From an optimization exercise on the open Yosys and OpenROAD flow, aimed at small area and a short achievable clock period; shortcuts taken in it are not production practice. At most, simulation tests tie the RTL to the original design; equivalence was not proved. The series may have gaps, and a smaller design here may also do less where the tests do not look. Function not checked in runs 1 to 7: the RTL went through the layout flow alone. Power figures rest on the tool's default switching activity, not on a simulated workload.

**Run 1: the clock tree on the layout**

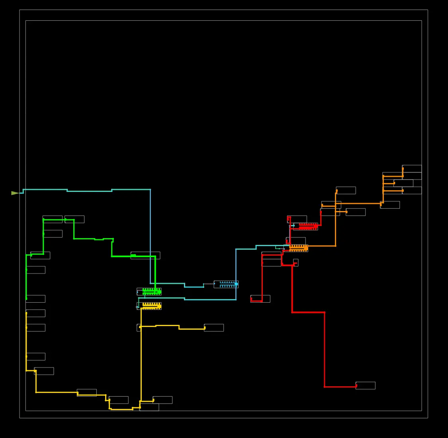
**Run 1: the metal 3 layer**

The bar under the picture is 50 µm long. Cells faint in the background.
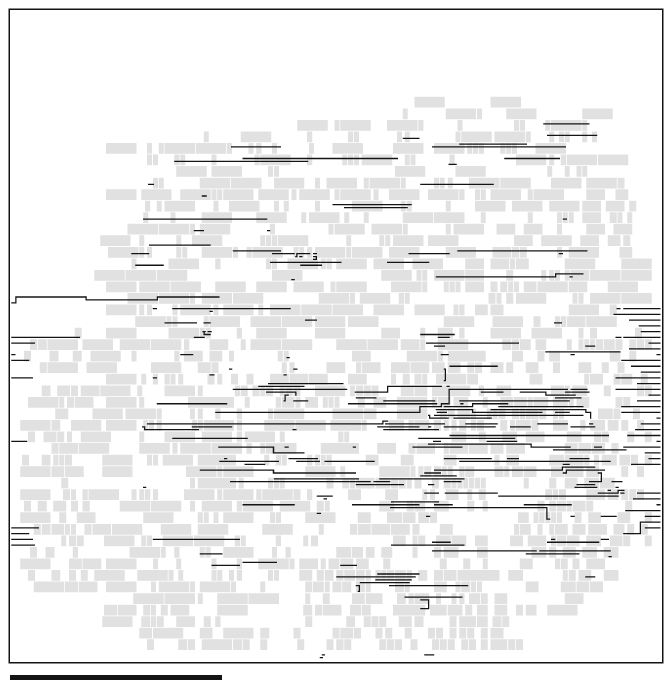
**Run 1: signal wires by layer**

The bar under the picture is 50 µm long. Two of the layers only.
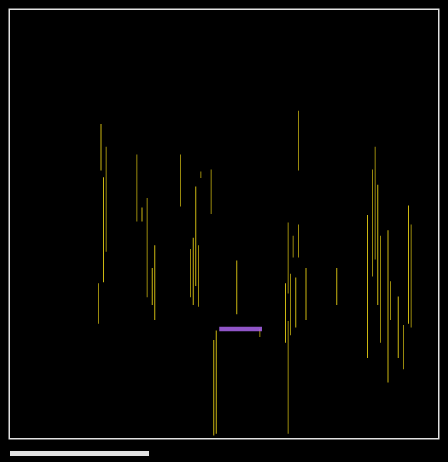
==> flow/design.v, too long to show whole: its modules and the start of the top module <==
// module logical: 88 lines
// module arithmetic: 147 lines
// module multiplier: 927 lines
// module ALU: 52 lines
module ALU(
input clk,
input [15:0] a, b,
input [3*8:0] op,
output [31:0] out
    );
  // ...
==> flow/flow/run.sh <==
#!/bin/bash
# Layout flow: the standard ORFS flow, with
#  - the generated multiplier and adder modules mapped gate for gate onto cells (flow/map_cells.py)
#    before synthesis, so Yosys keeps their adder structure as written;
#  - small port buffers and a timing-repair slack target.
set -euo pipefail
MARGIN=$(cat flow/margin.txt 2>/dev/null || echo 0)
BUF=$(cat flow/portbuf.txt 2>/dev/null || echo sky130_fd_sc_hd__buf_2)
python3 flow/map_cells.py design.v design_mapped.v > map_cells.log 2>&1
bash standard.sh "VERILOG_FILES=$PWD/design_mapped.v" "BUFFER_PORTS_ARGS=-buffer_cell $BUF" "SETUP_SLACK_MARGIN=$MARGIN" finish > standard.log 2>&1
==> flow/flow/map_cells.py <==
#!/usr/bin/env python3
"""Maps the generated modules of design.v (multiplier, arithmetic, logical) gate for gate onto sky130
cells before synthesis. In those modules each gate is one assign driving a net named KIND_N
(KIND_N_s / KIND_N_c for the sum and carry of an adder); KIND names the cell. Other lines are
kept; the multiplier's product register becomes dfxtp cells named as Yosys names them.
usage: map_cells.py design.v out.v"""
import re, sys

CELL = {
    'inv': ('inv_1', ['A'], ['Y']),
    'nand2': ('nand2_1', ['A', 'B'], ['Y']),
    'nor2': ('nor2_1', ['A', 'B'], ['Y']),
    'fa': ('fa_1', ['A', 'B', 'CIN'], ['SUM', 'COUT']),
    'ha': ('ha_1', ['A', 'B'], ['SUM', 'COUT']),
    'xor2': ('xor2_1', ['A', 'B'], ['X']),
    'xnor2': ('xnor2_1', ['A', 'B'], ['Y']),
    'a21oi': ('a21oi_1', ['A1', 'A2', 'B1'], ['Y']),
    'o21ai': ('o21ai_0', ['A1', 'A2', 'B1'], ['Y']),
    'a222oi': ('a222oi_1', ['A1', 'A2', 'B1', 'B2', 'C1', 'C2'], ['Y']),
    'a22oi': ('a22oi_1', ['A1', 'A2', 'B1', 'B2'], ['Y']),
    'nand3': ('nand3_1', ['A', 'B', 'C'], ['Y']),
}
IDENT = r'[A-Za-z_][A-Za-z0-9_]*(?:\s*\[\s*\d+\s*\])?'
GATE = re.compile(r'\s*assign\s+((' + '|'.join(CELL) + r')_(\d+)(?:_([sc]))?)\s*=\s*([^;]*);\s*$')


def map_module(mod):
    gates = {}
    out = []
    for line in mod.split('\n'):
        m = GATE.match(line)
        if not m:
            out.append(line)
            continue
        lhs, kind, idx, part, rhs = m.groups()
        ins = []
        for t in re.findall(IDENT, rhs):
            t = re.sub(r'\s+', '', t)
            if t not in ins:
                ins.append(t)
        e = gates.get(idx)
        if e is None:
            e = gates[idx] = {'kind': kind, 'ins': None, 'outs': {}, 'pos': len(out)}
            out.append(None)
        if part in (None, 's'):
            e['ins'] = ins
        e['outs'][part] = lhs
    for idx, e in gates.items():
        cell, ip, op = CELL[e['kind']]
        assert len(e['ins']) == len(ip), (idx, e)
        outs = [e['outs'][None]] if None in e['outs'] else [e['outs']['s'], e['outs']['c']]
        pins = [f'.{p}({s})' for p, s in zip(ip, e['ins'])] + \
               [f'.{p}({s})' for p, s in zip(op, outs)]
        out[e['pos']] = f'sky130_fd_sc_hd__{cell} g{idx} (' + ', '.join(pins) + ');'
    text = '\n'.join(out)
    m = re.search(r'always\s*@\s*\(\s*posedge\s+clk\s*\)\s*C\s*<=\s*prod\s*;', text)
    if m:
        regs = '\n'.join(f'sky130_fd_sc_hd__dfxtp_1 \\C[{c}]$_DFF_P_  (.CLK(clk), .D(prod[{c}]), .Q(C[{c}]));'
                         for c in range(32))
        text = text[:m.start()] + regs + text[m.end():]
        text = re.sub(r'output\s+reg\s+\[31:0\]\s*C', 'output [31:0] C', text)
    return text, len(gates)


src = open(sys.argv[1]).read()
total = 0
for name in ('multiplier', 'arithmetic', 'logical'):
    m = re.search(r'module\s+' + name + r'\s*\(.*?\bendmodule\b', src, re.S)
    if m:
        text, n = map_module(m.group(0))
        src = src[:m.start()] + text + src[m.end():]
        total += n
open(sys.argv[2], 'w').write(src)
print(f'mapped {total} gates', file=sys.stderr)
==> flow/flow/margin.txt <==
13
==> flow/standard.sh <==
#!/bin/bash
# synth_recipe.tcl (not shown) runs the flow's synth.tcl, then flattens the netlist and writes it again
# the make line also repeats each setting of config.mk as NAME=value (left out here)
make -C /OpenROAD-flow-scripts/flow DESIGN_CONFIG=/design/flow/config.mk WORK_HOME=/design/flow/orfs CLKGATE_MAP_FILE= SYNTH_SCRIPT=/design/flow/synth_recipe.tcl "${@:-finish}"
==> flow/config.mk <==
export PLATFORM = sky130hd
export DESIGN_NAME = ALU
export DESIGN_NICKNAME = ALU
export VERILOG_FILES = /design/flow/design.v
export SDC_FILE = /design/flow/constraint.sdc
export NUM_CORES = 4
export LEC_CHECK = 0
export CAP_MARGIN = 20
export CORE_MARGIN = 2
export CORE_UTILIZATION = 40
export SLEW_MARGIN = 20
==> flow/constraint.sdc <==
create_clock -name core_clock -period 28.0 [get_ports {clk}]
set_input_delay 5.6000 -clock core_clock [delete_from_list [all_inputs] [get_ports {clk}]]
set_output_delay 5.6000 -clock core_clock [all_outputs]
set_load 0.01 [all_outputs]
==> flow_metrics.py, run 1 <==
metrics = {
    "outcome": {
        "status": "no timing/DRC/antenna violations",
    },
    "timing": {
        "fin_crit_sh_pct": 52.3,
        "hold_ws_ns": 5.84,
        "setup_viol": 0,
        "final-max-slew-violation-count": 0,
        "grt_setup_unrepaired": "false",
        "fmax_mhz": 68.3,
        "tns_ns": 0,
        "tightestPinTransition_ns": 0.952,
        "slew_headroom_pct": 36.4,
        "finalCriticalPeriod_ns": 14.64,
        "hold_violations": 0,
        "worst_slack_ns": 13.36,
    },
    "floorplan": {
        "rows": 54,
        "core-area_mm2": 0.0219,
        "start_util_pct": 40.9,
        "die_w_um": 154,
        "die_area_mm2": 0.0236,
        "num_io_pins": 90,
        "die_h_um": 154,
    },
    "run": {
        "cap_violations": 0,
    },
    "routing": {
        "antenna_left": 0,
        "first_pass_iters": 9,
        "routed_wirelength_mm": 27.6,
        "drc": 0,
        "wl_per_cell_um": 20.6,
        "vias_per_cell": 5.86,
        "vias": 7829,
        "drt_iter0_markers": 882,
    },
    "placement": {
        "post-dp-hpwl_mm": 20.0,
        "port_buffers": 89,
        "place_area_mm2": 0.00969,
        "post-place-cells": 1326,
        "place_ws_ns": 13.00,
        "gp_congestion": 0.873,
    },
    "layout": {
        "drive_above_1_share_pct": 11.0,
        "final_cell_mix": "274 x nor2_1, 198 x fa_1, 89 x buf_2, 58 x ha_1, 53 x xor2_1",
        "postLayoutCoreUtil_pct": 45.1,
        "area_growth_pct": 10.3,
        "layoutNonFillerInstCount": 1336,
        "nNetsFinal": 1367,
        "fin_area_mm2": 0.00988,
        "final_common_cell": "nor2_1",
        "largest_reg_flops": 32,
    },
    "critical_path": {
        "path_class": "primary input to output port",
        "cp.arrival_ns": 9.04,
        "cp_data_required_time_ns": 22.40,
        "cp-start-kind": "primary input",
        "worstPathMaxFanout": 18,
        "cp-end-kind": "output port",
    },
    "logic_synthesis": {
        "ys.warnings.count": 0,
        "muxShareOfSynthArea_pct": 0.112,
        "synth_edf_count": 0,
        "synth_top_cells_by_area": "fa_1 44%, nor2_1 12%, ha_1 8.1%",
        "netlist_top_cells_count": "276 x nor2_1, 198 x fa_1, 58 x ha_1",
        "synth_cells": 968,
        "synth_compound_area_share_pct": 9.83,
        "synth-simple-area-share_pct": 19.7,
        "synth_top_cell_area_share_pct": 44.2,
        "syn-cell-area_mm2": 0.00896,
        "ys.flop_type": "dfxtp_1",
        "synthMostInstantiatedCell": "nor2_1",
        "synth_seq_cells": 32,
        "synth_adder_area_share_pct": 52.3,
        "yosysUniqueCellTypes": 42,
        "synth_top_family_by_area": "adder cells",
        "synthesis.nets": 1282,
        "syn_avg_cell_area_um2": 9.25,
        "synthArstFlopShare_pct": 0,
        "synth-xor-area-share_pct": 7.43,
        "synth_top_area_cell": "fa_1",
        "seq_area_frac_synth_pct": 7.15,
    },
    "hold_path": {
        "hold_depth": 4,
        "hold_class": "primary input to flip-flop",
    },
    "power_and_ir_drop": {
        "vdd_ir_drop_max_mv": 0.0191,
        "switching_share_pct": 36.5,
        "powerClk_uw": 65.0,
        "seq_cell_power_uw": 45.5,
        "clkPwrFrac_pct": 39.8,
        "p_switching_uw": 59.6,
        "powerComb_uw": 52.8,
        "power.density_mw_per_mm2": 16.5,
        "p_total_uw": 163,
        "power.leakage_nw": 5.42,
        "seqPwrFrac_pct": 27.9,
        "power.group.top": "the clock network",
        "p_int_uw": 104,
        "comb_power_share_pct": 32.3,
    },
    "cts": {
        "postCtsSetupBuffers": 0,
        "tritoncts": "yes",
        "cts-hold-fix-buffers": 0,
        "cts_max_level": 2,
        "clkTransAtPathRegs_ns": 0.06,
        "cts-resized-gates": 0,
        "cts_buffer_depth": 2,
    },
    "grt": {
        "grt_pass1_wl_mm": 45.0,
        "grt.total_usage_pct": 24.2,
        "antenna_found_initial": 3,
        "grt_start_max_net_pins": 48,
        "overflow": 0,
        "grt_pass1_vias": 8352,
    },
}
About 'the clock tree on the layout':
Root Buffer: clkbuf_16
number of buffers created by CTS: 5
Sink Count: 32

About 'the metal 3 layer':
share of all routed wire = 8.3%
nets with wire on the layer = 153

About 'signal wires by layer':
M5 -> purple  # wire length 13.8 µm
M4 -> yellow  # wire length 1030 µm

run 1: worst max-delay path: stages:
cell and delay, ns:
buf_2 0.14, nor2b_1 0.25, nor2_2 0.05, buf_4 0.23
xor2_1 0.17, ha_1 0.35, a21oi_1 0.27, o21ai_1 0.21
a21oi_2 0.44, o21ai_0 0.21, a21oi_1 0.18, inv_1 0.07
inv_1 0.41, a22oi_1 0.13, nand3_1 0.17, buf_2 0.15
run 1: metal layers:
layer | global-route usage (%) | part of all wire (%) | vias up | wire, µm
li1 | - | - | 3423 | -
met4 | 8.39 | 3.7 | 2 | 1030
met3 | 3.92 | 8.3 | 86 | 2280
met2 | 39.5 | 47 | 399 | 13000
met1 | 32.8 | 41 | 3919 | 11300
met5 | 0 | 0.047 | - | 13
run 1: layout make-up:
type                       instances  area [µm²]
tap                              280         350
fill                            2154       12000
clock buffer                       6         129
clock inverter                     2        35.0
inverter                          46         173
antenna                            2        5.00
timing repair buffer              96         498
multi-input combinational        872        8050
sequential                        32         641
## Run 2: large edit since run 1, in outline
flow/design.v: 1214 -> 1215 lines; modules unchanged: 0
  logical: edited, 88 -> 90 lines
  arithmetic: edited, 147 -> 147 lines
  multiplier: edited, 927 -> 927 lines
  ALU: edited, 52 -> 51 lines
==> module arithmetic as of run 2 <==
module arithmetic(input [15:0] A, input [15:0] B, input sub, output [15:0] S, output Cout, output [15:0] p, output [15:0] g);
wire xor2_10001, xor2_10002, and2_10003, xor2_10004, xor2_10005, and2_10006, xor2_10007, xor2_10008, and2_10009, xor2_10010, xor2_10011, and2_10012, xor2_10013, xor2_10014, and2_10015, xor2_10016;
wire xor2_10017, and2_10018, xor2_10019, xor2_10020, and2_10021, xor2_10022, xor2_10023, and2_10024, xor2_10025, xor2_10026, and2_10027, xor2_10028, xor2_10029, and2_10030, xor2_10031, xor2_10032;
wire and2_10033, xor2_10034, xor2_10035, and2_10036, xor2_10037, xor2_10038, and2_10039, xor2_10040, xor2_10041, and2_10042, xor2_10043, xor2_10044, and2_10045, xor2_10046, xor2_10047, and2_10048;
wire a21oi_10049, a21oi_10050, nand2_10051, a21oi_10052, nand2_10053, a21oi_10054, nand2_10055, a21oi_10056, nand2_10057, a21oi_10058, nand2_10059, a21oi_10060, nand2_10061, a21oi_10062, nand2_10063, inv_10064;
wire a21oi_10065, o21ai_10066, inv_10067, a21oi_10068, inv_10069, nand2_10070, o21ai_10071, nor2_10072, inv_10073, a21oi_10074, inv_10075, nand2_10076, o21ai_10077, nor2_10078, inv_10079, a21oi_10080;
wire inv_10081, nand2_10082, o21ai_10083, nor2_10084, a21oi_10085, inv_10086, o21ai_10087, inv_10088, o21ai_10089, a21oi_10090, a21oi_10091, nand2_10092, inv_10093, o21ai_10094, inv_10095, nand2_10096;
wire inv_10097, o21ai_10098, inv_10099, nand2_10100, a21oi_10101, nand2_10102, inv_10103, a21oi_10104, o21ai_10105, o21ai_10106, inv_10107, a21oi_10108, o21ai_10109, inv_10110, o21ai_10111, inv_10112;
wire o21ai_10113, o21ai_10114, a21oi_10115, xor2_10116, xnor2_10117, xnor2_10118, xor2_10119, xnor2_10120, xor2_10121, xor2_10122, xnor2_10123, xnor2_10124, xor2_10125, xor2_10126, xnor2_10127, xor2_10128;
wire xor2_10129, xor2_10130, xor2_10131, inv_10132;
assign xor2_10001 = B[0] ^ sub;
assign xor2_10002 = A[0] ^ xor2_10001;
assign and2_10003 = A[0] & xor2_10001;
assign xor2_10004 = B[1] ^ sub;
assign xor2_10005 = A[1] ^ xor2_10004;
assign and2_10006 = A[1] & xor2_10004;
assign xor2_10007 = B[2] ^ sub;
assign xor2_10008 = A[2] ^ xor2_10007;
assign and2_10009 = A[2] & xor2_10007;
assign xor2_10010 = B[3] ^ sub;
assign xor2_10011 = A[3] ^ xor2_10010;
assign and2_10012 = A[3] & xor2_10010;
assign xor2_10013 = B[4] ^ sub;
assign xor2_10014 = A[4] ^ xor2_10013;
assign and2_10015 = A[4] & xor2_10013;
assign xor2_10016 = B[5] ^ sub;
assign xor2_10017 = A[5] ^ xor2_10016;
assign and2_10018 = A[5] & xor2_10016;
assign xor2_10019 = B[6] ^ sub;
assign xor2_10020 = A[6] ^ xor2_10019;
assign and2_10021 = A[6] & xor2_10019;
assign xor2_10022 = B[7] ^ sub;
assign xor2_10023 = A[7] ^ xor2_10022;
assign and2_10024 = A[7] & xor2_10022;
assign xor2_10025 = B[8] ^ sub;
assign xor2_10026 = A[8] ^ xor2_10025;
assign and2_10027 = A[8] & xor2_10025;
assign xor2_10028 = B[9] ^ sub;
assign xor2_10029 = A[9] ^ xor2_10028;
assign and2_10030 = A[9] & xor2_10028;
assign xor2_10031 = B[10] ^ sub;
assign xor2_10032 = A[10] ^ xor2_10031;
assign and2_10033 = A[10] & xor2_10031;
assign xor2_10034 = B[11] ^ sub;
assign xor2_10035 = A[11] ^ xor2_10034;
assign and2_10036 = A[11] & xor2_10034;
assign xor2_10037 = B[12] ^ sub;
assign xor2_10038 = A[12] ^ xor2_10037;
assign and2_10039 = A[12] & xor2_10037;
assign xor2_10040 = B[13] ^ sub;
assign xor2_10041 = A[13] ^ xor2_10040;
assign and2_10042 = A[13] & xor2_10040;
assign xor2_10043 = B[14] ^ sub;
assign xor2_10044 = A[14] ^ xor2_10043;
assign and2_10045 = A[14] & xor2_10043;
assign xor2_10046 = B[15] ^ sub;
assign xor2_10047 = A[15] ^ xor2_10046;
assign and2_10048 = A[15] & xor2_10046;
assign a21oi_10049 = ~((xor2_10002 & sub) | and2_10003);
assign a21oi_10050 = ~((xor2_10008 & and2_10006) | and2_10009);
assign nand2_10051 = ~(xor2_10008 & xor2_10005);
assign a21oi_10052 = ~((xor2_10014 & and2_10012) | and2_10015);
assign nand2_10053 = ~(xor2_10014 & xor2_10011);
assign a21oi_10054 = ~((xor2_10020 & and2_10018) | and2_10021);
assign nand2_10055 = ~(xor2_10020 & xor2_10017);
assign a21oi_10056 = ~((xor2_10026 & and2_10024) | and2_10027);
assign nand2_10057 = ~(xor2_10026 & xor2_10023);
assign a21oi_10058 = ~((xor2_10032 & and2_10030) | and2_10033);
assign nand2_10059 = ~(xor2_10032 & xor2_10029);
assign a21oi_10060 = ~((xor2_10038 & and2_10036) | and2_10039);
assign nand2_10061 = ~(xor2_10038 & xor2_10035);
assign a21oi_10062 = ~((xor2_10044 & and2_10042) | and2_10045);
assign nand2_10063 = ~(xor2_10044 & xor2_10041);
assign inv_10064 = ~a21oi_10049;
assign a21oi_10065 = ~((xor2_10005 & inv_10064) | and2_10006);
assign o21ai_10066 = ~((nand2_10051 | a21oi_10049) & a21oi_10050);
assign inv_10067 = ~a21oi_10052;
assign a21oi_10068 = ~((xor2_10017 & inv_10067) | and2_10018);
assign inv_10069 = ~nand2_10053;
assign nand2_10070 = ~(xor2_10017 & inv_10069);
assign o21ai_10071 = ~((nand2_10055 | a21oi_10052) & a21oi_10054);
assign nor2_10072 = ~(nand2_10055 | nand2_10053);
assign inv_10073 = ~a21oi_10056;
assign a21oi_10074 = ~((xor2_10029 & inv_10073) | and2_10030);
assign inv_10075 = ~nand2_10057;
assign nand2_10076 = ~(xor2_10029 & inv_10075);
assign o21ai_10077 = ~((nand2_10059 | a21oi_10056) & a21oi_10058);
assign nor2_10078 = ~(nand2_10059 | nand2_10057);
assign inv_10079 = ~a21oi_10060;
assign a21oi_10080 = ~((xor2_10041 & inv_10079) | and2_10042);
assign inv_10081 = ~nand2_10061;
assign nand2_10082 = ~(xor2_10041 & inv_10081);
assign o21ai_10083 = ~((nand2_10063 | a21oi_10060) & a21oi_10062);
assign nor2_10084 = ~(nand2_10063 | nand2_10061);
assign a21oi_10085 = ~((xor2_10011 & o21ai_10066) | and2_10012);
assign inv_10086 = ~o21ai_10066;
assign o21ai_10087 = ~((nand2_10053 | inv_10086) & a21oi_10052);
assign inv_10088 = ~o21ai_10066;
assign o21ai_10089 = ~((nand2_10070 | inv_10088) & a21oi_10068);
assign a21oi_10090 = ~((nor2_10072 & o21ai_10066) | o21ai_10071);
assign a21oi_10091 = ~((xor2_10035 & o21ai_10077) | and2_10036);
assign nand2_10092 = ~(xor2_10035 & nor2_10078);
assign inv_10093 = ~o21ai_10077;
assign o21ai_10094 = ~((nand2_10061 | inv_10093) & a21oi_10060);
assign inv_10095 = ~nand2_10061;
assign nand2_10096 = ~(inv_10095 & nor2_10078);
assign inv_10097 = ~o21ai_10077;
assign o21ai_10098 = ~((nand2_10082 | inv_10097) & a21oi_10080);
assign inv_10099 = ~nand2_10082;
assign nand2_10100 = ~(inv_10099 & nor2_10078);
assign a21oi_10101 = ~((nor2_10084 & o21ai_10077) | o21ai_10083);
assign nand2_10102 = ~(nor2_10084 & nor2_10078);
assign inv_10103 = ~a21oi_10090;
assign a21oi_10104 = ~((xor2_10023 & inv_10103) | and2_10024);
assign o21ai_10105 = ~((nand2_10057 | a21oi_10090) & a21oi_10056);
assign o21ai_10106 = ~((nand2_10076 | a21oi_10090) & a21oi_10074);
assign inv_10107 = ~a21oi_10090;
assign a21oi_10108 = ~((nor2_10078 & inv_10107) | o21ai_10077);
assign o21ai_10109 = ~((nand2_10092 | a21oi_10090) & a21oi_10091);
assign inv_10110 = ~o21ai_10094;
assign o21ai_10111 = ~((nand2_10096 | a21oi_10090) & inv_10110);
assign inv_10112 = ~o21ai_10098;
assign o21ai_10113 = ~((nand2_10100 | a21oi_10090) & inv_10112);
assign o21ai_10114 = ~((nand2_10102 | a21oi_10090) & a21oi_10101);
assign a21oi_10115 = ~((xor2_10047 & o21ai_10114) | and2_10048);
assign xor2_10116 = xor2_10002 ^ sub;
assign xnor2_10117 = ~(xor2_10005 ^ a21oi_10049);
assign xnor2_10118 = ~(xor2_10008 ^ a21oi_10065);
assign xor2_10119 = xor2_10011 ^ o21ai_10066;
assign xnor2_10120 = ~(xor2_10014 ^ a21oi_10085);
assign xor2_10121 = xor2_10017 ^ o21ai_10087;
assign xor2_10122 = xor2_10020 ^ o21ai_10089;
assign xnor2_10123 = ~(xor2_10023 ^ a21oi_10090);
assign xnor2_10124 = ~(xor2_10026 ^ a21oi_10104);
assign xor2_10125 = xor2_10029 ^ o21ai_10105;
assign xor2_10126 = xor2_10032 ^ o21ai_10106;
assign xnor2_10127 = ~(xor2_10035 ^ a21oi_10108);
assign xor2_10128 = xor2_10038 ^ o21ai_10109;
assign xor2_10129 = xor2_10041 ^ o21ai_10111;
assign xor2_10130 = xor2_10044 ^ o21ai_10113;
assign xor2_10131 = xor2_10047 ^ o21ai_10114;
assign inv_10132 = ~a21oi_10115;
assign S = {xor2_10131, xor2_10130, xor2_10129, xor2_10128, xnor2_10127, xor2_10126, xor2_10125, xnor2_10124, xnor2_10123, xor2_10122, xor2_10121, xnor2_10120, xor2_10119, xnor2_10118, xnor2_10117, xor2_10116};
assign Cout = inv_10132;
assign p = {xor2_10047, xor2_10044, xor2_10041, xor2_10038, xor2_10035, xor2_10032, xor2_10029, xor2_10026, xor2_10023, xor2_10020, xor2_10017, xor2_10014, xor2_10011, xor2_10008, xor2_10005, xor2_10002};
assign g = {and2_10048, and2_10045, and2_10042, and2_10039, and2_10036, and2_10033, and2_10030, and2_10027, and2_10024, and2_10021, and2_10018, and2_10015, and2_10012, and2_10009, and2_10006, and2_10003};
endmodule
==> module ALU as of run 2 <==
module ALU(
input clk,
input [15:0] a, b,
input [3*8:0] op,
output [31:0] out
    );
wire [7:0] c0 = op[7:0], c1 = op[15:8], c2 = op[23:16];
wire z2  = (op[24:16] == 9'd0);          
wire z1  = z2 & (c1 == 8'd0);            
wire t3  = ~op[24];                      
wire is_mul  = z1 & (c0 == "*");
wire is_add  = z1 & (c0 == "+");
wire is_sub  = z1 & (c0 == "-");
wire is_not  = z1 & (c0 == "~");
wire is_or   = z1 & (c0 == "|");
wire is_and  = z1 & (c0 == "&");
wire is_xor  = z1 & (c0 == "^");
wire tl      = z2 & (c1 == "~");
wire is_nand = tl & (c0 == "&");
wire is_nor  = tl & (c0 == "|");
wire is_xnor = tl & (c0 == "^");
wire is_shl  = z2 & (c1 == "<") & (c0 == "<");
wire is_shr  = z2 & (c1 == ">") & (c0 == ">");
wire as_     = t3 & (c2 == "a") & (c1 == "s");
wire ro_     = t3 & (c2 == "r") & (c1 == "o");
wire is_asl  = as_ & (c0 == "l");
wire is_asr  = as_ & (c0 == "r");
wire is_rol  = ro_ & (c0 == "l");
wire is_ror  = ro_ & (c0 == "r");
wire is_cmp  = t3 & (c2 == "c") & (c1 == "m") & (c0 == "p");
wire sub = ~op[1] & (op[0] | ~op[2]);
wire [15:0] s, p, g;
wire co;
arithmetic AA1(.A(a), .B(b), .sub(sub), .S(s), .Cout(co), .p(p), .g(g));
wire ne = ~&p;                           
wire [31:0] m;
multiplier M(.clk(clk), .A1(a), .B1(b), .en(is_mul), .C(m));
wire as = is_add | is_sub;
logical L(.a(a), .p(p), .g(g), .s(s), .m(m[15:0]),
  .k_g(is_and | is_or | is_nand | is_nor),
  .k_p(is_or | is_xor | is_nor | is_xnor),
  .k_a(is_not),
  .inv(is_not | is_nand | is_nor | is_xnor),
  .as(as),
  .left(is_shl | is_asl | is_rol), .rol(is_rol),
  .right(is_shr | is_asr | is_ror), .asr(is_asr), .ror(is_ror),
  .mul(is_mul), .cmp(is_cmp), .co(co), .ne(ne),
  .x(out[15:0]));
assign out[16]    = (is_add & co) | (is_mul & m[16]);
assign out[31:17] = {15{is_mul}} & m[31:17];
endmodule
--- a/flow/flow/map_cells.py
+++ b/flow/flow/map_cells.py
@@ -20,4 +20,14 @@
     'a22oi': ('a22oi_1', ['A1', 'A2', 'B1', 'B2'], ['Y']),
     'nand3': ('nand3_1', ['A', 'B', 'C'], ['Y']),
+    'and2': ('and2_1', ['A', 'B'], ['X']),
+}
+# drive strength by fanout inside the module: (fanout at least, cell)
+SIZES = {
+    'inv': [(4, 'inv_2'), (8, 'inv_4')],
+    'nand2': [(4, 'nand2_2'), (8, 'nand2_4')],
+    'nor2': [(4, 'nor2_2'), (8, 'nor2_4')],
+    'a21oi': [(4, 'a21oi_2'), (8, 'a21oi_4')],
+    'o21ai': [(3, 'o21ai_1'), (5, 'o21ai_2'), (9, 'o21ai_4')],
+    'and2': [(4, 'and2_2'), (8, 'and2_4')],
 }
 IDENT = r'[A-Za-z_][A-Za-z0-9_]*(?:\s*\[\s*\d+\s*\])?'
@@ -46,6 +56,19 @@
             e['ins'] = ins
         e['outs'][part] = lhs
+    fanout = {}
+    for e in gates.values():
+        for s in e['ins']:
+            fanout[s] = fanout.get(s, 0) + 1
+    for line in out:
+        if line is not None and not line.lstrip().startswith('sky130'):
+            for t in re.findall(IDENT, line):
+                fanout[t] = fanout.get(t, 0) + 1
     for idx, e in gates.items():
         cell, ip, op = CELL[e['kind']]
+        outs0 = list(e['outs'].values())
+        fo = max(fanout.get(o, 0) for o in outs0)
+        for lim, big in SIZES.get(e['kind'], []):
+            if fo >= lim:
+                cell = big
         assert len(e['ins']) == len(ip), (idx, e)
         outs = [e['outs'][None]] if None in e['outs'] else [e['outs']['s'], e['outs']['c']]
==> flow/flow/margin.txt (replaced) <==
14
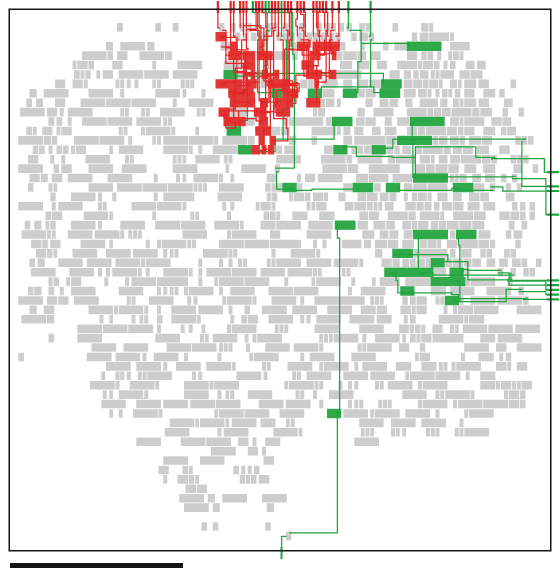
**Above:** run 2 (port wiring).
The bar under the picture is 50 µm long.
`b` -> green  # bits 16, direction input, edge 9 east, 6 north, 1 south, end cells 32, buffers 16, wire 980 µm
`op` -> red  # bits 25, direction input, edge north, end cells 49, buffers 25, wire 908 µm

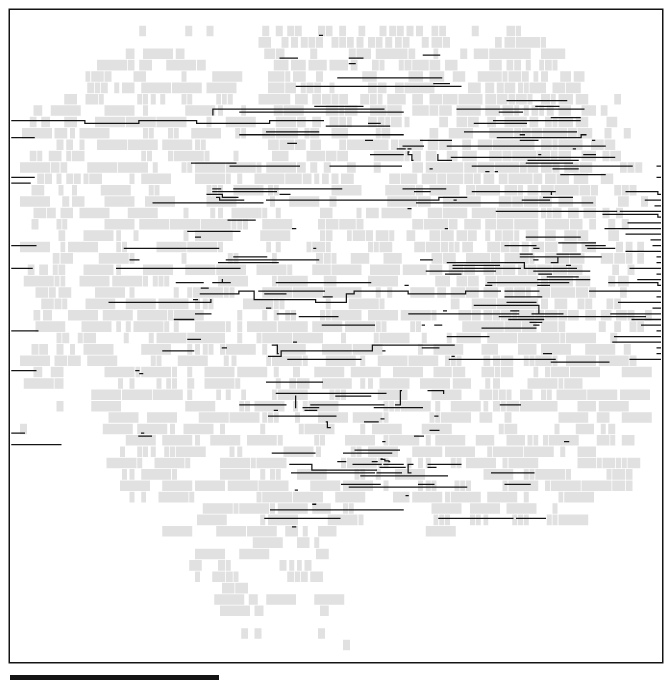
**Above:** run 2 (the metal 3 layer).
The bar under the picture is 50 µm long. Cells faint in the background.
longest straight run = 42.1 µm
main direction = horizontal
nets with wire on the layer = 159
share of all routed wire = 8.2%

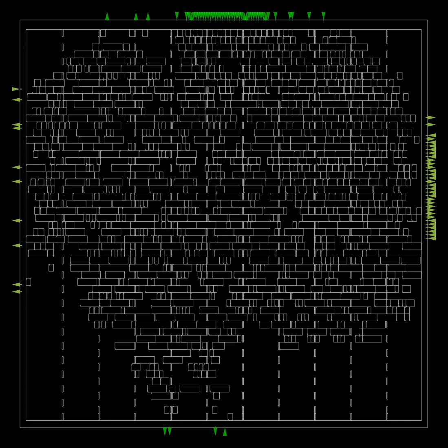
**Above:** run 2 (cell placement).
n_taps: 285
Non-Filler Instances: 1414
core area: 0.0226 mm²
Site Rows: 55
fin util: 48.1%

==> flow_metrics.py, run 2 <==
metrics = {
    "outcome": {
        "status": "no timing/DRC/antenna violations",
    },
    "routing": {
        "vias": 8250,
        "drt_iter0_markers": 845,
        "wl_per_cell_um": 21.0,
        "routed_wirelength_mm": 29.7,
        "drc": 0,
        "antenna_left": 0,
    },
    "power_and_ir_drop": {
        "p_switching_uw": 76.7,
        "seqPwrFrac_pct": 24.5,
        "power.leakage_nw": 5.42,
        "p_int_uw": 109,
        "powerComb_uw": 82.4,
        "vdd_ir_drop_max_mv": 0.0173,
        "comb_power_share_pct": 44.4,
        "power.group.top": "combinational logic",
        "switching_share_pct": 41.3,
        "seq_cell_power_uw": 45.5,
    },
    "floorplan": {
        "start_util_pct": 40.8,
        "die_w_um": 156,
        "num_io_pins": 90,
    },
    "layout": {
        "buffers_excl_clock": 130,
        "sh_seq_area_pct": 5.89,
        "seq_cells": 32,
        "clkCellAreaFrac_pct": 1.26,
        "antennaDiodeCount": 0,
        "final_cell_mix": "277 x nor2_1, 198 x fa_1, 88 x buf_2, 49 x xnor2_1, 47 x nand2_1",
        "drive_above_1_share_pct": 22.1,
        "multi_input_area_mm2": 0.00871,
        "nNetsFinal": 1401,
        "multi_input_area_share_pct": 80.0,
        "multi_input_cells": 915,
        "final_common_cell": "nor2_1",
        "dominant_cells": "multi-input combinational cells",
        "fill_cells": 2098,
        "seqCellArea_um2": 641,
        "clkbuf_count": 5,
    },
    "critical_path": {
        "worst-path-buf-inv": 4,
        "path_class": "primary input to output port",
        "worstPathMaxFanout": 7,
        "crit_chain": "buf_2 -> nand2b_4 -> nor2b_4 -> buf_12 -> xor2_4 -> xor2_2 -> buf_4 -> a21oi_2 -> o21ai_4 -> a21oi_2 -> o21ai_0 -> xor2_1 -> a222oi_1 -> nand3_1 -> buf_2",
        "cp-start-kind": "primary input",
    },
    "logic_synthesis": {
        "seq_area_frac_synth_pct": 6.93,
        "synth_top_cells_by_area": "fa_1 43%, nor2_1 11%, dfxtp_1 6.9%",
        "synth_edf_count": 0,
        "synthArstFlopShare_pct": 0,
        "synth_top_cell_area_share_pct": 42.9,
        "synth_cells": 1009,
        "synthMostInstantiatedCell": "nor2_1",
        "yosysUniqueCellTypes": 51,
        "netlist_top_cells_count": "280 x nor2_1, 198 x fa_1, 68 x xor2_1",
        "synth_top_area_cell": "fa_1",
        "ys.flop_type": "dfxtp_1",
    },
    "cts": {
        "cts_buffer_depth": 2,
        "postCtsSetupBuffers": 21,
        "cts_max_level": 2,
        "cts-hold-fix-buffers": 0,
        "clkTransAtPathRegs_ns": 0.05,
        "cts-resized-gates": 26,
        "tritoncts": "yes",
        "cts_sinks": 32,
        "clockRootBuffer": "clkbuf_16",
        "cts_buffers": 5,
    },
    "timing": {
        "slew_headroom_pct": 43.9,
        "hold_ws_ns": 5.77,
        "final-max-slew-violation-count": 0,
        "setup_viol": 0,
        "finalCriticalPeriod_ns": 13.99,
        "fin_crit_sh_pct": 50.0,
        "grt_setup_unrepaired": "false",
    },
    "grt": {
        "grt.total_usage_pct": 24.9,
        "overflow": 0,
        "grt_pass1_vias": 8601,
        "grt_start_max_net_pins": 36,
    },
    "hold_path": {
        "hold_depth": 3,
        "hold_class": "primary input to flip-flop",
    },
    "placement": {
        "post-dp-hpwl_mm": 20.7,
        "gp_congestion": 0.897,
    },
}
run 2: changes by cell type after synthesis, sizes merged, moves of 15 or more:
cell | before | now
nand2 | 50 | 68
ha | 58 | 16
and2 | 16 | 32
xnor2 | 23 | 49
a21oi | 53 | 35
xor2 | 53 | 68
o21ai | 28 | 46
run 2: routing by layer:
metal	GRT usage, %	share of wire (%)
met5	0	0
met4	7.56	2.8
met3	3.56	8.2
met2	41.9	49
met1	33.3	40
run 2: per-stage QoR:
stage | utilization (%) | instances | setup slack [ns] | instance area (µm²)
floorplan | - | 1009 | 14.10 | 9250
global placement | 44.1 | 1371 | 13.48 | 9990
detailed placement | 44.1 | 1371 | 13.39 | 9990
CTS | 46.3 | 1399 | 14.03 | 10500
global route | 48.1 | 1414 | 13.95 | 10900
finish | 48.1 | 1414 | 14.01 | 10900
run 2: cells by family after synthesis:
kind of cell    after synthesis  share of synthesized area (%)
xor+xnor                    117                           11.1
mux                           1                          0.108
fa+ha+maj                   214                           45.1
compound gates              135                           10.3
buf+inv                      63                           3.70
flops                        32                           6.93
simple gates                447                           22.8
run 2: worst min-delay path, delay by kind of cell:
family | cells | cell delay (ns)
simple gates | 2 | 0.27
buf+inv | 1 | 0.14
==> inputs of run 3 (changes only) <==
==> flow/flow/margin.txt (replaced) <==
0
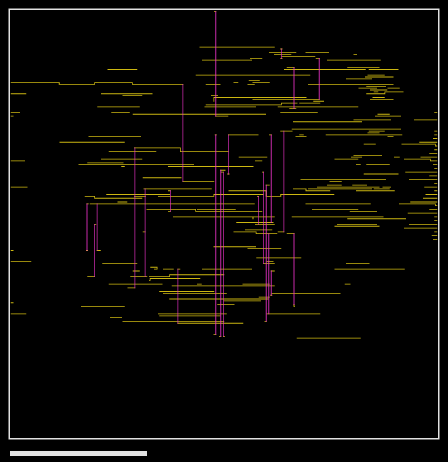
**Above:** run 3 (signal wires by layer).
The bar under the picture is 50 µm long. Two of the layers only.
M3 -> yellow  # wire length 2480 µm
M4 -> magenta  # wire length 703 µm

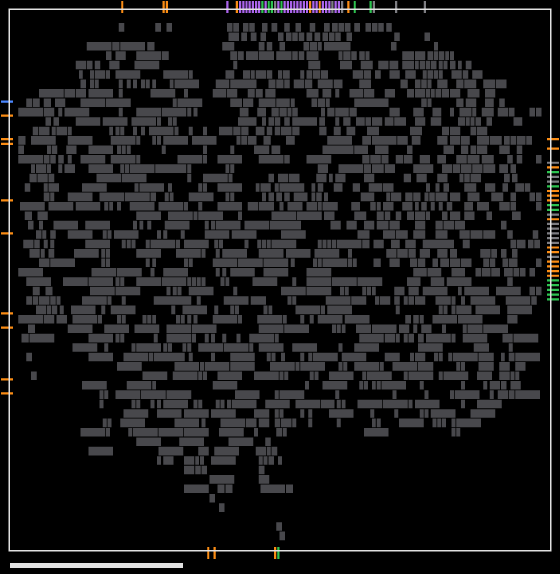
**Above:** run 3 (I/O pins on the die edge).
The bar under the picture is 50 µm long. Pins as bars across the die edge, other pins in gray.
`clk` -> blue  # pins 1, direction input, edge west
`b` -> green  # pins 16, direction input, edge 9 east, 6 north, 1 south
`out` -> orange  # pins 32, direction output, edge 13 east, 9 west, 7 north, 3 south
`op` -> purple  # pins 25, direction input, edge north
all pins by edge = 44 north, 32 east, 10 west, 4 south

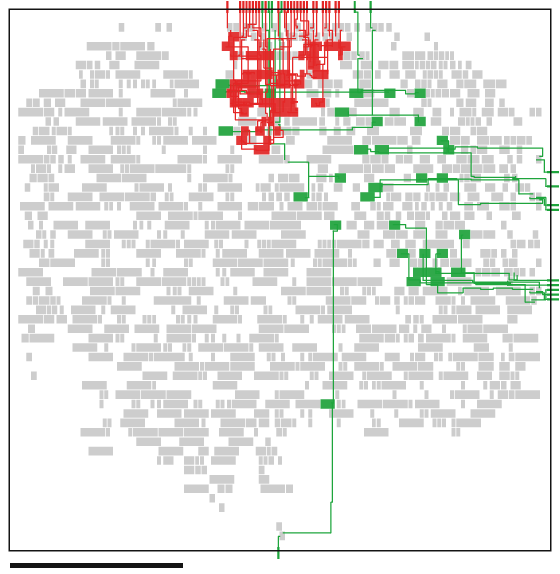
**Above:** run 3 (port wiring).
The bar under the picture is 50 µm long.
`b` -> green  # bits 16, direction input, edge 9 east, 6 north, 1 south, end cells 32, buffers 16, wire 993 µm
`op` -> red  # bits 25, direction input, edge north, end cells 49, buffers 25, wire 896 µm

==> flow_metrics.py, run 3 <==
metrics = {
    "layout": {
        "final_common_cell": "nor2_1",
        "drive_above_1_share_pct": 15.6,
        "postLayoutCoreUtil_pct": 44.9,
        "layoutNonFillerInstCount": 1379,
        "final_cell_mix": "279 x nor2_1, 198 x fa_1, 89 x buf_2, 68 x xor2_1",
        "fin_area_mm2": 0.0102,
        "seqCellArea_um2": 641,
        "fill_cells": 2232,
        "antennaDiodeCount": 0,
        "nNetsFinal": 1365,
        "area_growth_pct": 10.0,
        "largest_reg_flops": 32,
        "multi_input_area_mm2": 0.00830,
    },
    "cts": {
        "cts_max_level": 2,
        "cts_buffers": 5,
        "cts-hold-fix-buffers": 0,
        "postCtsSetupBuffers": 0,
        "clkTransAtPathRegs_ns": 0.05,
        "clockRootBuffer": "clkbuf_16",
        "tritoncts": "yes",
        "cts_sinks": 32,
        "cts_buffer_depth": 2,
        "cts-resized-gates": 0,
    },
    "logic_synthesis": {
        "synthesis.nets": 1281,
        "synth_seq_cells": 32,
        "synth_top_family_by_area": "adder cells",
        "synthMostInstantiatedCell": "nor2_1",
        "muxShareOfSynthArea_pct": 0.108,
        "synth_cells": 1009,
        "netlist_top_cells_count": "280 x nor2_1, 198 x fa_1, 68 x xor2_1",
        "synth_top_cells_by_area": "fa_1 43%, nor2_1 11%, dfxtp_1 6.9%",
        "synth-xor-area-share_pct": 11.1,
        "synth-simple-area-share_pct": 22.8,
        "syn-cell-area_mm2": 0.00924,
        "synth_adder_area_share_pct": 45.1,
        "ys.warnings.count": 0,
        "synth_top_cell_area_share_pct": 42.9,
        "yosysUniqueCellTypes": 51,
        "synth_top_area_cell": "fa_1",
        "seq_area_frac_synth_pct": 6.93,
        "synth_compound_area_share_pct": 10.3,
        "synthArstFlopShare_pct": 0,
        "syn_avg_cell_area_um2": 9.16,
        "synth_edf_count": 0,
        "ys.flop_type": "dfxtp_1",
    },
    "outcome": {
        "status": "no timing/DRC/antenna violations",
    },
    "critical_path": {
        "cp-end-kind": "output port",
        "path_class": "primary input to output port",
        "max_stage_delay_ns": 0.62,
        "cp-start-kind": "primary input",
        "cp.arrival_ns": 9.07,
        "crit_path_top_delay_cell": "nor2b_4",
        "crit_chain": "buf_2 -> nand2b_1 -> nor2b_4 -> xor2_1 -> xor2_1 -> nand2_1 -> o21ai_0 -> a21oi_4 -> o21ai_1 -> a21oi_1 -> inv_1 -> inv_4 -> a222oi_1 -> nand3_1 -> buf_2",
        "worstPathMaxFanout": 18,
        "cp_data_required_time_ns": 22.40,
    },
    "placement": {
        "port_buffers": 89,
        "gp_congestion": 0.902,
        "place_area_mm2": 0.00999,
        "place_ws_ns": 13.39,
        "post-place-cells": 1371,
        "post-dp-hpwl_mm": 20.9,
    },
    "timing": {
        "fin_crit_sh_pct": 52.4,
        "slew_headroom_pct": 47.1,
        "hold_violations": 0,
        "grt_setup_unrepaired": "false",
        "final-max-slew-violation-count": 0,
        "worst_slack_ns": 13.34,
        "fmax_mhz": 68.2,
        "setup_viol": 0,
        "tns_ns": 0,
        "finalCriticalPeriod_ns": 14.67,
        "hold_ws_ns": 5.77,
        "tightestPinTransition_ns": 0.792,
    },
    "grt": {
        "grt_pass1_vias": 8593,
        "antenna_found_initial": 0,
        "grt.total_usage_pct": 24.5,
        "grt_start_max_net_pins": 36,
        "grtUsageMet1_pct": 33.3,
        "gr-usage-met2_pct": 39.9,
        "gr-usage-met3_pct": 4.33,
        "overflow": 0,
        "grt_busiest_layer": "met2",
        "grt_pass1_wl_mm": 46.0,
    },
    "power_and_ir_drop": {
        "power.density_mw_per_mm2": 16.6,
        "vdd_ir_drop_max_mv": 0.0186,
        "power.leakage_nw": 5.17,
        "p_total_uw": 169,
    },
    "routing": {
        "routed_wirelength_mm": 28.3,
        "wl_met3_mm": 2.48,
        "drc": 0,
        "wl_per_cell_um": 20.5,
        "vias_per_cell": 5.79,
        "wl_met2_mm": 13.5,
        "wl_met1_mm": 11.6,
        "antenna_left": 0,
        "first_pass_iters": 8,
        "drt_iter0_markers": 724,
        "vias": 7978,
        "top_layer": "met4",
    },
    "floorplan": {
        "start_util_pct": 40.8,
        "num_io_pins": 90,
        "core-area_mm2": 0.0226,
        "rows": 55,
        "die_w_um": 156,
        "die_area_mm2": 0.0243,
        "die_h_um": 156,
    },
    "run": {
        "cap_violations": 0,
    },
    "hold_path": {
        "hold_class": "primary input to flip-flop",
        "hold_depth": 3,
    },
}
[run 3: cell counts after synthesis]
No cell type changed its count.
[run 3: cell families after synthesis]
logic type	count (synthesis)
XOR/XNOR	117
multiplexers	1
adder cells (fa/ha/maj)	214
flip-flops	32
buffers and inverters	63
AO/OA/AOI/OAI	135
AND/OR/NAND/NOR	447
[run 3: cell type report]
cell class              count  area share (%)
clock buffers               5            1.23
clock inverters             3           0.418
inverters                  45            2.08
multi-input cells         914            81.6
flip-flops and latches     32            6.30
well taps                 285            3.51
repair buffers             95            4.82
[run 3: worst max-delay path: cells and delay by family]
| family | cells | cell delay, ns |
|---|---|---|
| buffers and inverters | 4 | 0.56 |
| AO/OA/AOI/OAI | 5 | 1.15 |
| AND/OR/NAND/NOR | 4 | 1.07 |
| XOR/XNOR | 2 | 0.68 |
[run 3: where the power goes]
group	internal [mW]	leakage, nW	switching [mW]	total [mW]
registers	0.0455	0.258	0.00000000325	0.0455
clock network	0.0419	0.0798	0.0245	0.0664
logic	0.0165	4.84	0.0402	0.0568
==> inputs of run 4 (changes only) <==
--- a/flow/design.v
+++ b/flow/design.v
@@ -89,150 +89,152 @@
 assign x = {nand3_20081, nand3_20076, nand3_20071, nand3_20066, nand3_20061, nand3_20056, nand3_20051, nand3_20046, nand3_20041, nand3_20036, nand3_20031, nand3_20026, nand3_20021, nand3_20016, nand3_20011, nand3_20006};
 endmodule
-module arithmetic(input [15:0] A, input [15:0] B, input sub, output [15:0] S, output Cout, output [15:0] p, output [15:0] g);
-wire xor2_10001, xor2_10002, and2_10003, xor2_10004, xor2_10005, and2_10006, xor2_10007, xor2_10008, and2_10009, xor2_10010, xor2_10011, and2_10012, xor2_10013, xor2_10014, and2_10015, xor2_10016;
-wire xor2_10017, and2_10018, xor2_10019, xor2_10020, and2_10021, xor2_10022, xor2_10023, and2_10024, xor2_10025, xor2_10026, and2_10027, xor2_10028, xor2_10029, and2_10030, xor2_10031, xor2_10032;
-wire and2_10033, xor2_10034, xor2_10035, and2_10036, xor2_10037, xor2_10038, and2_10039, xor2_10040, xor2_10041, and2_10042, xor2_10043, xor2_10044, and2_10045, xor2_10046, xor2_10047, and2_10048;
-wire a21oi_10049, a21oi_10050, nand2_10051, a21oi_10052, nand2_10053, a21oi_10054, nand2_10055, a21oi_10056, nand2_10057, a21oi_10058, nand2_10059, a21oi_10060, nand2_10061, a21oi_10062, nand2_10063, inv_10064;
-wire a21oi_10065, o21ai_10066, inv_10067, a21oi_10068, inv_10069, nand2_10070, o21ai_10071, nor2_10072, inv_10073, a21oi_10074, inv_10075, nand2_10076, o21ai_10077, nor2_10078, inv_10079, a21oi_10080;
-wire inv_10081, nand2_10082, o21ai_10083, nor2_10084, a21oi_10085, inv_10086, o21ai_10087, inv_10088, o21ai_10089, a21oi_10090, a21oi_10091, nand2_10092, inv_10093, o21ai_10094, inv_10095, nand2_10096;
-wire inv_10097, o21ai_10098, inv_10099, nand2_10100, a21oi_10101, nand2_10102, inv_10103, a21oi_10104, o21ai_10105, o21ai_10106, inv_10107, a21oi_10108, o21ai_10109, inv_10110, o21ai_10111, inv_10112;
-wire o21ai_10113, o21ai_10114, a21oi_10115, xor2_10116, xnor2_10117, xnor2_10118, xor2_10119, xnor2_10120, xor2_10121, xor2_10122, xnor2_10123, xnor2_10124, xor2_10125, xor2_10126, xnor2_10127, xor2_10128;
-wire xor2_10129, xor2_10130, xor2_10131, inv_10132;
-assign xor2_10001 = B[0] ^ sub;
-assign xor2_10002 = A[0] ^ xor2_10001;
-assign and2_10003 = A[0] & xor2_10001;
-assign xor2_10004 = B[1] ^ sub;
-assign xor2_10005 = A[1] ^ xor2_10004;
-assign and2_10006 = A[1] & xor2_10004;
-assign xor2_10007 = B[2] ^ sub;
-assign xor2_10008 = A[2] ^ xor2_10007;
-assign and2_10009 = A[2] & xor2_10007;
-assign xor2_10010 = B[3] ^ sub;
-assign xor2_10011 = A[3] ^ xor2_10010;
-assign and2_10012 = A[3] & xor2_10010;
-assign xor2_10013 = B[4] ^ sub;
-assign xor2_10014 = A[4] ^ xor2_10013;
-assign and2_10015 = A[4] & xor2_10013;
-assign xor2_10016 = B[5] ^ sub;
-assign xor2_10017 = A[5] ^ xor2_10016;
-assign and2_10018 = A[5] & xor2_10016;
-assign xor2_10019 = B[6] ^ sub;
-assign xor2_10020 = A[6] ^ xor2_10019;
-assign and2_10021 = A[6] & xor2_10019;
-assign xor2_10022 = B[7] ^ sub;
-assign xor2_10023 = A[7] ^ xor2_10022;
-assign and2_10024 = A[7] & xor2_10022;
-assign xor2_10025 = B[8] ^ sub;
-assign xor2_10026 = A[8] ^ xor2_10025;
-assign and2_10027 = A[8] & xor2_10025;
-assign xor2_10028 = B[9] ^ sub;
-assign xor2_10029 = A[9] ^ xor2_10028;
-assign and2_10030 = A[9] & xor2_10028;
-assign xor2_10031 = B[10] ^ sub;
-assign xor2_10032 = A[10] ^ xor2_10031;
-assign and2_10033 = A[10] & xor2_10031;
-assign xor2_10034 = B[11] ^ sub;
-assign xor2_10035 = A[11] ^ xor2_10034;
-assign and2_10036 = A[11] & xor2_10034;
-assign xor2_10037 = B[12] ^ sub;
-assign xor2_10038 = A[12] ^ xor2_10037;
-assign and2_10039 = A[12] & xor2_10037;
-assign xor2_10040 = B[13] ^ sub;
-assign xor2_10041 = A[13] ^ xor2_10040;
-assign and2_10042 = A[13] & xor2_10040;
-assign xor2_10043 = B[14] ^ sub;
-assign xor2_10044 = A[14] ^ xor2_10043;
-assign and2_10045 = A[14] & xor2_10043;
-assign xor2_10046 = B[15] ^ sub;
-assign xor2_10047 = A[15] ^ xor2_10046;
-assign and2_10048 = A[15] & xor2_10046;
-assign a21oi_10049 = ~((xor2_10002 & sub) | and2_10003);
-assign a21oi_10050 = ~((xor2_10008 & and2_10006) | and2_10009);
-assign nand2_10051 = ~(xor2_10008 & xor2_10005);
-assign a21oi_10052 = ~((xor2_10014 & and2_10012) | and2_10015);
-assign nand2_10053 = ~(xor2_10014 & xor2_10011);
-assign a21oi_10054 = ~((xor2_10020 & and2_10018) | and2_10021);
-assign nand2_10055 = ~(xor2_10020 & xor2_10017);
-assign a21oi_10056 = ~((xor2_10026 & and2_10024) | and2_10027);
-assign nand2_10057 = ~(xor2_10026 & xor2_10023);
-assign a21oi_10058 = ~((xor2_10032 & and2_10030) | and2_10033);
-assign nand2_10059 = ~(xor2_10032 & xor2_10029);
-assign a21oi_10060 = ~((xor2_10038 & and2_10036) | and2_10039);
-assign nand2_10061 = ~(xor2_10038 & xor2_10035);
-assign a21oi_10062 = ~((xor2_10044 & and2_10042) | and2_10045);
-assign nand2_10063 = ~(xor2_10044 & xor2_10041);
-assign inv_10064 = ~a21oi_10049;
-assign a21oi_10065 = ~((xor2_10005 & inv_10064) | and2_10006);
-assign o21ai_10066 = ~((nand2_10051 | a21oi_10049) & a21oi_10050);
-assign inv_10067 = ~a21oi_10052;
-assign a21oi_10068 = ~((xor2_10017 & inv_10067) | and2_10018);
-assign inv_10069 = ~nand2_10053;
-assign nand2_10070 = ~(xor2_10017 & inv_10069);
-assign o21ai_10071 = ~((nand2_10055 | a21oi_10052) & a21oi_10054);
-assign nor2_10072 = ~(nand2_10055 | nand2_10053);
-assign inv_10073 = ~a21oi_10056;
-assign a21oi_10074 = ~((xor2_10029 & inv_10073) | and2_10030);
-assign inv_10075 = ~nand2_10057;
-assign nand2_10076 = ~(xor2_10029 & inv_10075);
-assign o21ai_10077 = ~((nand2_10059 | a21oi_10056) & a21oi_10058);
-assign nor2_10078 = ~(nand2_10059 | nand2_10057);
-assign inv_10079 = ~a21oi_10060;
-assign a21oi_10080 = ~((xor2_10041 & inv_10079) | and2_10042);
-assign inv_10081 = ~nand2_10061;
-assign nand2_10082 = ~(xor2_10041 & inv_10081);
-assign o21ai_10083 = ~((nand2_10063 | a21oi_10060) & a21oi_10062);
-assign nor2_10084 = ~(nand2_10063 | nand2_10061);
-assign a21oi_10085 = ~((xor2_10011 & o21ai_10066) | and2_10012);
-assign inv_10086 = ~o21ai_10066;
-assign o21ai_10087 = ~((nand2_10053 | inv_10086) & a21oi_10052);
-assign inv_10088 = ~o21ai_10066;
-assign o21ai_10089 = ~((nand2_10070 | inv_10088) & a21oi_10068);
-assign a21oi_10090 = ~((nor2_10072 & o21ai_10066) | o21ai_10071);
-assign a21oi_10091 = ~((xor2_10035 & o21ai_10077) | and2_10036);
-assign nand2_10092 = ~(xor2_10035 & nor2_10078);
-assign inv_10093 = ~o21ai_10077;
-assign o21ai_10094 = ~((nand2_10061 | inv_10093) & a21oi_10060);
-assign inv_10095 = ~nand2_10061;
-assign nand2_10096 = ~(inv_10095 & nor2_10078);
-assign inv_10097 = ~o21ai_10077;
-assign o21ai_10098 = ~((nand2_10082 | inv_10097) & a21oi_10080);
-assign inv_10099 = ~nand2_10082;
-assign nand2_10100 = ~(inv_10099 & nor2_10078);
-assign a21oi_10101 = ~((nor2_10084 & o21ai_10077) | o21ai_10083);
-assign nand2_10102 = ~(nor2_10084 & nor2_10078);
-assign inv_10103 = ~a21oi_10090;
-assign a21oi_10104 = ~((xor2_10023 & inv_10103) | and2_10024);
-assign o21ai_10105 = ~((nand2_10057 | a21oi_10090) & a21oi_10056);
-assign o21ai_10106 = ~((nand2_10076 | a21oi_10090) & a21oi_10074);
-assign inv_10107 = ~a21oi_10090;
-assign a21oi_10108 = ~((nor2_10078 & inv_10107) | o21ai_10077);
-assign o21ai_10109 = ~((nand2_10092 | a21oi_10090) & a21oi_10091);
-assign inv_10110 = ~o21ai_10094;
-assign o21ai_10111 = ~((nand2_10096 | a21oi_10090) & inv_10110);
-assign inv_10112 = ~o21ai_10098;
-assign o21ai_10113 = ~((nand2_10100 | a21oi_10090) & inv_10112);
-assign o21ai_10114 = ~((nand2_10102 | a21oi_10090) & a21oi_10101);
-assign a21oi_10115 = ~((xor2_10047 & o21ai_10114) | and2_10048);
-assign xor2_10116 = xor2_10002 ^ sub;
-assign xnor2_10117 = ~(xor2_10005 ^ a21oi_10049);
-assign xnor2_10118 = ~(xor2_10008 ^ a21oi_10065);
-assign xor2_10119 = xor2_10011 ^ o21ai_10066;
-assign xnor2_10120 = ~(xor2_10014 ^ a21oi_10085);
-assign xor2_10121 = xor2_10017 ^ o21ai_10087;
-assign xor2_10122 = xor2_10020 ^ o21ai_10089;
-assign xnor2_10123 = ~(xor2_10023 ^ a21oi_10090);
-assign xnor2_10124 = ~(xor2_10026 ^ a21oi_10104);
-assign xor2_10125 = xor2_10029 ^ o21ai_10105;
-assign xor2_10126 = xor2_10032 ^ o21ai_10106;
-assign xnor2_10127 = ~(xor2_10035 ^ a21oi_10108);
-assign xor2_10128 = xor2_10038 ^ o21ai_10109;
-assign xor2_10129 = xor2_10041 ^ o21ai_10111;
-assign xor2_10130 = xor2_10044 ^ o21ai_10113;
-assign xor2_10131 = xor2_10047 ^ o21ai_10114;
-assign inv_10132 = ~a21oi_10115;
-assign S = {xor2_10131, xor2_10130, xor2_10129, xor2_10128, xnor2_10127, xor2_10126, xor2_10125, xnor2_10124, xnor2_10123, xor2_10122, xor2_10121, xnor2_10120, xor2_10119, xnor2_10118, xnor2_10117, xor2_10116};
-assign Cout = inv_10132;
-assign p = {xor2_10047, xor2_10044, xor2_10041, xor2_10038, xor2_10035, xor2_10032, xor2_10029, xor2_10026, xor2_10023, xor2_10020, xor2_10017, xor2_10014, xor2_10011, xor2_10008, xor2_10005, xor2_10002};
-assign g = {and2_10048, and2_10045, and2_10042, and2_10039, and2_10036, and2_10033, and2_10030, and2_10027, and2_10024, and2_10021, and2_10018, and2_10015, and2_10012, and2_10009, and2_10006, and2_10003};
+module arithmetic(input [15:0] A, input [15:0] B, input [2:0] o, output [15:0] S, output Cout, output [15:0] p, output [15:0] g);
+wire inv_10001, a21oi_10002, xor2_10003, xor2_10004, and2_10005, xor2_10006, xor2_10007, and2_10008, xor2_10009, xor2_10010, and2_10011, xor2_10012, xor2_10013, and2_10014, xor2_10015, xor2_10016;
+wire and2_10017, xor2_10018, xor2_10019, and2_10020, xor2_10021, xor2_10022, and2_10023, xor2_10024, xor2_10025, and2_10026, xor2_10027, xor2_10028, and2_10029, xor2_10030, xor2_10031, and2_10032;
+wire xor2_10033, xor2_10034, and2_10035, xor2_10036, xor2_10037, and2_10038, xor2_10039, xor2_10040, and2_10041, xor2_10042, xor2_10043, and2_10044, xor2_10045, xor2_10046, and2_10047, xor2_10048;
+wire xor2_10049, and2_10050, a21oi_10051, a21oi_10052, nand2_10053, a21oi_10054, nand2_10055, a21oi_10056, nand2_10057, a21oi_10058, nand2_10059, a21oi_10060, nand2_10061, a21oi_10062, nand2_10063, a21oi_10064;
+wire nand2_10065, inv_10066, a21oi_10067, o21ai_10068, inv_10069, a21oi_10070, inv_10071, nand2_10072, o21ai_10073, nor2_10074, inv_10075, a21oi_10076, inv_10077, nand2_10078, o21ai_10079, nor2_10080;
+wire inv_10081, a21oi_10082, inv_10083, nand2_10084, o21ai_10085, nor2_10086, a21oi_10087, inv_10088, o21ai_10089, inv_10090, o21ai_10091, a21oi_10092, a21oi_10093, nand2_10094, inv_10095, o21ai_10096;
+wire inv_10097, nand2_10098, inv_10099, o21ai_10100, inv_10101, nand2_10102, a21oi_10103, nand2_10104, inv_10105, a21oi_10106, o21ai_10107, o21ai_10108, inv_10109, a21oi_10110, o21ai_10111, inv_10112;
+wire o21ai_10113, inv_10114, o21ai_10115, o21ai_10116, a21oi_10117, xor2_10118, xnor2_10119, xnor2_10120, xor2_10121, xnor2_10122, xor2_10123, xor2_10124, xnor2_10125, xnor2_10126, xor2_10127, xor2_10128;
+wire xnor2_10129, xor2_10130, xor2_10131, xor2_10132, xor2_10133, inv_10134;
+assign inv_10001 = ~o[0];
+assign a21oi_10002 = ~((inv_10001 & o[2]) | o[1]);
+assign xor2_10003 = B[0] ^ a21oi_10002;
+assign xor2_10004 = A[0] ^ xor2_10003;
+assign and2_10005 = A[0] & xor2_10003;
+assign xor2_10006 = B[1] ^ a21oi_10002;
+assign xor2_10007 = A[1] ^ xor2_10006;
+assign and2_10008 = A[1] & xor2_10006;
+assign xor2_10009 = B[2] ^ a21oi_10002;
+assign xor2_10010 = A[2] ^ xor2_10009;
+assign and2_10011 = A[2] & xor2_10009;
+assign xor2_10012 = B[3] ^ a21oi_10002;
+assign xor2_10013 = A[3] ^ xor2_10012;
+assign and2_10014 = A[3] & xor2_10012;
+assign xor2_10015 = B[4] ^ a21oi_10002;
+assign xor2_10016 = A[4] ^ xor2_10015;
+assign and2_10017 = A[4] & xor2_10015;
+assign xor2_10018 = B[5] ^ a21oi_10002;
+assign xor2_10019 = A[5] ^ xor2_10018;
+assign and2_10020 = A[5] & xor2_10018;
+assign xor2_10021 = B[6] ^ a21oi_10002;
+assign xor2_10022 = A[6] ^ xor2_10021;
+assign and2_10023 = A[6] & xor2_10021;
+assign xor2_10024 = B[7] ^ a21oi_10002;
+assign xor2_10025 = A[7] ^ xor2_10024;
+assign and2_10026 = A[7] & xor2_10024;
+assign xor2_10027 = B[8] ^ a21oi_10002;
+assign xor2_10028 = A[8] ^ xor2_10027;
+assign and2_10029 = A[8] & xor2_10027;
+assign xor2_10030 = B[9] ^ a21oi_10002;
+assign xor2_10031 = A[9] ^ xor2_10030;
+assign and2_10032 = A[9] & xor2_10030;
+assign xor2_10033 = B[10] ^ a21oi_10002;
+assign xor2_10034 = A[10] ^ xor2_10033;
+assign and2_10035 = A[10] & xor2_10033;
+assign xor2_10036 = B[11] ^ a21oi_10002;
+assign xor2_10037 = A[11] ^ xor2_10036;
+assign and2_10038 = A[11] & xor2_10036;
+assign xor2_10039 = B[12] ^ a21oi_10002;
+assign xor2_10040 = A[12] ^ xor2_10039;
+assign and2_10041 = A[12] & xor2_10039;
+assign xor2_10042 = B[13] ^ a21oi_10002;
+assign xor2_10043 = A[13] ^ xor2_10042;
+assign and2_10044 = A[13] & xor2_10042;
+assign xor2_10045 = B[14] ^ a21oi_10002;
+assign xor2_10046 = A[14] ^ xor2_10045;
+assign and2_10047 = A[14] & xor2_10045;
+assign xor2_10048 = B[15] ^ a21oi_10002;
+assign xor2_10049 = A[15] ^ xor2_10048;
+assign and2_10050 = A[15] & xor2_10048;
+assign a21oi_10051 = ~((xor2_10004 & a21oi_10002) | and2_10005);
+assign a21oi_10052 = ~((xor2_10010 & and2_10008) | and2_10011);
+assign nand2_10053 = ~(xor2_10010 & xor2_10007);
+assign a21oi_10054 = ~((xor2_10016 & and2_10014) | and2_10017);
+assign nand2_10055 = ~(xor2_10016 & xor2_10013);
+assign a21oi_10056 = ~((xor2_10022 & and2_10020) | and2_10023);
+assign nand2_10057 = ~(xor2_10022 & xor2_10019);
+assign a21oi_10058 = ~((xor2_10028 & and2_10026) | and2_10029);
+assign nand2_10059 = ~(xor2_10028 & xor2_10025);
+assign a21oi_10060 = ~((xor2_10034 & and2_10032) | and2_10035);
+assign nand2_10061 = ~(xor2_10034 & xor2_10031);
+assign a21oi_10062 = ~((xor2_10040 & and2_10038) | and2_10041);
+assign nand2_10063 = ~(xor2_10040 & xor2_10037);
+assign a21oi_10064 = ~((xor2_10046 & and2_10044) | and2_10047);
+assign nand2_10065 = ~(xor2_10046 & xor2_10043);
+assign inv_10066 = ~a21oi_10051;
+assign a21oi_10067 = ~((xor2_10007 & inv_10066) | and2_10008);
+assign o21ai_10068 = ~((nand2_10053 | a21oi_10051) & a21oi_10052);
+assign inv_10069 = ~a21oi_10054;
+assign a21oi_10070 = ~((xor2_10019 & inv_10069) | and2_10020);
+assign inv_10071 = ~nand2_10055;
+assign nand2_10072 = ~(xor2_10019 & inv_10071);
+assign o21ai_10073 = ~((nand2_10057 | a21oi_10054) & a21oi_10056);
+assign nor2_10074 = ~(nand2_10057 | nand2_10055);
+assign inv_10075 = ~a21oi_10058;
+assign a21oi_10076 = ~((xor2_10031 & inv_10075) | and2_10032);
+assign inv_10077 = ~nand2_10059;
+assign nand2_10078 = ~(xor2_10031 & inv_10077);
+assign o21ai_10079 = ~((nand2_10061 | a21oi_10058) & a21oi_10060);
+assign nor2_10080 = ~(nand2_10061 | nand2_10059);
+assign inv_10081 = ~a21oi_10062;
+assign a21oi_10082 = ~((xor2_10043 & inv_10081) | and2_10044);
+assign inv_10083 = ~nand2_10063;
+assign nand2_10084 = ~(xor2_10043 & inv_10083);
+assign o21ai_10085 = ~((nand2_10065 | a21oi_10062) & a21oi_10064);
+assign nor2_10086 = ~(nand2_10065 | nand2_10063);
+assign a21oi_10087 = ~((xor2_10013 & o21ai_10068) | and2_10014);
+assign inv_10088 = ~o21ai_10068;
+assign o21ai_10089 = ~((nand2_10055 | inv_10088) & a21oi_10054);
+assign inv_10090 = ~o21ai_10068;
+assign o21ai_10091 = ~((nand2_10072 | inv_10090) & a21oi_10070);
+assign a21oi_10092 = ~((nor2_10074 & o21ai_10068) | o21ai_10073);
+assign a21oi_10093 = ~((xor2_10037 & o21ai_10079) | and2_10038);
+assign nand2_10094 = ~(xor2_10037 & nor2_10080);
+assign inv_10095 = ~o21ai_10079;
+assign o21ai_10096 = ~((nand2_10063 | inv_10095) & a21oi_10062);
+assign inv_10097 = ~nand2_10063;
+assign nand2_10098 = ~(inv_10097 & nor2_10080);
+assign inv_10099 = ~o21ai_10079;
+assign o21ai_10100 = ~((nand2_10084 | inv_10099) & a21oi_10082);
+assign inv_10101 = ~nand2_10084;
+assign nand2_10102 = ~(inv_10101 & nor2_10080);
+assign a21oi_10103 = ~((nor2_10086 & o21ai_10079) | o21ai_10085);
+assign nand2_10104 = ~(nor2_10086 & nor2_10080);
+assign inv_10105 = ~a21oi_10092;
+assign a21oi_10106 = ~((xor2_10025 & inv_10105) | and2_10026);
+assign o21ai_10107 = ~((nand2_10059 | a21oi_10092) & a21oi_10058);
+assign o21ai_10108 = ~((nand2_10078 | a21oi_10092) & a21oi_10076);
+assign inv_10109 = ~a21oi_10092;
+assign a21oi_10110 = ~((nor2_10080 & inv_10109) | o21ai_10079);
+assign o21ai_10111 = ~((nand2_10094 | a21oi_10092) & a21oi_10093);
+assign inv_10112 = ~o21ai_10096;
+assign o21ai_10113 = ~((nand2_10098 | a21oi_10092) & inv_10112);
+assign inv_10114 = ~o21ai_10100;
+assign o21ai_10115 = ~((nand2_10102 | a21oi_10092) & inv_10114);
+assign o21ai_10116 = ~((nand2_10104 | a21oi_10092) & a21oi_10103);
+assign a21oi_10117 = ~((xor2_10049 & o21ai_10116) | and2_10050);
+assign xor2_10118 = xor2_10004 ^ a21oi_10002;
+assign xnor2_10119 = ~(xor2_10007 ^ a21oi_10051);
+assign xnor2_10120 = ~(xor2_10010 ^ a21oi_10067);
+assign xor2_10121 = xor2_10013 ^ o21ai_10068;
+assign xnor2_10122 = ~(xor2_10016 ^ a21oi_10087);
+assign xor2_10123 = xor2_10019 ^ o21ai_10089;
+assign xor2_10124 = xor2_10022 ^ o21ai_10091;
+assign xnor2_10125 = ~(xor2_10025 ^ a21oi_10092);
+assign xnor2_10126 = ~(xor2_10028 ^ a21oi_10106);
+assign xor2_10127 = xor2_10031 ^ o21ai_10107;
+assign xor2_10128 = xor2_10034 ^ o21ai_10108;
+assign xnor2_10129 = ~(xor2_10037 ^ a21oi_10110);
+assign xor2_10130 = xor2_10040 ^ o21ai_10111;
+assign xor2_10131 = xor2_10043 ^ o21ai_10113;
+assign xor2_10132 = xor2_10046 ^ o21ai_10115;
+assign xor2_10133 = xor2_10049 ^ o21ai_10116;
+assign inv_10134 = ~a21oi_10117;
+assign S = {xor2_10133, xor2_10132, xor2_10131, xor2_10130, xnor2_10129, xor2_10128, xor2_10127, xnor2_10126, xnor2_10125, xor2_10124, xor2_10123, xnor2_10122, xor2_10121, xnor2_10120, xnor2_10119, xor2_10118};
+assign Cout = inv_10134;
+assign p = {xor2_10049, xor2_10046, xor2_10043, xor2_10040, xor2_10037, xor2_10034, xor2_10031, xor2_10028, xor2_10025, xor2_10022, xor2_10019, xor2_10016, xor2_10013, xor2_10010, xor2_10007, xor2_10004};
+assign g = {and2_10050, and2_10047, and2_10044, and2_10041, and2_10038, and2_10035, and2_10032, and2_10029, and2_10026, and2_10023, and2_10020, and2_10017, and2_10014, and2_10011, and2_10008, and2_10005};
 endmodule
 module multiplier(input clk, input [15:0] A1, input [15:0] B1, input en, output reg [31:0] C);
@@ -1193,8 +1195,7 @@
 wire is_ror  = ro_ & (c0 == "r");
 wire is_cmp  = t3 & (c2 == "c") & (c1 == "m") & (c0 == "p");
-wire sub = ~op[1] & (op[0] | ~op[2]);
 wire [15:0] s, p, g;
 wire co;
-arithmetic AA1(.A(a), .B(b), .sub(sub), .S(s), .Cout(co), .p(p), .g(g));
+arithmetic AA1(.A(a), .B(b), .o(op[2:0]), .S(s), .Cout(co), .p(p), .g(g));
 wire ne = ~&p;                           
 wire [31:0] m;
--- a/flow/flow/map_cells.py
+++ b/flow/flow/map_cells.py
@@ -25,5 +25,5 @@
 SIZES = {
     'inv': [(4, 'inv_2'), (8, 'inv_4')],
-    'nand2': [(4, 'nand2_2'), (8, 'nand2_4')],
+    'nand2': [(4, 'nand2_2')],
     'nor2': [(4, 'nor2_2'), (8, 'nor2_4')],
     'a21oi': [(4, 'a21oi_2'), (8, 'a21oi_4')],
--- a/flow/config.mk
+++ b/flow/config.mk
@@ -6,4 +6,5 @@
 export NUM_CORES = 4
 export LEC_CHECK = 0
+export ABC_AREA = 1
 export CAP_MARGIN = 20
 export CORE_MARGIN = 2
removed: flow/flow/margin.txt
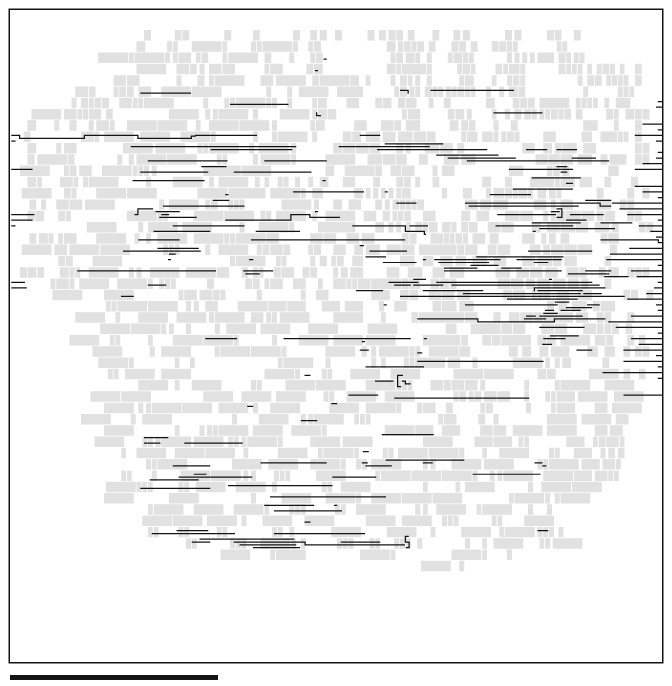
**Above:** run 4 (the metal 3 layer).
The bar under the picture is 50 µm long. Cells faint in the background.
nets with wire on the layer = 162
share of all routed wire = 8.1%
wire length on this layer = 2280 µm
main direction = horizontal

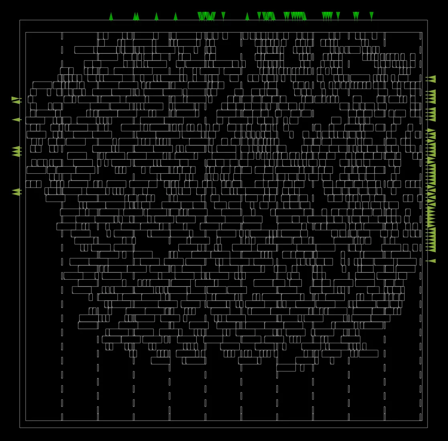
**Above:** run 4 (cell placement).
fillers: 2285
core area: 0.0228 mm²
n_taps: 313

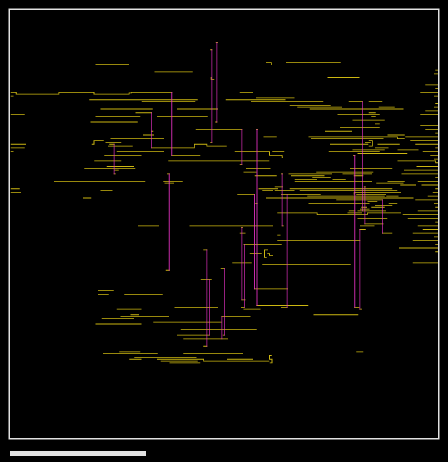
**Above:** run 4 (signal wires by layer).
The bar under the picture is 50 µm long. Two of the layers only.
M4 -> magenta  # wire length 607 µm
M3 -> yellow  # wire length 2280 µm

==> flow_metrics.py, run 4 <==
metrics = {
    "timing": {
        "finalCriticalPeriod_ns": 14.48,
        "fin_crit_sh_pct": 51.7,
        "slew_headroom_pct": 36.4,
        "setup_viol": 0,
        "fmax_mhz": 69.1,
        "hold_violations": 0,
        "hold_ws_ns": 5.83,
    },
    "routing": {
        "wl_per_cell_um": 18.9,
        "vias_per_cell": 5.56,
        "antenna_left": 0,
        "routed_wirelength_mm": 28.2,
        "first_pass_iters": 8,
        "drt_iter0_markers": 1040,
        "drc": 0,
    },
    "power_and_ir_drop": {
        "vdd_ir_drop_max_mv": 0.0170,
        "powerComb_uw": 57.0,
        "clkPwrFrac_pct": 39.4,
        "power.group.top": "the clock network",
        "powerClk_uw": 66.8,
        "p_total_uw": 169,
        "comb_power_share_pct": 33.7,
        "seq_cell_power_uw": 45.5,
        "power.density_mw_per_mm2": 16.5,
        "p_int_uw": 104,
        "seqPwrFrac_pct": 26.9,
    },
    "grt": {
        "grt_start_max_net_pins": 33,
        "overflow": 0,
        "antenna_found_initial": 0,
    },
    "cts": {
        "postCtsSetupBuffers": 0,
        "cts_sinks": 32,
        "cts_buffer_depth": 2,
        "cts_max_level": 2,
        "clockRootBuffer": "clkbuf_16",
        "cts-hold-fix-buffers": 0,
        "tritoncts": "yes",
        "cts-resized-gates": 0,
    },
    "floorplan": {
        "start_util_pct": 41.0,
        "rows": 55,
        "die_h_um": 157,
    },
    "layout": {
        "multi_input_area_mm2": 0.00821,
        "drive_above_1_share_pct": 15.2,
        "nNetsFinal": 1445,
    },
    "logic_synthesis": {
        "synth_top_area_cell": "fa_1",
        "syn-cell-area_mm2": 0.00937,
        "syn_avg_cell_area_um2": 8.60,
        "synthMostInstantiatedCell": "nor2_1",
        "synth_cells": 1089,
        "synth_seq_cells": 32,
        "synthArstFlopShare_pct": 0,
    },
    "critical_path": {
        "crit_family": "compound AO/OA/AOI/OAI gates",
        "cp-start-kind": "primary input",
        "crit_chain": "buf_2 -> inv_1 -> a21oi_4 -> xor2_1 -> xor2_1 -> a21oi_2 -> o21ai_0 -> a21oi_4 -> o21ai_1 -> a21oi_1 -> inv_1 -> inv_4 -> a222oi_1 -> nand3_1 -> buf_2",
        "cp_data_required_time_ns": 22.40,
        "max_stage_delay_ns": 0.63,
        "crit_cells": 15,
        "cp-end-kind": "output port",
        "worstPathMaxFanout": 18,
        "crit_path_top_delay_cell": "a21oi_4",
    },
    "placement": {
        "port_buffers": 89,
        "post-dp-hpwl_mm": 20.4,
        "post-place-cells": 1479,
    },
    "hold_path": {
        "hold_depth": 3,
    },
    "outcome": {
        "status": "no timing/DRC/antenna violations",
    },
}
-- run 4: cell types whose count changed after synthesis, sizes merged, moves of 4 or more --
cell / change
nand2: +19
nor2: +45
and2: -14
nand4: +5
nand4b: -4
nand3: +21
inv: +47
nand2b: -5
nor3: -4
nor4: -8
-- run 4: kinds of logic (layout without fill, tap and decap cells) --
kind of cell,Yosys count,in the layout,share of synthesized area (%)
simple gates,488,488,22.6
fa+ha+maj,214,214,44.5
compound gates,130,130,9.75
xor+xnor,116,116,10.8
buf+inv,109,194,5.54
flops,32,32,6.84
-- run 4: through the flow --
stage	util, %	worst slack [ns]
CTS	45.0	13.51
floorplan	-	14.21
detailed placement	44.3	13.52
global placement	44.3	13.64
global route	45.0	13.20
finish	45.0	13.52
-- run 4: layout make-up --
type                       count  area share, %
timing repair buffer          94           4.70
inverter                      92           3.77
tap                          313           3.81
clock buffer                   5           1.22
sequential                    32           6.23
clock inverter                 3          0.414
multi-input combinational    948           79.9
-- run 4: routing by layer --
layer / vias to the layer above / track usage [%] / routed length [µm]
met3: 48 / 3.85 / 2280
met1: 4149 / 32.6 / 11700
met5: - / 0 / 0
met2: 393 / 39.6 / 13600
met4: 0 / 6.10 / 607
li1: 3676 / - / -
==> inputs of run 5 (changes only) <==
--- a/flow/config.mk
+++ b/flow/config.mk
@@ -6,5 +6,4 @@
 export NUM_CORES = 4
 export LEC_CHECK = 0
-export ABC_AREA = 1
 export CAP_MARGIN = 20
 export CORE_MARGIN = 2
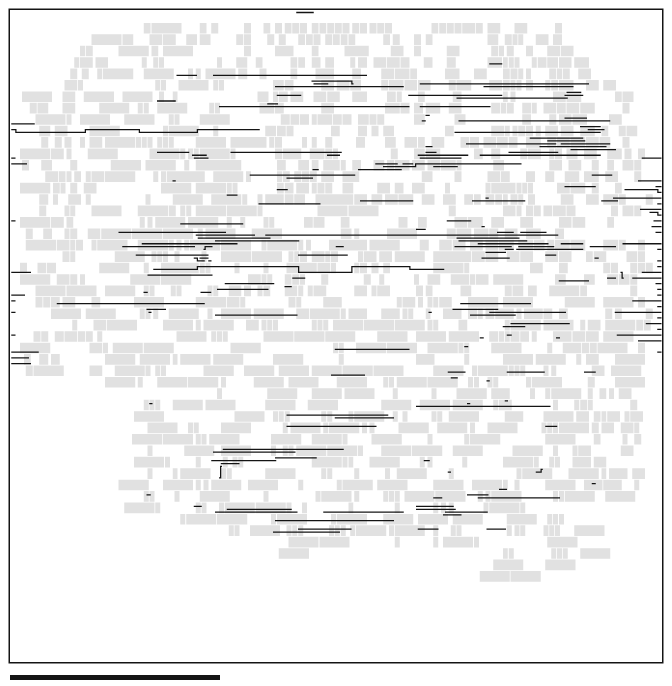
**Above:** run 5 (the metal 3 layer).
The bar under the picture is 50 µm long. Cells faint in the background.
main direction = horizontal
longest straight run = 69.5 µm

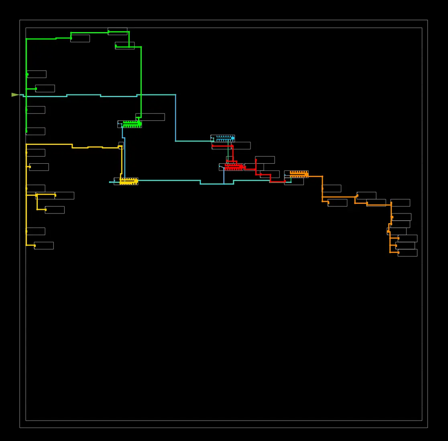
**Above:** run 5 (the clock tree on the layout).
htree depth: 2
flip-flop and latch count: 32

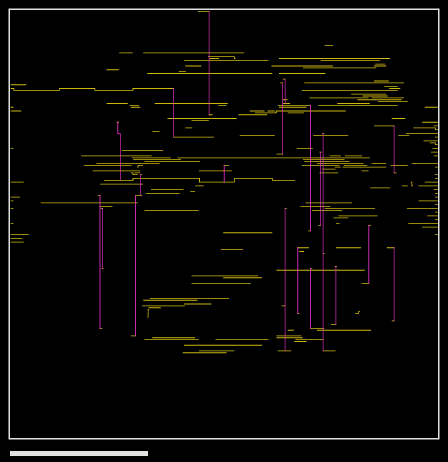
**Above:** run 5 (signal wires by layer).
The bar under the picture is 50 µm long. Two of the layers only.
M3 -> yellow  # wire length 1940 µm
M4 -> magenta  # wire length 580 µm

==> flow_metrics.py, run 5 <==
metrics = {
    "logic_synthesis": {
        "synth_seq_cells": 32,
        "synthArstFlopShare_pct": 0,
        "synth_top_family_by_area": "adder cells",
        "synth_top_cell_area_share_pct": 43.3,
        "synth_edf_count": 0,
        "syn-cell-area_mm2": 0.00916,
        "netlist_top_cells_count": "278 x nor2_1, 198 x fa_1, 68 x xor2_1",
        "syn_avg_cell_area_um2": 9.08,
        "synth_compound_area_share_pct": 10.3,
        "synthesis.nets": 1280,
        "synth_top_area_cell": "fa_1",
        "synth-xor-area-share_pct": 11.2,
        "ys.warnings.count": 0,
        "ys.flop_type": "dfxtp_1",
        "seq_area_frac_synth_pct": 7.00,
        "synth-simple-area-share_pct": 22.1,
        "yosysUniqueCellTypes": 49,
        "synth_top_cells_by_area": "fa_1 43%, nor2_1 11%, dfxtp_1 7.0%",
        "muxShareOfSynthArea_pct": 0.109,
        "synth_adder_area_share_pct": 45.5,
        "synth_cells": 1008,
        "synthMostInstantiatedCell": "nor2_1",
    },
    "power_and_ir_drop": {
        "powerClk_uw": 63.2,
        "p_total_uw": 165,
        "seq_cell_power_uw": 45.6,
        "vdd_ir_drop_max_mv": 0.0204,
        "comb_power_share_pct": 34.1,
        "power.leakage_nw": 5.07,
        "switching_share_pct": 37.1,
        "power.group.top": "the clock network",
        "clkPwrFrac_pct": 38.3,
        "p_switching_uw": 61.3,
        "p_int_uw": 104,
        "powerComb_uw": 56.3,
        "seqPwrFrac_pct": 27.6,
        "power.density_mw_per_mm2": 16.4,
    },
    "grt": {
        "grt_pass1_wl_mm": 46.4,
        "antenna_found_initial": 0,
        "grt.total_usage_pct": 24.5,
        "grt_pass1_vias": 8587,
        "grt_start_max_net_pins": 33,
        "overflow": 0,
    },
    "layout": {
        "largest_reg_flops": 32,
        "fill_cells": 2218,
        "seqCellArea_um2": 641,
        "drive_above_1_share_pct": 16.0,
        "antennaDiodeCount": 0,
        "multi_input_area_mm2": 0.00819,
        "fin_area_mm2": 0.0101,
        "layoutNonFillerInstCount": 1378,
        "nNetsFinal": 1364,
        "final_cell_mix": "277 x nor2_1, 198 x fa_1, 89 x buf_2, 68 x xor2_1, 49 x xnor2_1",
        "final_common_cell": "nor2_1",
        "area_growth_pct": 9.87,
    },
    "hold_path": {
        "hold_class": "primary input to flip-flop",
        "hold_depth": 3,
    },
    "timing": {
        "tightestPinTransition_ns": 1.03,
        "hold_violations": 0,
        "tns_ns": 0,
        "slew_headroom_pct": 31.1,
        "hold_ws_ns": 5.80,
        "fin_crit_sh_pct": 52.2,
        "fmax_mhz": 68.4,
        "setup_viol": 0,
        "final-max-slew-violation-count": 0,
        "grt_setup_unrepaired": "false",
        "finalCriticalPeriod_ns": 14.61,
    },
    "floorplan": {
        "die_area_mm2": 0.0241,
        "num_io_pins": 90,
        "core-area_mm2": 0.0226,
        "rows": 55,
        "die_h_um": 155,
        "die_w_um": 155,
        "start_util_pct": 40.6,
    },
    "critical_path": {
        "cp-start-kind": "primary input",
        "cp.arrival_ns": 9.01,
        "crit_path_top_delay_cell": "a21oi_4",
        "crit_chain": "buf_2 -> inv_1 -> a21oi_4 -> xor2_1 -> xor2_1 -> nand2_1 -> o21ai_0 -> a21oi_4 -> o21ai_1 -> a21oi_1 -> inv_1 -> inv_4 -> a222oi_1 -> nand3_1 -> buf_2",
        "worstPathMaxFanout": 18,
        "cp_data_required_time_ns": 22.40,
        "path_class": "primary input to output port",
        "cp-end-kind": "output port",
        "max_stage_delay_ns": 0.65,
    },
    "cts": {
        "clockRootBuffer": "clkbuf_16",
        "tritoncts": "yes",
        "cts_sinks": 32,
        "clkTransAtPathRegs_ns": 0.05,
        "cts_buffer_depth": 2,
        "cts-hold-fix-buffers": 0,
        "postCtsSetupBuffers": 0,
        "cts-resized-gates": 0,
        "cts_buffers": 5,
    },
    "routing": {
        "vias": 8021,
        "vias_per_cell": 5.82,
        "antenna_left": 0,
        "drt_iter0_markers": 815,
        "routed_wirelength_mm": 28.5,
        "first_pass_iters": 7,
        "drc": 0,
        "wl_per_cell_um": 20.6,
    },
    "run": {
        "cap_violations": 0,
    },
    "placement": {
        "port_buffers": 89,
        "place_area_mm2": 0.00989,
        "post-place-cells": 1370,
        "gp_congestion": 0.915,
        "post-dp-hpwl_mm": 20.7,
    },
    "outcome": {
        "status": "no timing/DRC/antenna violations",
    },
}
==> run 5: changes by cell type after synthesis, moves of 4 or more <==
cell	before	now
and3_1	0	9
and3_2	0	7
inv_1	73	29
nand2_1	68	46
nand3_1	39	23
nor2_1	309	278
nor2_2	13	1
nor3_1	3	7
nor4_1	0	6
==> run 5: critical path: cells and delay by family <==
kind                      cells  cell delay, ns
xor gates and xnor gates      2            0.72
and+or+nand+nor               2            0.25
buffers and inverters         5            0.65
AOI/OAI and AO/OA             6            1.77
==> run 5: per-layer routing <==
metal | vias to the layer above | global-route usage [%] | routed length (µm)
met5 | - | 0 | 0
met3 | 44 | 3.06 | 1940
met4 | 0 | 5.81 | 580
met2 | 357 | 40.7 | 13600
met1 | 4098 | 34.4 | 12300
li1 | 3522 | - | -
==> run 5: cell type report <==
type	instances	share of cell area [%]
inverter	46	2.14
clock inverter	3	0.423
sequential	32	6.37
clock buffer	5	1.24
multi-input combinational	912	81.4
tap	285	3.54
timing repair buffer	95	4.88
==> run 5: through the flow <==
step	setup WS [ns]	util [%]
after floorplan	13.98	-
after CTS	13.40	44.6
after global placement	13.51	43.8
after detailed placement	13.44	43.8
final	13.39	44.6
after global routing	12.98	44.6
--- run 6: outline of the changes from run 5 ---
flow/design.v: 1216 -> 1216 lines; modules unchanged: 1
  logical: edited, 90 -> 88 lines
  arithmetic: edited, 149 -> 151 lines
  ALU: edited, 50 -> 50 lines
==> module logical as of run 6 <==
module logical(input [15:0] a, p, g, s, m, input k_g, k_p, k_a, inv, as, left, rol, right, asr, ror, mul, cmp, lt, ne, output [15:0] x);
wire a222oi_20001, xor2_20002, a222oi_20003, a22oi_20004, nand3_20005, a222oi_20006, xor2_20007, a222oi_20008, a22oi_20009, nand3_20010, a222oi_20011, xor2_20012, a222oi_20013, a22oi_20014, nand3_20015, a222oi_20016;
wire xor2_20017, a222oi_20018, a22oi_20019, nand3_20020, a222oi_20021, xor2_20022, a222oi_20023, a22oi_20024, nand3_20025, a222oi_20026, xor2_20027, a222oi_20028, a22oi_20029, nand3_20030, a222oi_20031, xor2_20032;
wire a222oi_20033, a22oi_20034, nand3_20035, a222oi_20036, xor2_20037, a222oi_20038, a22oi_20039, nand3_20040, a222oi_20041, xor2_20042, a222oi_20043, a22oi_20044, nand3_20045, a222oi_20046, xor2_20047, a222oi_20048;
wire a22oi_20049, nand3_20050, a222oi_20051, xor2_20052, a222oi_20053, a22oi_20054, nand3_20055, a222oi_20056, xor2_20057, a222oi_20058, a22oi_20059, nand3_20060, a222oi_20061, xor2_20062, a222oi_20063, a22oi_20064;
wire nand3_20065, a222oi_20066, xor2_20067, a222oi_20068, a22oi_20069, nand3_20070, a222oi_20071, xor2_20072, a222oi_20073, a22oi_20074, nand3_20075, a222oi_20076, xor2_20077, a222oi_20078, a222oi_20079, nand3_20080;
assign a222oi_20001 = ~((k_g & g[0]) | (k_p & p[0]) | (k_a & a[0]));
assign xor2_20002 = a222oi_20001 ^ inv;
assign a222oi_20003 = ~((as & s[0]) | (rol & a[15]) | (right & a[1]));
assign a22oi_20004 = ~((mul & m[0]) | (cmp & ne));
assign nand3_20005 = ~(a222oi_20003 & a22oi_20004 & xor2_20002);
assign a222oi_20006 = ~((k_g & g[1]) | (k_p & p[1]) | (k_a & a[1]));
assign xor2_20007 = a222oi_20006 ^ inv;
assign a222oi_20008 = ~((as & s[1]) | (left & a[0]) | (right & a[2]));
assign a22oi_20009 = ~((mul & m[1]) | (cmp & lt));
assign nand3_20010 = ~(a222oi_20008 & a22oi_20009 & xor2_20007);
assign a222oi_20011 = ~((k_g & g[2]) | (k_p & p[2]) | (k_a & a[2]));
assign xor2_20012 = a222oi_20011 ^ inv;
assign a222oi_20013 = ~((as & s[2]) | (left & a[1]) | (right & a[3]));
assign a22oi_20014 = ~((mul & m[2]) | (cmp & lt));
assign nand3_20015 = ~(a222oi_20013 & a22oi_20014 & xor2_20012);
assign a222oi_20016 = ~((k_g & g[3]) | (k_p & p[3]) | (k_a & a[3]));
assign xor2_20017 = a222oi_20016 ^ inv;
assign a222oi_20018 = ~((as & s[3]) | (left & a[2]) | (right & a[4]));
assign a22oi_20019 = ~((mul & m[3]) | (cmp & lt));
assign nand3_20020 = ~(a222oi_20018 & a22oi_20019 & xor2_20017);
assign a222oi_20021 = ~((k_g & g[4]) | (k_p & p[4]) | (k_a & a[4]));
assign xor2_20022 = a222oi_20021 ^ inv;
assign a222oi_20023 = ~((as & s[4]) | (left & a[3]) | (right & a[5]));
assign a22oi_20024 = ~((mul & m[4]) | (cmp & lt));
assign nand3_20025 = ~(a222oi_20023 & a22oi_20024 & xor2_20022);
assign a222oi_20026 = ~((k_g & g[5]) | (k_p & p[5]) | (k_a & a[5]));
assign xor2_20027 = a222oi_20026 ^ inv;
assign a222oi_20028 = ~((as & s[5]) | (left & a[4]) | (right & a[6]));
assign a22oi_20029 = ~((mul & m[5]) | (cmp & lt));
assign nand3_20030 = ~(a222oi_20028 & a22oi_20029 & xor2_20027);
assign a222oi_20031 = ~((k_g & g[6]) | (k_p & p[6]) | (k_a & a[6]));
assign xor2_20032 = a222oi_20031 ^ inv;
assign a222oi_20033 = ~((as & s[6]) | (left & a[5]) | (right & a[7]));
assign a22oi_20034 = ~((mul & m[6]) | (cmp & lt));
assign nand3_20035 = ~(a222oi_20033 & a22oi_20034 & xor2_20032);
assign a222oi_20036 = ~((k_g & g[7]) | (k_p & p[7]) | (k_a & a[7]));
assign xor2_20037 = a222oi_20036 ^ inv;
assign a222oi_20038 = ~((as & s[7]) | (left & a[6]) | (right & a[8]));
assign a22oi_20039 = ~((mul & m[7]) | (cmp & lt));
assign nand3_20040 = ~(a222oi_20038 & a22oi_20039 & xor2_20037);
assign a222oi_20041 = ~((k_g & g[8]) | (k_p & p[8]) | (k_a & a[8]));
assign xor2_20042 = a222oi_20041 ^ inv;
assign a222oi_20043 = ~((as & s[8]) | (left & a[7]) | (right & a[9]));
assign a22oi_20044 = ~((mul & m[8]) | (cmp & lt));
assign nand3_20045 = ~(a222oi_20043 & a22oi_20044 & xor2_20042);
assign a222oi_20046 = ~((k_g & g[9]) | (k_p & p[9]) | (k_a & a[9]));
assign xor2_20047 = a222oi_20046 ^ inv;
assign a222oi_20048 = ~((as & s[9]) | (left & a[8]) | (right & a[10]));
assign a22oi_20049 = ~((mul & m[9]) | (cmp & lt));
assign nand3_20050 = ~(a222oi_20048 & a22oi_20049 & xor2_20047);
assign a222oi_20051 = ~((k_g & g[10]) | (k_p & p[10]) | (k_a & a[10]));
assign xor2_20052 = a222oi_20051 ^ inv;
assign a222oi_20053 = ~((as & s[10]) | (left & a[9]) | (right & a[11]));
assign a22oi_20054 = ~((mul & m[10]) | (cmp & lt));
assign nand3_20055 = ~(a222oi_20053 & a22oi_20054 & xor2_20052);
assign a222oi_20056 = ~((k_g & g[11]) | (k_p & p[11]) | (k_a & a[11]));
assign xor2_20057 = a222oi_20056 ^ inv;
assign a222oi_20058 = ~((as & s[11]) | (left & a[10]) | (right & a[12]));
assign a22oi_20059 = ~((mul & m[11]) | (cmp & lt));
assign nand3_20060 = ~(a222oi_20058 & a22oi_20059 & xor2_20057);
assign a222oi_20061 = ~((k_g & g[12]) | (k_p & p[12]) | (k_a & a[12]));
assign xor2_20062 = a222oi_20061 ^ inv;
assign a222oi_20063 = ~((as & s[12]) | (left & a[11]) | (right & a[13]));
assign a22oi_20064 = ~((mul & m[12]) | (cmp & lt));
assign nand3_20065 = ~(a222oi_20063 & a22oi_20064 & xor2_20062);
assign a222oi_20066 = ~((k_g & g[13]) | (k_p & p[13]) | (k_a & a[13]));
assign xor2_20067 = a222oi_20066 ^ inv;
assign a222oi_20068 = ~((as & s[13]) | (left & a[12]) | (right & a[14]));
assign a22oi_20069 = ~((mul & m[13]) | (cmp & lt));
assign nand3_20070 = ~(a222oi_20068 & a22oi_20069 & xor2_20067);
assign a222oi_20071 = ~((k_g & g[14]) | (k_p & p[14]) | (k_a & a[14]));
assign xor2_20072 = a222oi_20071 ^ inv;
assign a222oi_20073 = ~((as & s[14]) | (left & a[13]) | (right & a[15]));
assign a22oi_20074 = ~((mul & m[14]) | (cmp & lt));
assign nand3_20075 = ~(a222oi_20073 & a22oi_20074 & xor2_20072);
assign a222oi_20076 = ~((k_g & g[15]) | (k_p & p[15]) | (k_a & a[15]));
assign xor2_20077 = a222oi_20076 ^ inv;
assign a222oi_20078 = ~((as & s[15]) | (left & a[14]) | (asr & a[15]));
assign a222oi_20079 = ~((mul & m[15]) | (cmp & lt) | (ror & a[0]));
assign nand3_20080 = ~(a222oi_20078 & a222oi_20079 & xor2_20077);
assign x = {nand3_20080, nand3_20075, nand3_20070, nand3_20065, nand3_20060, nand3_20055, nand3_20050, nand3_20045, nand3_20040, nand3_20035, nand3_20030, nand3_20025, nand3_20020, nand3_20015, nand3_20010, nand3_20005};
endmodule
==> module ALU as of run 6 <==
module ALU(
input clk,
input [15:0] a, b,
input [3*8:0] op,
output [31:0] out
    );
wire [7:0] c0 = op[7:0], c1 = op[15:8], c2 = op[23:16];
wire z2  = (op[24:16] == 9'd0);          
wire z1  = z2 & (c1 == 8'd0);            
wire t3  = ~op[24];                      
wire is_mul  = z1 & (c0 == "*");
wire is_add  = z1 & (c0 == "+");
wire is_sub  = z1 & (c0 == "-");
wire is_not  = z1 & (c0 == "~");
wire is_or   = z1 & (c0 == "|");
wire is_and  = z1 & (c0 == "&");
wire is_xor  = z1 & (c0 == "^");
wire tl      = z2 & (c1 == "~");
wire is_nand = tl & (c0 == "&");
wire is_nor  = tl & (c0 == "|");
wire is_xnor = tl & (c0 == "^");
wire is_shl  = z2 & (c1 == "<") & (c0 == "<");
wire is_shr  = z2 & (c1 == ">") & (c0 == ">");
wire as_     = t3 & (c2 == "a") & (c1 == "s");
wire ro_     = t3 & (c2 == "r") & (c1 == "o");
wire is_asl  = as_ & (c0 == "l");
wire is_asr  = as_ & (c0 == "r");
wire is_rol  = ro_ & (c0 == "l");
wire is_ror  = ro_ & (c0 == "r");
wire is_cmp  = t3 & (c2 == "c") & (c1 == "m") & (c0 == "p");
wire [15:0] s, p, g;
wire co, lt;
arithmetic AA1(.A(a), .B(b), .o(op[2:0]), .S(s), .Cout(co), .lt(lt), .p(p), .g(g));
wire ne = ~&p;                           
wire [31:0] m;
multiplier M(.clk(clk), .A1(a), .B1(b), .en(is_mul), .C(m));
wire as = is_add | is_sub;
logical L(.a(a), .p(p), .g(g), .s(s), .m(m[15:0]),
  .k_g(is_and | is_or | is_nand | is_nor),
  .k_p(is_or | is_xor | is_nor | is_xnor),
  .k_a(is_not),
  .inv(is_not | is_nand | is_nor | is_xnor),
  .as(as),
  .left(is_shl | is_asl | is_rol), .rol(is_rol),
  .right(is_shr | is_asr | is_ror), .asr(is_asr), .ror(is_ror),
  .mul(is_mul), .cmp(is_cmp), .lt(lt), .ne(ne),
  .x(out[15:0]));
assign out[16]    = (is_add & co) | (is_mul & m[16]);
assign out[31:17] = {15{is_mul}} & m[31:17];
endmodule
--- a/flow/flow/map_cells.py
+++ b/flow/flow/map_cells.py
@@ -32,5 +32,5 @@
 }
 IDENT = r'[A-Za-z_][A-Za-z0-9_]*(?:\s*\[\s*\d+\s*\])?'
-GATE = re.compile(r'\s*assign\s+((' + '|'.join(CELL) + r')_(\d+)(?:_([sc]))?)\s*=\s*([^;]*);\s*$')
+GATE = re.compile(r'\s*assign\s+((' + '|'.join(CELL) + r')(?:X(\d+))?_(\d+)(?:_([sc]))?)\s*=\s*([^;]*);\s*$')
 
 
@@ -43,5 +43,5 @@
             out.append(line)
             continue
-        lhs, kind, idx, part, rhs = m.groups()
+        lhs, kind, size, idx, part, rhs = m.groups()
         ins = []
         for t in re.findall(IDENT, rhs):
@@ -51,5 +51,5 @@
         e = gates.get(idx)
         if e is None:
-            e = gates[idx] = {'kind': kind, 'ins': None, 'outs': {}, 'pos': len(out)}
+            e = gates[idx] = {'kind': kind, 'size': size, 'ins': None, 'outs': {}, 'pos': len(out)}
             out.append(None)
         if part in (None, 's'):
@@ -71,4 +71,6 @@
             if fo >= lim:
                 cell = big
+        if e['size']:
+            cell = cell.rsplit('_', 1)[0] + '_' + e['size']
         assert len(e['ins']) == len(ip), (idx, e)
         outs = [e['outs'][None]] if None in e['outs'] else [e['outs']['s'], e['outs']['c']]
==> flow/flow/margin.txt (new file) <==
13.9
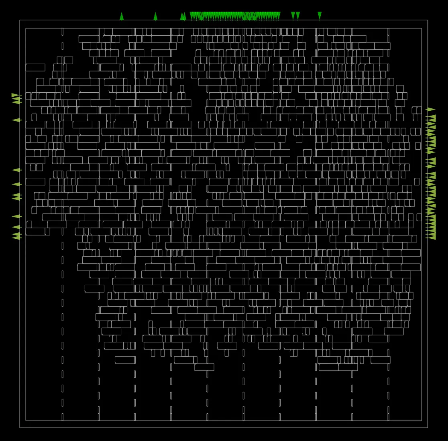
**Above:** run 6 (cell placement).
core area: 0.0226 mm²
n_taps: 285

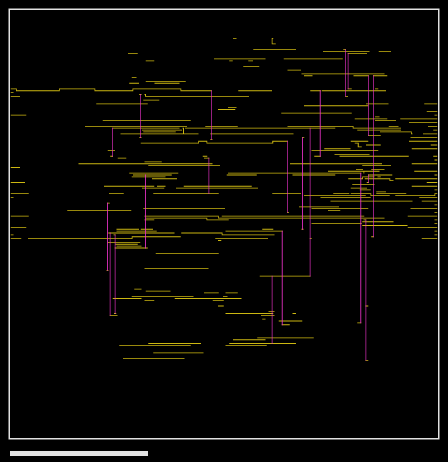
**Above:** run 6 (signal wires by layer).
The bar under the picture is 50 µm long. Two of the layers only.
M3 -> yellow  # wire length 2570 µm
M4 -> magenta  # wire length 579 µm

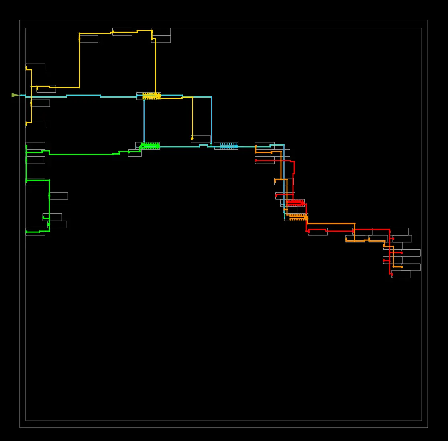
**Above:** run 6 (the clock tree on the layout).

==> flow_metrics.py, run 6 <==
metrics = {
    "placement": {
        "post-place-cells": 1371,
        "post-dp-hpwl_mm": 20.6,
        "port_buffers": 89,
        "place_ws_ns": 13.66,
        "gp_congestion": 0.929,
        "place_area_mm2": 0.00992,
    },
    "routing": {
        "wl_met1_mm": 12.1,
        "antenna_left": 0,
        "drt_iter0_markers": 877,
        "vias": 8202,
        "first_pass_iters": 9,
        "routed_wirelength_mm": 29.5,
        "top_layer": "met4",
        "wl_per_cell_um": 20.9,
        "wl_met2_mm": 14.2,
        "wl_met3_mm": 2.57,
        "vias_per_cell": 5.81,
        "drc": 0,
    },
    "logic_synthesis": {
        "syn-cell-area_mm2": 0.00918,
        "synth_cells": 1008,
        "synth_top_cells_by_area": "fa_1 43%, nor2_1 11%, dfxtp_1 7.0%",
        "yosysUniqueCellTypes": 49,
        "synthMostInstantiatedCell": "nor2_1",
        "ys.warnings.count": 0,
        "synth_top_area_cell": "fa_1",
        "seq_area_frac_synth_pct": 6.98,
        "synth_top_cell_area_share_pct": 43.2,
        "synth_edf_count": 0,
        "netlist_top_cells_count": "278 x nor2_1, 198 x fa_1, 68 x xor2_1",
        "synthArstFlopShare_pct": 0,
        "ys.flop_type": "dfxtp_1",
        "synth_seq_cells": 32,
        "synthesis.nets": 1280,
        "syn_avg_cell_area_um2": 9.10,
    },
    "grt": {
        "grt_pass1_wl_mm": 46.8,
        "gr-usage-met2_pct": 41.2,
        "grt_busiest_layer": "met2",
        "grtUsageMet1_pct": 34.4,
        "gr-usage-met3_pct": 4.57,
        "antenna_found_initial": 0,
        "grt.total_usage_pct": 24.8,
        "grt_start_max_net_pins": 33,
        "overflow": 0,
        "grt_pass1_vias": 8502,
    },
    "floorplan": {
        "start_util_pct": 40.7,
        "die_area_mm2": 0.0242,
        "die_w_um": 155,
        "die_h_um": 155,
        "rows": 55,
        "num_io_pins": 90,
    },
    "cts": {
        "postCtsSetupBuffers": 4,
        "cts_max_level": 2,
        "cts_sinks": 32,
        "cts_buffers": 5,
        "tritoncts": "yes",
        "clockRootBuffer": "clkbuf_16",
        "cts-hold-fix-buffers": 0,
        "clkTransAtPathRegs_ns": 0.05,
        "cts-resized-gates": 5,
        "cts_buffer_depth": 2,
    },
    "critical_path": {
        "cp-end-kind": "output port",
        "worstPathMaxFanout": 10,
        "cp-start-kind": "primary input",
        "cp.arrival_ns": 8.43,
        "path_class": "primary input to output port",
        "cp_data_required_time_ns": 22.40,
    },
    "layout": {
        "antennaDiodeCount": 0,
        "postLayoutCoreUtil_pct": 46.7,
        "drive_above_1_share_pct": 20.7,
        "final_common_cell": "nor2_1",
        "largest_reg_flops": 32,
        "final_cell_mix": "278 x nor2_1, 198 x fa_1, 89 x buf_2, 49 x xnor2_1, 46 x nand2_1",
        "nNetsFinal": 1398,
        "area_growth_pct": 15.0,
        "layoutNonFillerInstCount": 1411,
        "fin_area_mm2": 0.0106,
    },
    "timing": {
        "finalCriticalPeriod_ns": 14.03,
        "slew_headroom_pct": 32.6,
        "hold_violations": 0,
        "fin_crit_sh_pct": 50.1,
        "setup_viol": 0,
        "fmax_mhz": 71.3,
        "tightestPinTransition_ns": 1.01,
        "final-max-slew-violation-count": 0,
        "tns_ns": 0,
        "worst_slack_ns": 13.97,
        "grt_setup_unrepaired": "true",
        "hold_ws_ns": 5.83,
    },
    "power_and_ir_drop": {
        "power.density_mw_per_mm2": 17.0,
        "vdd_ir_drop_max_mv": 0.0196,
        "power.leakage_nw": 5.28,
        "p_total_uw": 179,
    },
    "run": {
        "cap_violations": 0,
    },
    "outcome": {
        "status": "no timing/DRC/antenna violations",
    },
    "hold_path": {
        "hold_depth": 3,
        "hold_class": "primary input to flip-flop",
    },
}
run 6: power by group:
| part | switching (mW) | internal (mW) |
|---|---|---|
| Combinational | 0.0465 | 0.0279 |
| Clock | 0.0220 | 0.0374 |
| Sequential | 0.00000000350 | 0.0455 |
| Total | 0.0685 | 0.111 |
run 6: critical path, stage by stage:
cell and delay, ns:
buf_2 0.19, inv_1 0.14, a21oi_4 0.19, buf_12 0.18
xor2_1 0.27, xor2_2 0.16, a21oi_1 0.19, o21ai_1 0.14
a21oi_4 0.27, inv_1 0.07, a21oi_1 0.22, xnor2_1 0.12
a222oi_1 0.33, nand3_1 0.18, buf_2 0.18
run 6: cell families after synthesis:
family / Yosys count / synth area share, %
AOI/OAI and AO/OA: 136 / 10.6
xor gates and xnor gates: 117 / 11.2
muxes: 1 / 0.109
buffers and inverters: 63 / 3.75
DFF: 32 / 6.98
adders and majority gates: 214 / 45.4
and+or+nand+nor: 445 / 22.0
run 6: layout make-up:
| type | instances | area [µm²] |
|---|---|---|
| fill | 2208 | 12000 |
| multi-input combinational | 913 | 8410 |
| timing repair buffer | 129 | 783 |
| sequential | 32 | 641 |
| tap | 285 | 357 |
| inverter | 45 | 209 |
| clock buffer | 7 | 153 |
==> inputs of run 7 (changes only) <==
removed: flow/flow/margin.txt
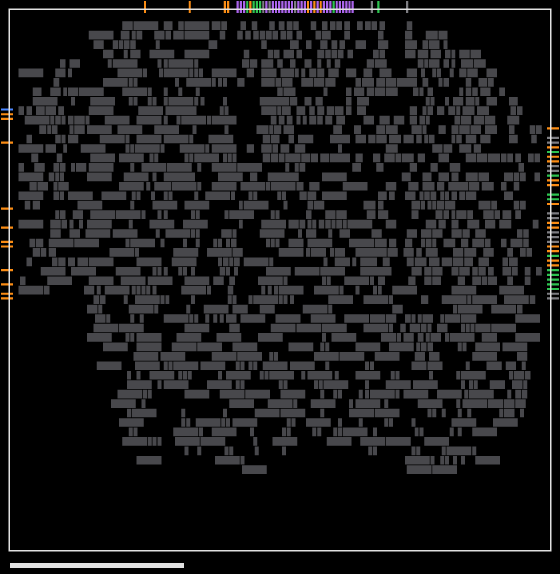
**Above:** run 7 (I/O pins on the die edge).
The bar under the picture is 50 µm long. Pins as bars across the die edge, other pins in gray.
`out` -> orange  # pins 32, direction output, edge 13 east, 11 west, 8 north
`b` -> green  # pins 16, direction input, edge 10 east, 6 north
`op` -> purple  # pins 25, direction input, edge north
`clk` -> blue  # pins 1, direction input, edge west

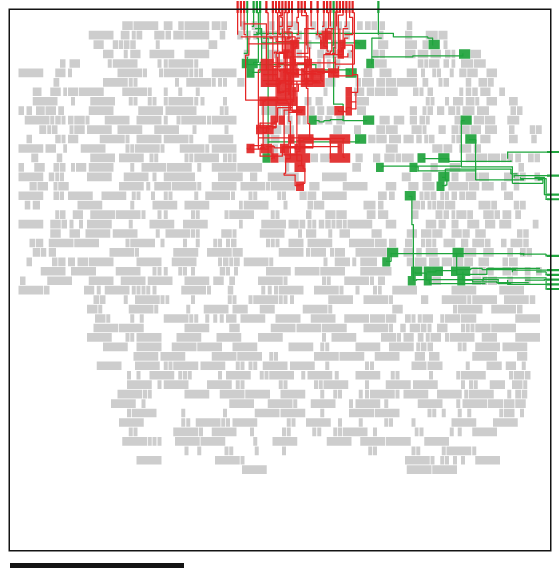
**Above:** run 7 (port wiring).
The bar under the picture is 50 µm long.
`b` -> green  # bits 16, direction input, edge 10 east, 6 north, end cells 32, buffers 16, wire 821 µm
`op` -> red  # bits 25, direction input, edge north, end cells 49, buffers 25, wire 1110 µm

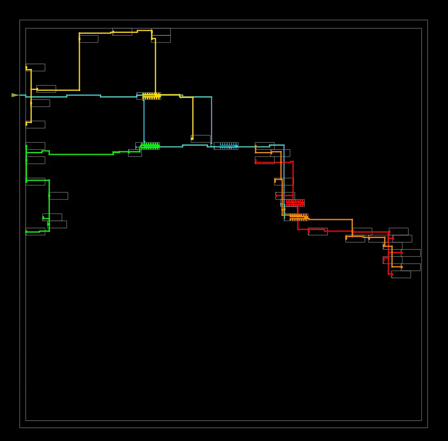
**Above:** run 7 (the clock tree on the layout).

==> flow_metrics.py, run 7 <==
metrics = {
    "critical_path": {
        "max_stage_delay_ns": 0.45,
        "path_common_cell": "a21oi_4",
        "cp_data_required_time_ns": 22.40,
        "crit_chain": "buf_2 -> inv_1 -> a21oi_4 -> xor2_1 -> xor2_1 -> a21oi_2 -> o21ai_0 -> a21oi_4 -> o21ai_1 -> a21oi_4 -> a222oi_1 -> nand3_1 -> buf_2",
        "cp-start-kind": "primary input",
        "cp.arrival_ns": 8.77,
        "crit_path_top_delay_cell": "xor2_1",
        "path_class": "primary input to output port",
        "cp-end-kind": "output port",
    },
    "floorplan": {
        "num_io_pins": 90,
        "start_util_pct": 40.7,
        "die_area_mm2": 0.0242,
        "rows": 55,
        "core-area_mm2": 0.0226,
    },
    "routing": {
        "vias_per_cell": 5.84,
        "vias": 8041,
        "first_pass_iters": 13,
        "antenna_left": 0,
        "drt_iter0_markers": 858,
        "wl_per_cell_um": 20.9,
    },
    "timing": {
        "tns_ns": 0,
        "fmax_mhz": 69.6,
        "tightestPinTransition_ns": 0.988,
        "slew_headroom_pct": 33.8,
        "setup_viol": 0,
        "worst_slack_ns": 13.63,
        "fin_crit_sh_pct": 51.3,
        "hold_ws_ns": 5.82,
        "finalCriticalPeriod_ns": 14.37,
    },
    "placement": {
        "post-place-cells": 1371,
        "place_area_mm2": 0.00992,
        "port_buffers": 89,
        "place_ws_ns": 13.66,
    },
    "logic_synthesis": {
        "synth_compound_area_share_pct": 10.6,
        "seq_area_frac_synth_pct": 6.98,
        "synthArstFlopShare_pct": 0,
        "muxShareOfSynthArea_pct": 0.109,
        "syn-cell-area_mm2": 0.00918,
        "synth_top_family_by_area": "adder cells",
        "netlist_top_cells_count": "278 x nor2_1, 198 x fa_1, 68 x xor2_1",
        "synth-simple-area-share_pct": 22.0,
        "synth_top_cells_by_area": "fa_1 43%, nor2_1 11%, dfxtp_1 7.0%",
        "syn_avg_cell_area_um2": 9.10,
        "synth_cells": 1008,
        "synth_top_cell_area_share_pct": 43.2,
        "synthesis.nets": 1280,
        "synth_adder_area_share_pct": 45.4,
        "yosysUniqueCellTypes": 49,
    },
    "cts": {
        "clkTransAtPathRegs_ns": 0.06,
        "cts_max_level": 2,
        "cts_buffers": 5,
        "cts_sinks": 32,
        "cts_buffer_depth": 2,
        "postCtsSetupBuffers": 0,
        "cts-hold-fix-buffers": 0,
        "clockRootBuffer": "clkbuf_16",
        "tritoncts": "yes",
    },
    "power_and_ir_drop": {
        "power.leakage_nw": 5.08,
        "power.density_mw_per_mm2": 16.1,
        "p_total_uw": 162,
        "vdd_ir_drop_max_mv": 0.0196,
    },
    "layout": {
        "multi_input_cells": 913,
        "seqCellArea_um2": 641,
        "layoutNonFillerInstCount": 1378,
        "dominant_cells": "multi-input combinational cells",
        "nNetsFinal": 1365,
        "seq_cells": 32,
        "final_common_cell": "nor2_1",
        "area_growth_pct": 9.73,
        "clkCellAreaFrac_pct": 1.52,
        "fin_area_mm2": 0.0101,
        "bufAreaShareNonClock_pct": 4.94,
        "largest_reg_flops": 32,
        "clkbuf_count": 7,
        "buffers_excl_clock": 96,
        "postLayoutCoreUtil_pct": 44.6,
        "fill_cells": 2275,
        "sh_seq_area_pct": 6.36,
        "multi_input_area_mm2": 0.00821,
        "final_cell_mix": "278 x nor2_1, 198 x fa_1, 89 x buf_2, 68 x xor2_1, 49 x xnor2_1",
        "antennaDiodeCount": 0,
    },
    "grt": {
        "grt.total_usage_pct": 24.7,
        "grt_pass1_wl_mm": 46.6,
        "grt_start_max_net_pins": 33,
        "grtUsageMet1_pct": 34.4,
        "grt_busiest_layer": "met2",
        "antenna_found_initial": 0,
        "gr-usage-met3_pct": 4.68,
        "grt_pass1_vias": 8488,
        "overflow": 0,
    },
    "run": {
        "cap_violations": 0,
    },
    "hold_path": {
        "hold_depth": 3,
        "hold_class": "primary input to flip-flop",
    },
    "outcome": {
        "status": "no timing/DRC/antenna violations",
    },
}
-- run 7: cell counts after synthesis --
Identical to the previous run, type by type.
-- run 7: per-layer routing --
layer / wire, µm / share of wire, % / up-vias
met1: 11800 / 41 / 4035
met5: 0 / 0 / -
met3: 2730 / 9.5 / 47
met2: 13700 / 47 / 433
li1: - / - / 3526
met4: 600 / 2.1 / 0
-- run 7: power breakdown --
| group | internal (mW) | switching, mW | leakage [nW] |
|---|---|---|---|
| combinational | 0.0167 | 0.0404 | 4.74 |
| sequential | 0.0455 | 0.00000000356 | 0.258 |
| clock | 0.0374 | 0.0220 | 0.0760 |
| total | 0.0996 | 0.0624 | 5.08 |
-- run 7: logic make-up after synthesis --
family,Yosys count
AND/OR/NAND/NOR,445
adder cells (fa/ha/maj),214
AO/OA/AOI/OAI,136
XOR/XNOR,117
buffers and inverters,63
flip-flops,32
multiplexers,1
-- run 7: worst max-delay path, delay by kind of cell --
| family | cells | cell delay (ns) |
|---|---|---|
| compound gates | 7 | 1.84 |
| xor+xnor | 2 | 0.70 |
| simple gates | 1 | 0.13 |
| buf+inv | 3 | 0.48 |
==> run 8: too many edits to list; what changed since run 7 <==
flow/design.v: 1216 -> 1042 lines; modules unchanged: 0
  logical: edited, 88 -> 14 lines
  arithmetic: edited, 151 -> 75 lines
  multiplier: edited, 927 -> 901 lines
  ALU: edited, 50 -> 52 lines
==> module logical as of run 8 <==
module logical(
input [15:0] a, b,
input k_and, k_xor, k_a, inv,
input shl, rol, shr, asr, ror,
output [15:0] x
    );
wire [15:0] f = ({16{k_and}} & a & b) | ({16{k_xor}} & (a ^ b)) | ({16{k_a}} & a);
wire [15:0] bw = f ^ {16{inv}};
wire left = shl | rol;
wire right = shr | asr | ror;
wire [15:0] sl = {a[14:0], rol & a[15]};
wire [15:0] sr = {(asr & a[15]) | (ror & a[0]), a[15:1]};
assign x = bw | ({16{left}} & sl) | ({16{right}} & sr);
endmodule
==> module ALU as of run 8 <==
module ALU(
input clk,
input [15:0] a, b,
input [3*8:0] op,
output [31:0] out
    );
wire [7:0] c0 = op[7:0], c1 = op[15:8], c2 = op[23:16];
wire z2  = (op[24:16] == 9'd0);          
wire z1  = z2 & (c1 == 8'd0);            
wire t3  = ~op[24];                      
wire is_mul  = z1 & (c0 == "*");
wire is_add  = z1 & (c0 == "+");
wire is_sub  = z1 & (c0 == "-");
wire is_not  = z1 & (c0 == "~");
wire is_or   = z1 & (c0 == "|");
wire is_and  = z1 & (c0 == "&");
wire is_xor  = z1 & (c0 == "^");
wire tl      = z2 & (c1 == "~");
wire is_nand = tl & (c0 == "&");
wire is_nor  = tl & (c0 == "|");
wire is_xnor = tl & (c0 == "^");
wire is_shl  = z2 & (c1 == "<") & (c0 == "<");
wire is_shr  = z2 & (c1 == ">") & (c0 == ">");
wire as_     = t3 & (c2 == "a") & (c1 == "s");
wire ro_     = t3 & (c2 == "r") & (c1 == "o");
wire is_asl  = as_ & (c0 == "l");
wire is_asr  = as_ & (c0 == "r");
wire is_rol  = ro_ & (c0 == "l");
wire is_ror  = ro_ & (c0 == "r");
wire is_cmp  = t3 & (c2 == "c") & (c1 == "m") & (c0 == "p");
wire [15:0] zl;
logical L(.a(a), .b(b),
  .k_and(is_and | is_or | is_nand | is_nor),
  .k_xor(is_or | is_xor | is_nor | is_xnor),
  .k_a(is_not),
  .inv(is_not | is_nand | is_nor | is_xnor),
  .shl(is_shl | is_asl), .rol(is_rol),
  .shr(is_shr), .asr(is_asr), .ror(is_ror),
  .x(zl));
wire [15:0] s;
wire co;
arithmetic AA1(.A(a), .B(b), .sub(~op[1]), .S(s), .Cout(co));
wire ne = |(a ^ b);
wire lt = ~co;
wire [31:0] p;
multiplier M(.clk(clk), .A1(a), .B1(b), .en(is_mul), .C(p));
wire as = is_add | is_sub;
assign out[15:0]  = zl | ({16{as}} & s) | ({16{is_mul}} & p[15:0])
                  | {{15{is_cmp & lt}}, is_cmp & ne};
assign out[16]    = (is_add & co) | (is_mul & p[16]);
assign out[31:17] = {15{is_mul}} & p[31:17];
endmodule
==> flow/flow/run.sh (replaced) <==
#!/bin/bash
# Layout flow: the standard ORFS flow, with
#  - the generated multiplier module mapped gate for gate onto cells (flow/map_mult.py)
#    before synthesis, so Yosys keeps its full-adder tree as written;
#  - small port buffers and a timing-repair slack target.
set -euo pipefail
MARGIN=$(cat flow/margin.txt 2>/dev/null || echo 0)
BUF=$(cat flow/portbuf.txt 2>/dev/null || echo sky130_fd_sc_hd__buf_2)
python3 flow/map_mult.py design.v design_mapped.v > map_mult.log 2>&1
bash standard.sh "VERILOG_FILES=$PWD/design_mapped.v" "BUFFER_PORTS_ARGS=-buffer_cell $BUF" "SETUP_SLACK_MARGIN=$MARGIN" finish > standard.log 2>&1
==> flow/flow/map_mult.py (new file) <==
#!/usr/bin/env python3
"""Maps the generated multiplier module of design.v gate for gate onto sky130 cells.
Each assign of the module drives a net named KIND_INDEX (KIND_INDEX_s / _c for the sum and
carry of an adder); KIND names the cell. usage: map_mult.py design.v out.v"""
import re, sys

src = open(sys.argv[1]).read()
m = re.search(r'module multiplier\s*\(.*?\bendmodule\b', src, re.S)
mod = m.group(0)
CELL = {
    'inv': ('inv_1', ['A'], ['Y']),
    'nand2': ('nand2_1', ['A', 'B'], ['Y']),
    'nor2': ('nor2_1', ['A', 'B'], ['Y']),
    'fa': ('fa_1', ['A', 'B', 'CIN'], ['SUM', 'COUT']),
    'ha': ('ha_1', ['A', 'B'], ['SUM', 'COUT']),
    'xor2': ('xor2_1', ['A', 'B'], ['X']),
    'xnor2': ('xnor2_1', ['A', 'B'], ['Y']),
    'a21oi': ('a21oi_1', ['A1', 'A2', 'B1'], ['Y']),
    'o21ai': ('o21ai_0', ['A1', 'A2', 'B1'], ['Y']),
}
ident = r'[A-Za-z_][A-Za-z0-9_]*(?:\s*\[\s*\d+\s*\])?'
gates = {}
wires = []
for lhs, rhs in re.findall(r'assign\s+(\w+)\s*=\s*([^;]*);', mod):
    mm = re.fullmatch(r'([a-z0-9]+?)_(\d+)(?:_([sc]))?', lhs)
    kind, idx, part = mm.group(1), int(mm.group(2)), mm.group(3)
    ins = []
    for t in re.findall(ident, rhs):
        t = re.sub(r'\s+', '', t)
        if t not in ins:
            ins.append(t)
    ent = gates.setdefault(idx, {'kind': kind, 'ins': None, 'outs': {}})
    if part in (None, 's'):
        ent['ins'] = ins
    ent['outs'][part] = lhs
    wires.append(lhs)
pm = re.search(r'prod\s*=\s*\{([^}]*)\}', mod)
prod = [x.strip() for x in pm.group(1).split(',')][::-1]
assert len(prod) == 32
L = ['module multiplier(input clk, input [15:0] A1, input [15:0] B1, input en, output [31:0] C);']
for k in range(0, len(wires), 16):
    L.append('wire ' + ', '.join(wires[k:k + 16]) + ';')
for idx in sorted(gates):
    e = gates[idx]
    cell, ip, op = CELL[e['kind']]
    assert len(e['ins']) == len(ip), (idx, e)
    outs = [e['outs'][None]] if None in e['outs'] else [e['outs']['s'], e['outs']['c']]
    pins = [f'.{p}({s})' for p, s in zip(ip, e['ins'])] + [f'.{p}({s})' for p, s in zip(op, outs)]
    L.append(f'sky130_fd_sc_hd__{cell} g{idx} (' + ', '.join(pins) + ');')
for c in range(32):
    L.append(f'sky130_fd_sc_hd__dfxtp_1 \\C[{c}]$_DFF_P_  (.CLK(clk), .D({prod[c]}), .Q(C[{c}]));')
L.append('endmodule')
open(sys.argv[2], 'w').write(src[:m.start()] + '\n'.join(L) + src[m.end():])
print(f'mapped {len(gates)} gates and 32 flip-flops', file=sys.stderr)
==> flow/flow/margin.txt (new file) <==
14
--- a/flow/config.mk
+++ b/flow/config.mk
@@ -6,4 +6,5 @@
 export NUM_CORES = 4
 export LEC_CHECK = 0
+export ABC_AREA = 1
 export CAP_MARGIN = 20
 export CORE_MARGIN = 2
removed: flow/flow/map_cells.py
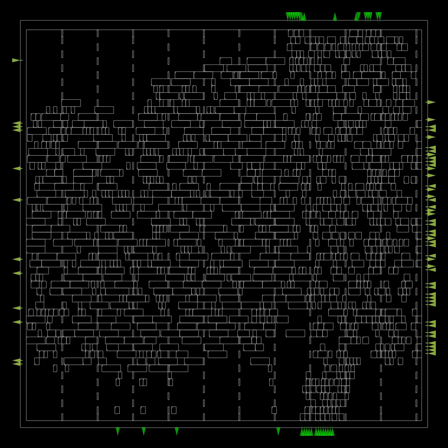
**Above:** run 8 (cell placement).
Site Rows: 56
fin util: 44.6%

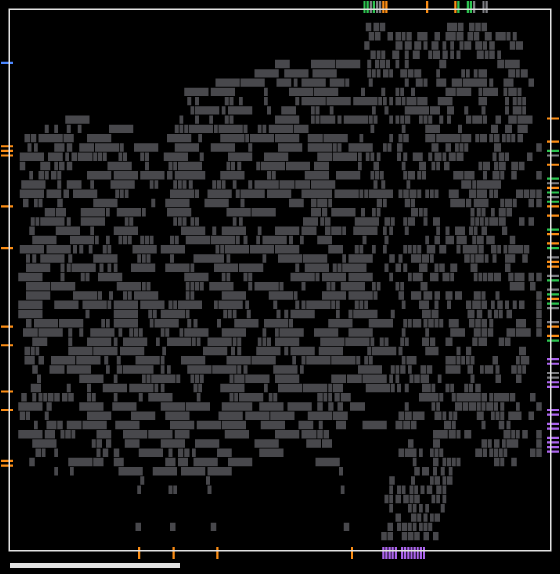
**Above:** run 8 (I/O pins on the die edge).
The bar under the picture is 50 µm long. Pins as bars across the die edge, other pins in gray.
`out` -> orange  # pins 32, direction output, edge 13 east, 11 west, 4 south, 4 north
`op` -> purple  # pins 25, direction input, edge 13 south, 12 east
`b` -> green  # pins 16, direction input, edge 10 east, 6 north
`clk` -> blue  # pins 1, direction input, edge west
all pins by edge = 45 east, 17 south, 16 north, 12 west

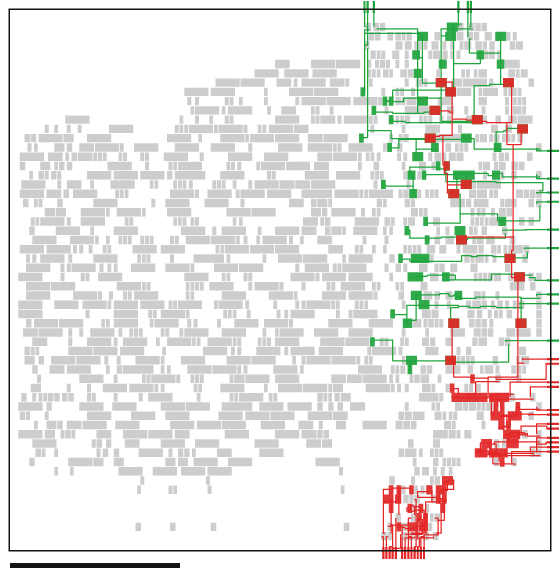
**Above:** run 8 (port wiring).
The bar under the picture is 50 µm long.
`op` -> red  # bits 25, direction input, edge 13 south, 12 east, end cells 69, buffers 25, wire 837 µm
`b` -> green  # bits 16, direction input, edge 10 east, 6 north, end cells 65, buffers 16, wire 991 µm

==> flow_metrics.py, run 8 <==
metrics = {
    "outcome": {
        "status": "no timing/DRC/antenna violations",
    },
    "layout": {
        "bufAreaShareNonClock_pct": 4.35,
        "seqCellArea_um2": 641,
        "largest_reg_flops": 32,
        "area_growth_pct": 9.36,
        "multi_input_area_mm2": 0.00845,
        "dominant_cells": "multi-input combinational cells",
        "clkCellAreaFrac_pct": 1.37,
        "antennaDiodeCount": 0,
        "sh_seq_area_pct": 6.12,
        "final_cell_mix": "339 x nor2_1, 208 x fa_1, 169 x nand2_1, 92 x inv_1, 88 x buf_2",
        "seq_cells": 32,
    },
    "cts": {
        "clkTransAtPathRegs_ns": 0.05,
        "cts_buffer_depth": 2,
        "cts_max_level": 2,
        "postCtsSetupBuffers": 0,
        "tritoncts": "yes",
    },
    "routing": {
        "wl_met2_mm": 13.4,
        "wl_per_cell_um": 17.8,
        "wl_met1_mm": 11.8,
        "antenna_left": 0,
        "top_layer": "met4",
        "vias": 8451,
        "first_pass_iters": 5,
    },
    "grt": {
        "grt_pass1_wl_mm": 46.3,
        "overflow": 0,
        "antenna_found_initial": 0,
        "grt.total_usage_pct": 23.0,
        "grt_pass1_vias": 8826,
    },
    "critical_path": {
        "crit_cells": 15,
        "cp.arrival_ns": 8.12,
        "cp-start-kind": "primary input",
        "path_common_cell": "nor2_1",
        "crit_family": "buffers and inverters",
        "crit_path_top_delay_cell": "fa_1",
        "cp-end-kind": "output port",
        "crit_chain": "clkbuf_4 -> xor2_1 -> inv_1 -> ha_1 -> nand2_1 -> nor2_1 -> nand3_1 -> nand2_1 -> inv_1 -> fa_1 -> xor2_1 -> nor2_1 -> nor2_1 -> nand4_1 -> buf_2",
        "cp_data_required_time_ns": 22.40,
    },
    "timing": {
        "tightestPinTransition_ns": 1.10,
        "fin_crit_sh_pct": 49.0,
        "setup_viol": 0,
        "fmax_mhz": 72.9,
        "slew_headroom_pct": 26.0,
        "finalCriticalPeriod_ns": 13.72,
        "worst_slack_ns": 14.28,
    },
    "logic_synthesis": {
        "syn_avg_cell_area_um2": 8.10,
        "netlist_top_cells_count": "339 x nor2_1, 208 x fa_1, 170 x nand2_1",
        "synthesis.nets": 1498,
        "synth_top_cells_by_area": "fa_1 43%, nor2_1 13%, dfxtp_1 6.7%",
        "synthArstFlopShare_pct": 0,
        "seq_area_frac_synth_pct": 6.69,
    },
    "floorplan": {
        "start_util_pct": 40.8,
        "die_area_mm2": 0.0252,
        "core-area_mm2": 0.0235,
        "num_io_pins": 90,
    },
    "power_and_ir_drop": {
        "p_total_uw": 152,
        "power.leakage_nw": 5.89,
    },
    "run": {
        "cap_violations": 0,
    },
    "hold_path": {
        "hold_depth": 3,
        "hold_class": "primary input to flip-flop",
    },
    "placement": {
        "port_buffers": 89,
    },
}
[run 8: stage by stage]
stage	hold WS (ns)	instance area [µm²]	std cells	util, %
after floorplan	5.90	9570	1182	-
after global placement	6.07	10300	1576	44.0
after detailed placement	6.07	10300	1576	44.0
after CTS	6.07	10500	1584	44.6
after global routing	6.12	10500	1584	44.6
final	6.12	10500	1584	44.6
[run 8: layer usage]
layer  vias up  track usage [%]
met5         -                0
met4         0             6.80
met3        49             3.81
met2       368             38.2
met1      4129             31.0
li1       3905                -
[run 8: where the power goes]
group | switching, mW | leakage, nW | internal [mW]
sequential | 0.00000000184 | 0.258 | 0.0455
clock | 0.0249 | 0.0736 | 0.0329
combinational | 0.0327 | 5.56 | 0.0156
total | 0.0576 | 5.89 | 0.0940
[run 8: logic make-up (layout without fill, tap and decap cells)]
kind of cell / Yosys count / count (layout) / synth area share, %
and+or+nand+nor: 666 / 666 / 30.2
adders and majority gates: 258 / 258 / 50.0
buffers and inverters: 116 / 199 / 5.06
AOI/OAI and AO/OA: 57 / 57 / 3.20
xor gates and xnor gates: 53 / 53 / 4.85
DFF: 32 / 32 / 6.69
[run 8: timing repair]
action	CTS	global route
resized for setup	0	2
hold buffers	0	0
setup endpoints to repair	0	15

==> screenshots <==
The clock tree on the layout.
image #1
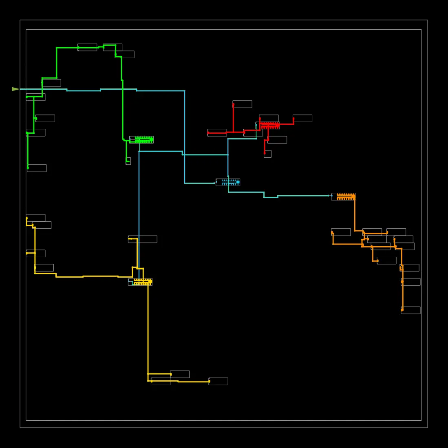
image #2
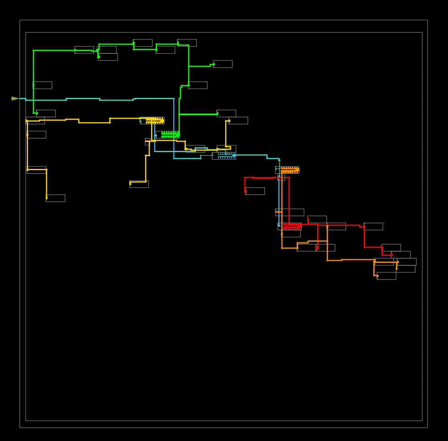
image #3
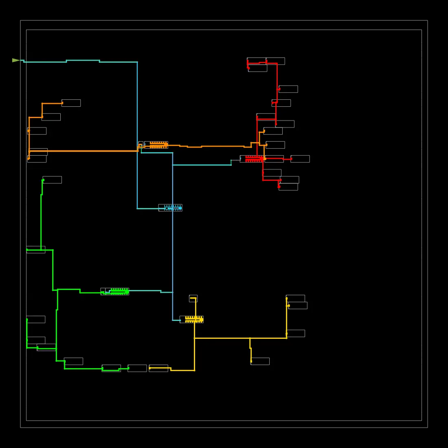
image #4
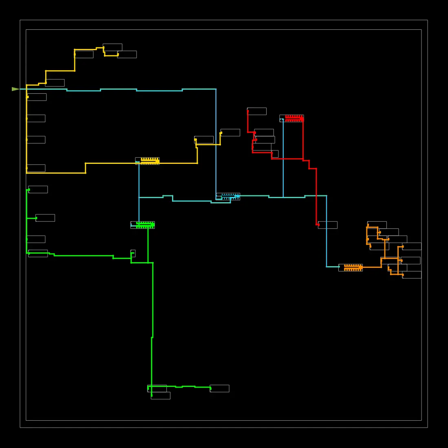
| picture | from |
|---|---|
| image #1 | run 3 |
| image #2 | run 4 |
| image #3 | run 8 |
| image #4 | run 2 |

static timing again, ports no longer ideal:
Ports are ideal in the flow. The routed layouts listed here were re-timed in OpenROAD. Step 1 (the two cells are an assumption about what drives the block):
set clk [get_ports {clk}]
set_driving_cell -lib_cell sky130_fd_sc_hd__clkbuf_16 $clk
set_driving_cell -lib_cell sky130_fd_sc_hd__buf_2 [delete_from_list [all_inputs] $clk]
Step 2, shift: input delay + t, output delay - t, t = (earliest + latest rising clock arrival at the registers) / 2. This alone moves slack from input paths to output paths. a / b / c = ideal ports / drivers / drivers and shift; a / b = the first two.
run	shift t [ns]	setup slack, ns	worst setup path after step 2	worst register clock-pin slew, ns	worst data-port slew with drivers (ns)
run 1	0.327	13.362 / 13.340 / 13.340	input to output	0.06 / 0.06	0.07
run 2	0.348	14.011 / 13.990 / 13.990	input to output	0.07 / 0.07	0.06
run 3	0.341	13.335 / 13.312 / 13.312	input to output	0.06 / 0.06	0.06
run 4	0.328	13.521 / 13.496 / 13.496	input to output	0.07 / 0.07	0.04
run 5	0.324	13.388 / 13.365 / 13.365	input to output	0.06 / 0.06	0.06
run 6	0.325	13.974 / 13.951 / 13.951	input to output	0.06 / 0.06	0.04
run 7	0.325	13.629 / 13.603 / 13.603	input to output	0.06 / 0.06	0.04
run 8	0.335	14.278 / 14.252 / 14.252	input to output	0.06 / 0.06	0.03
After both steps every run listed still meets setup and hold.
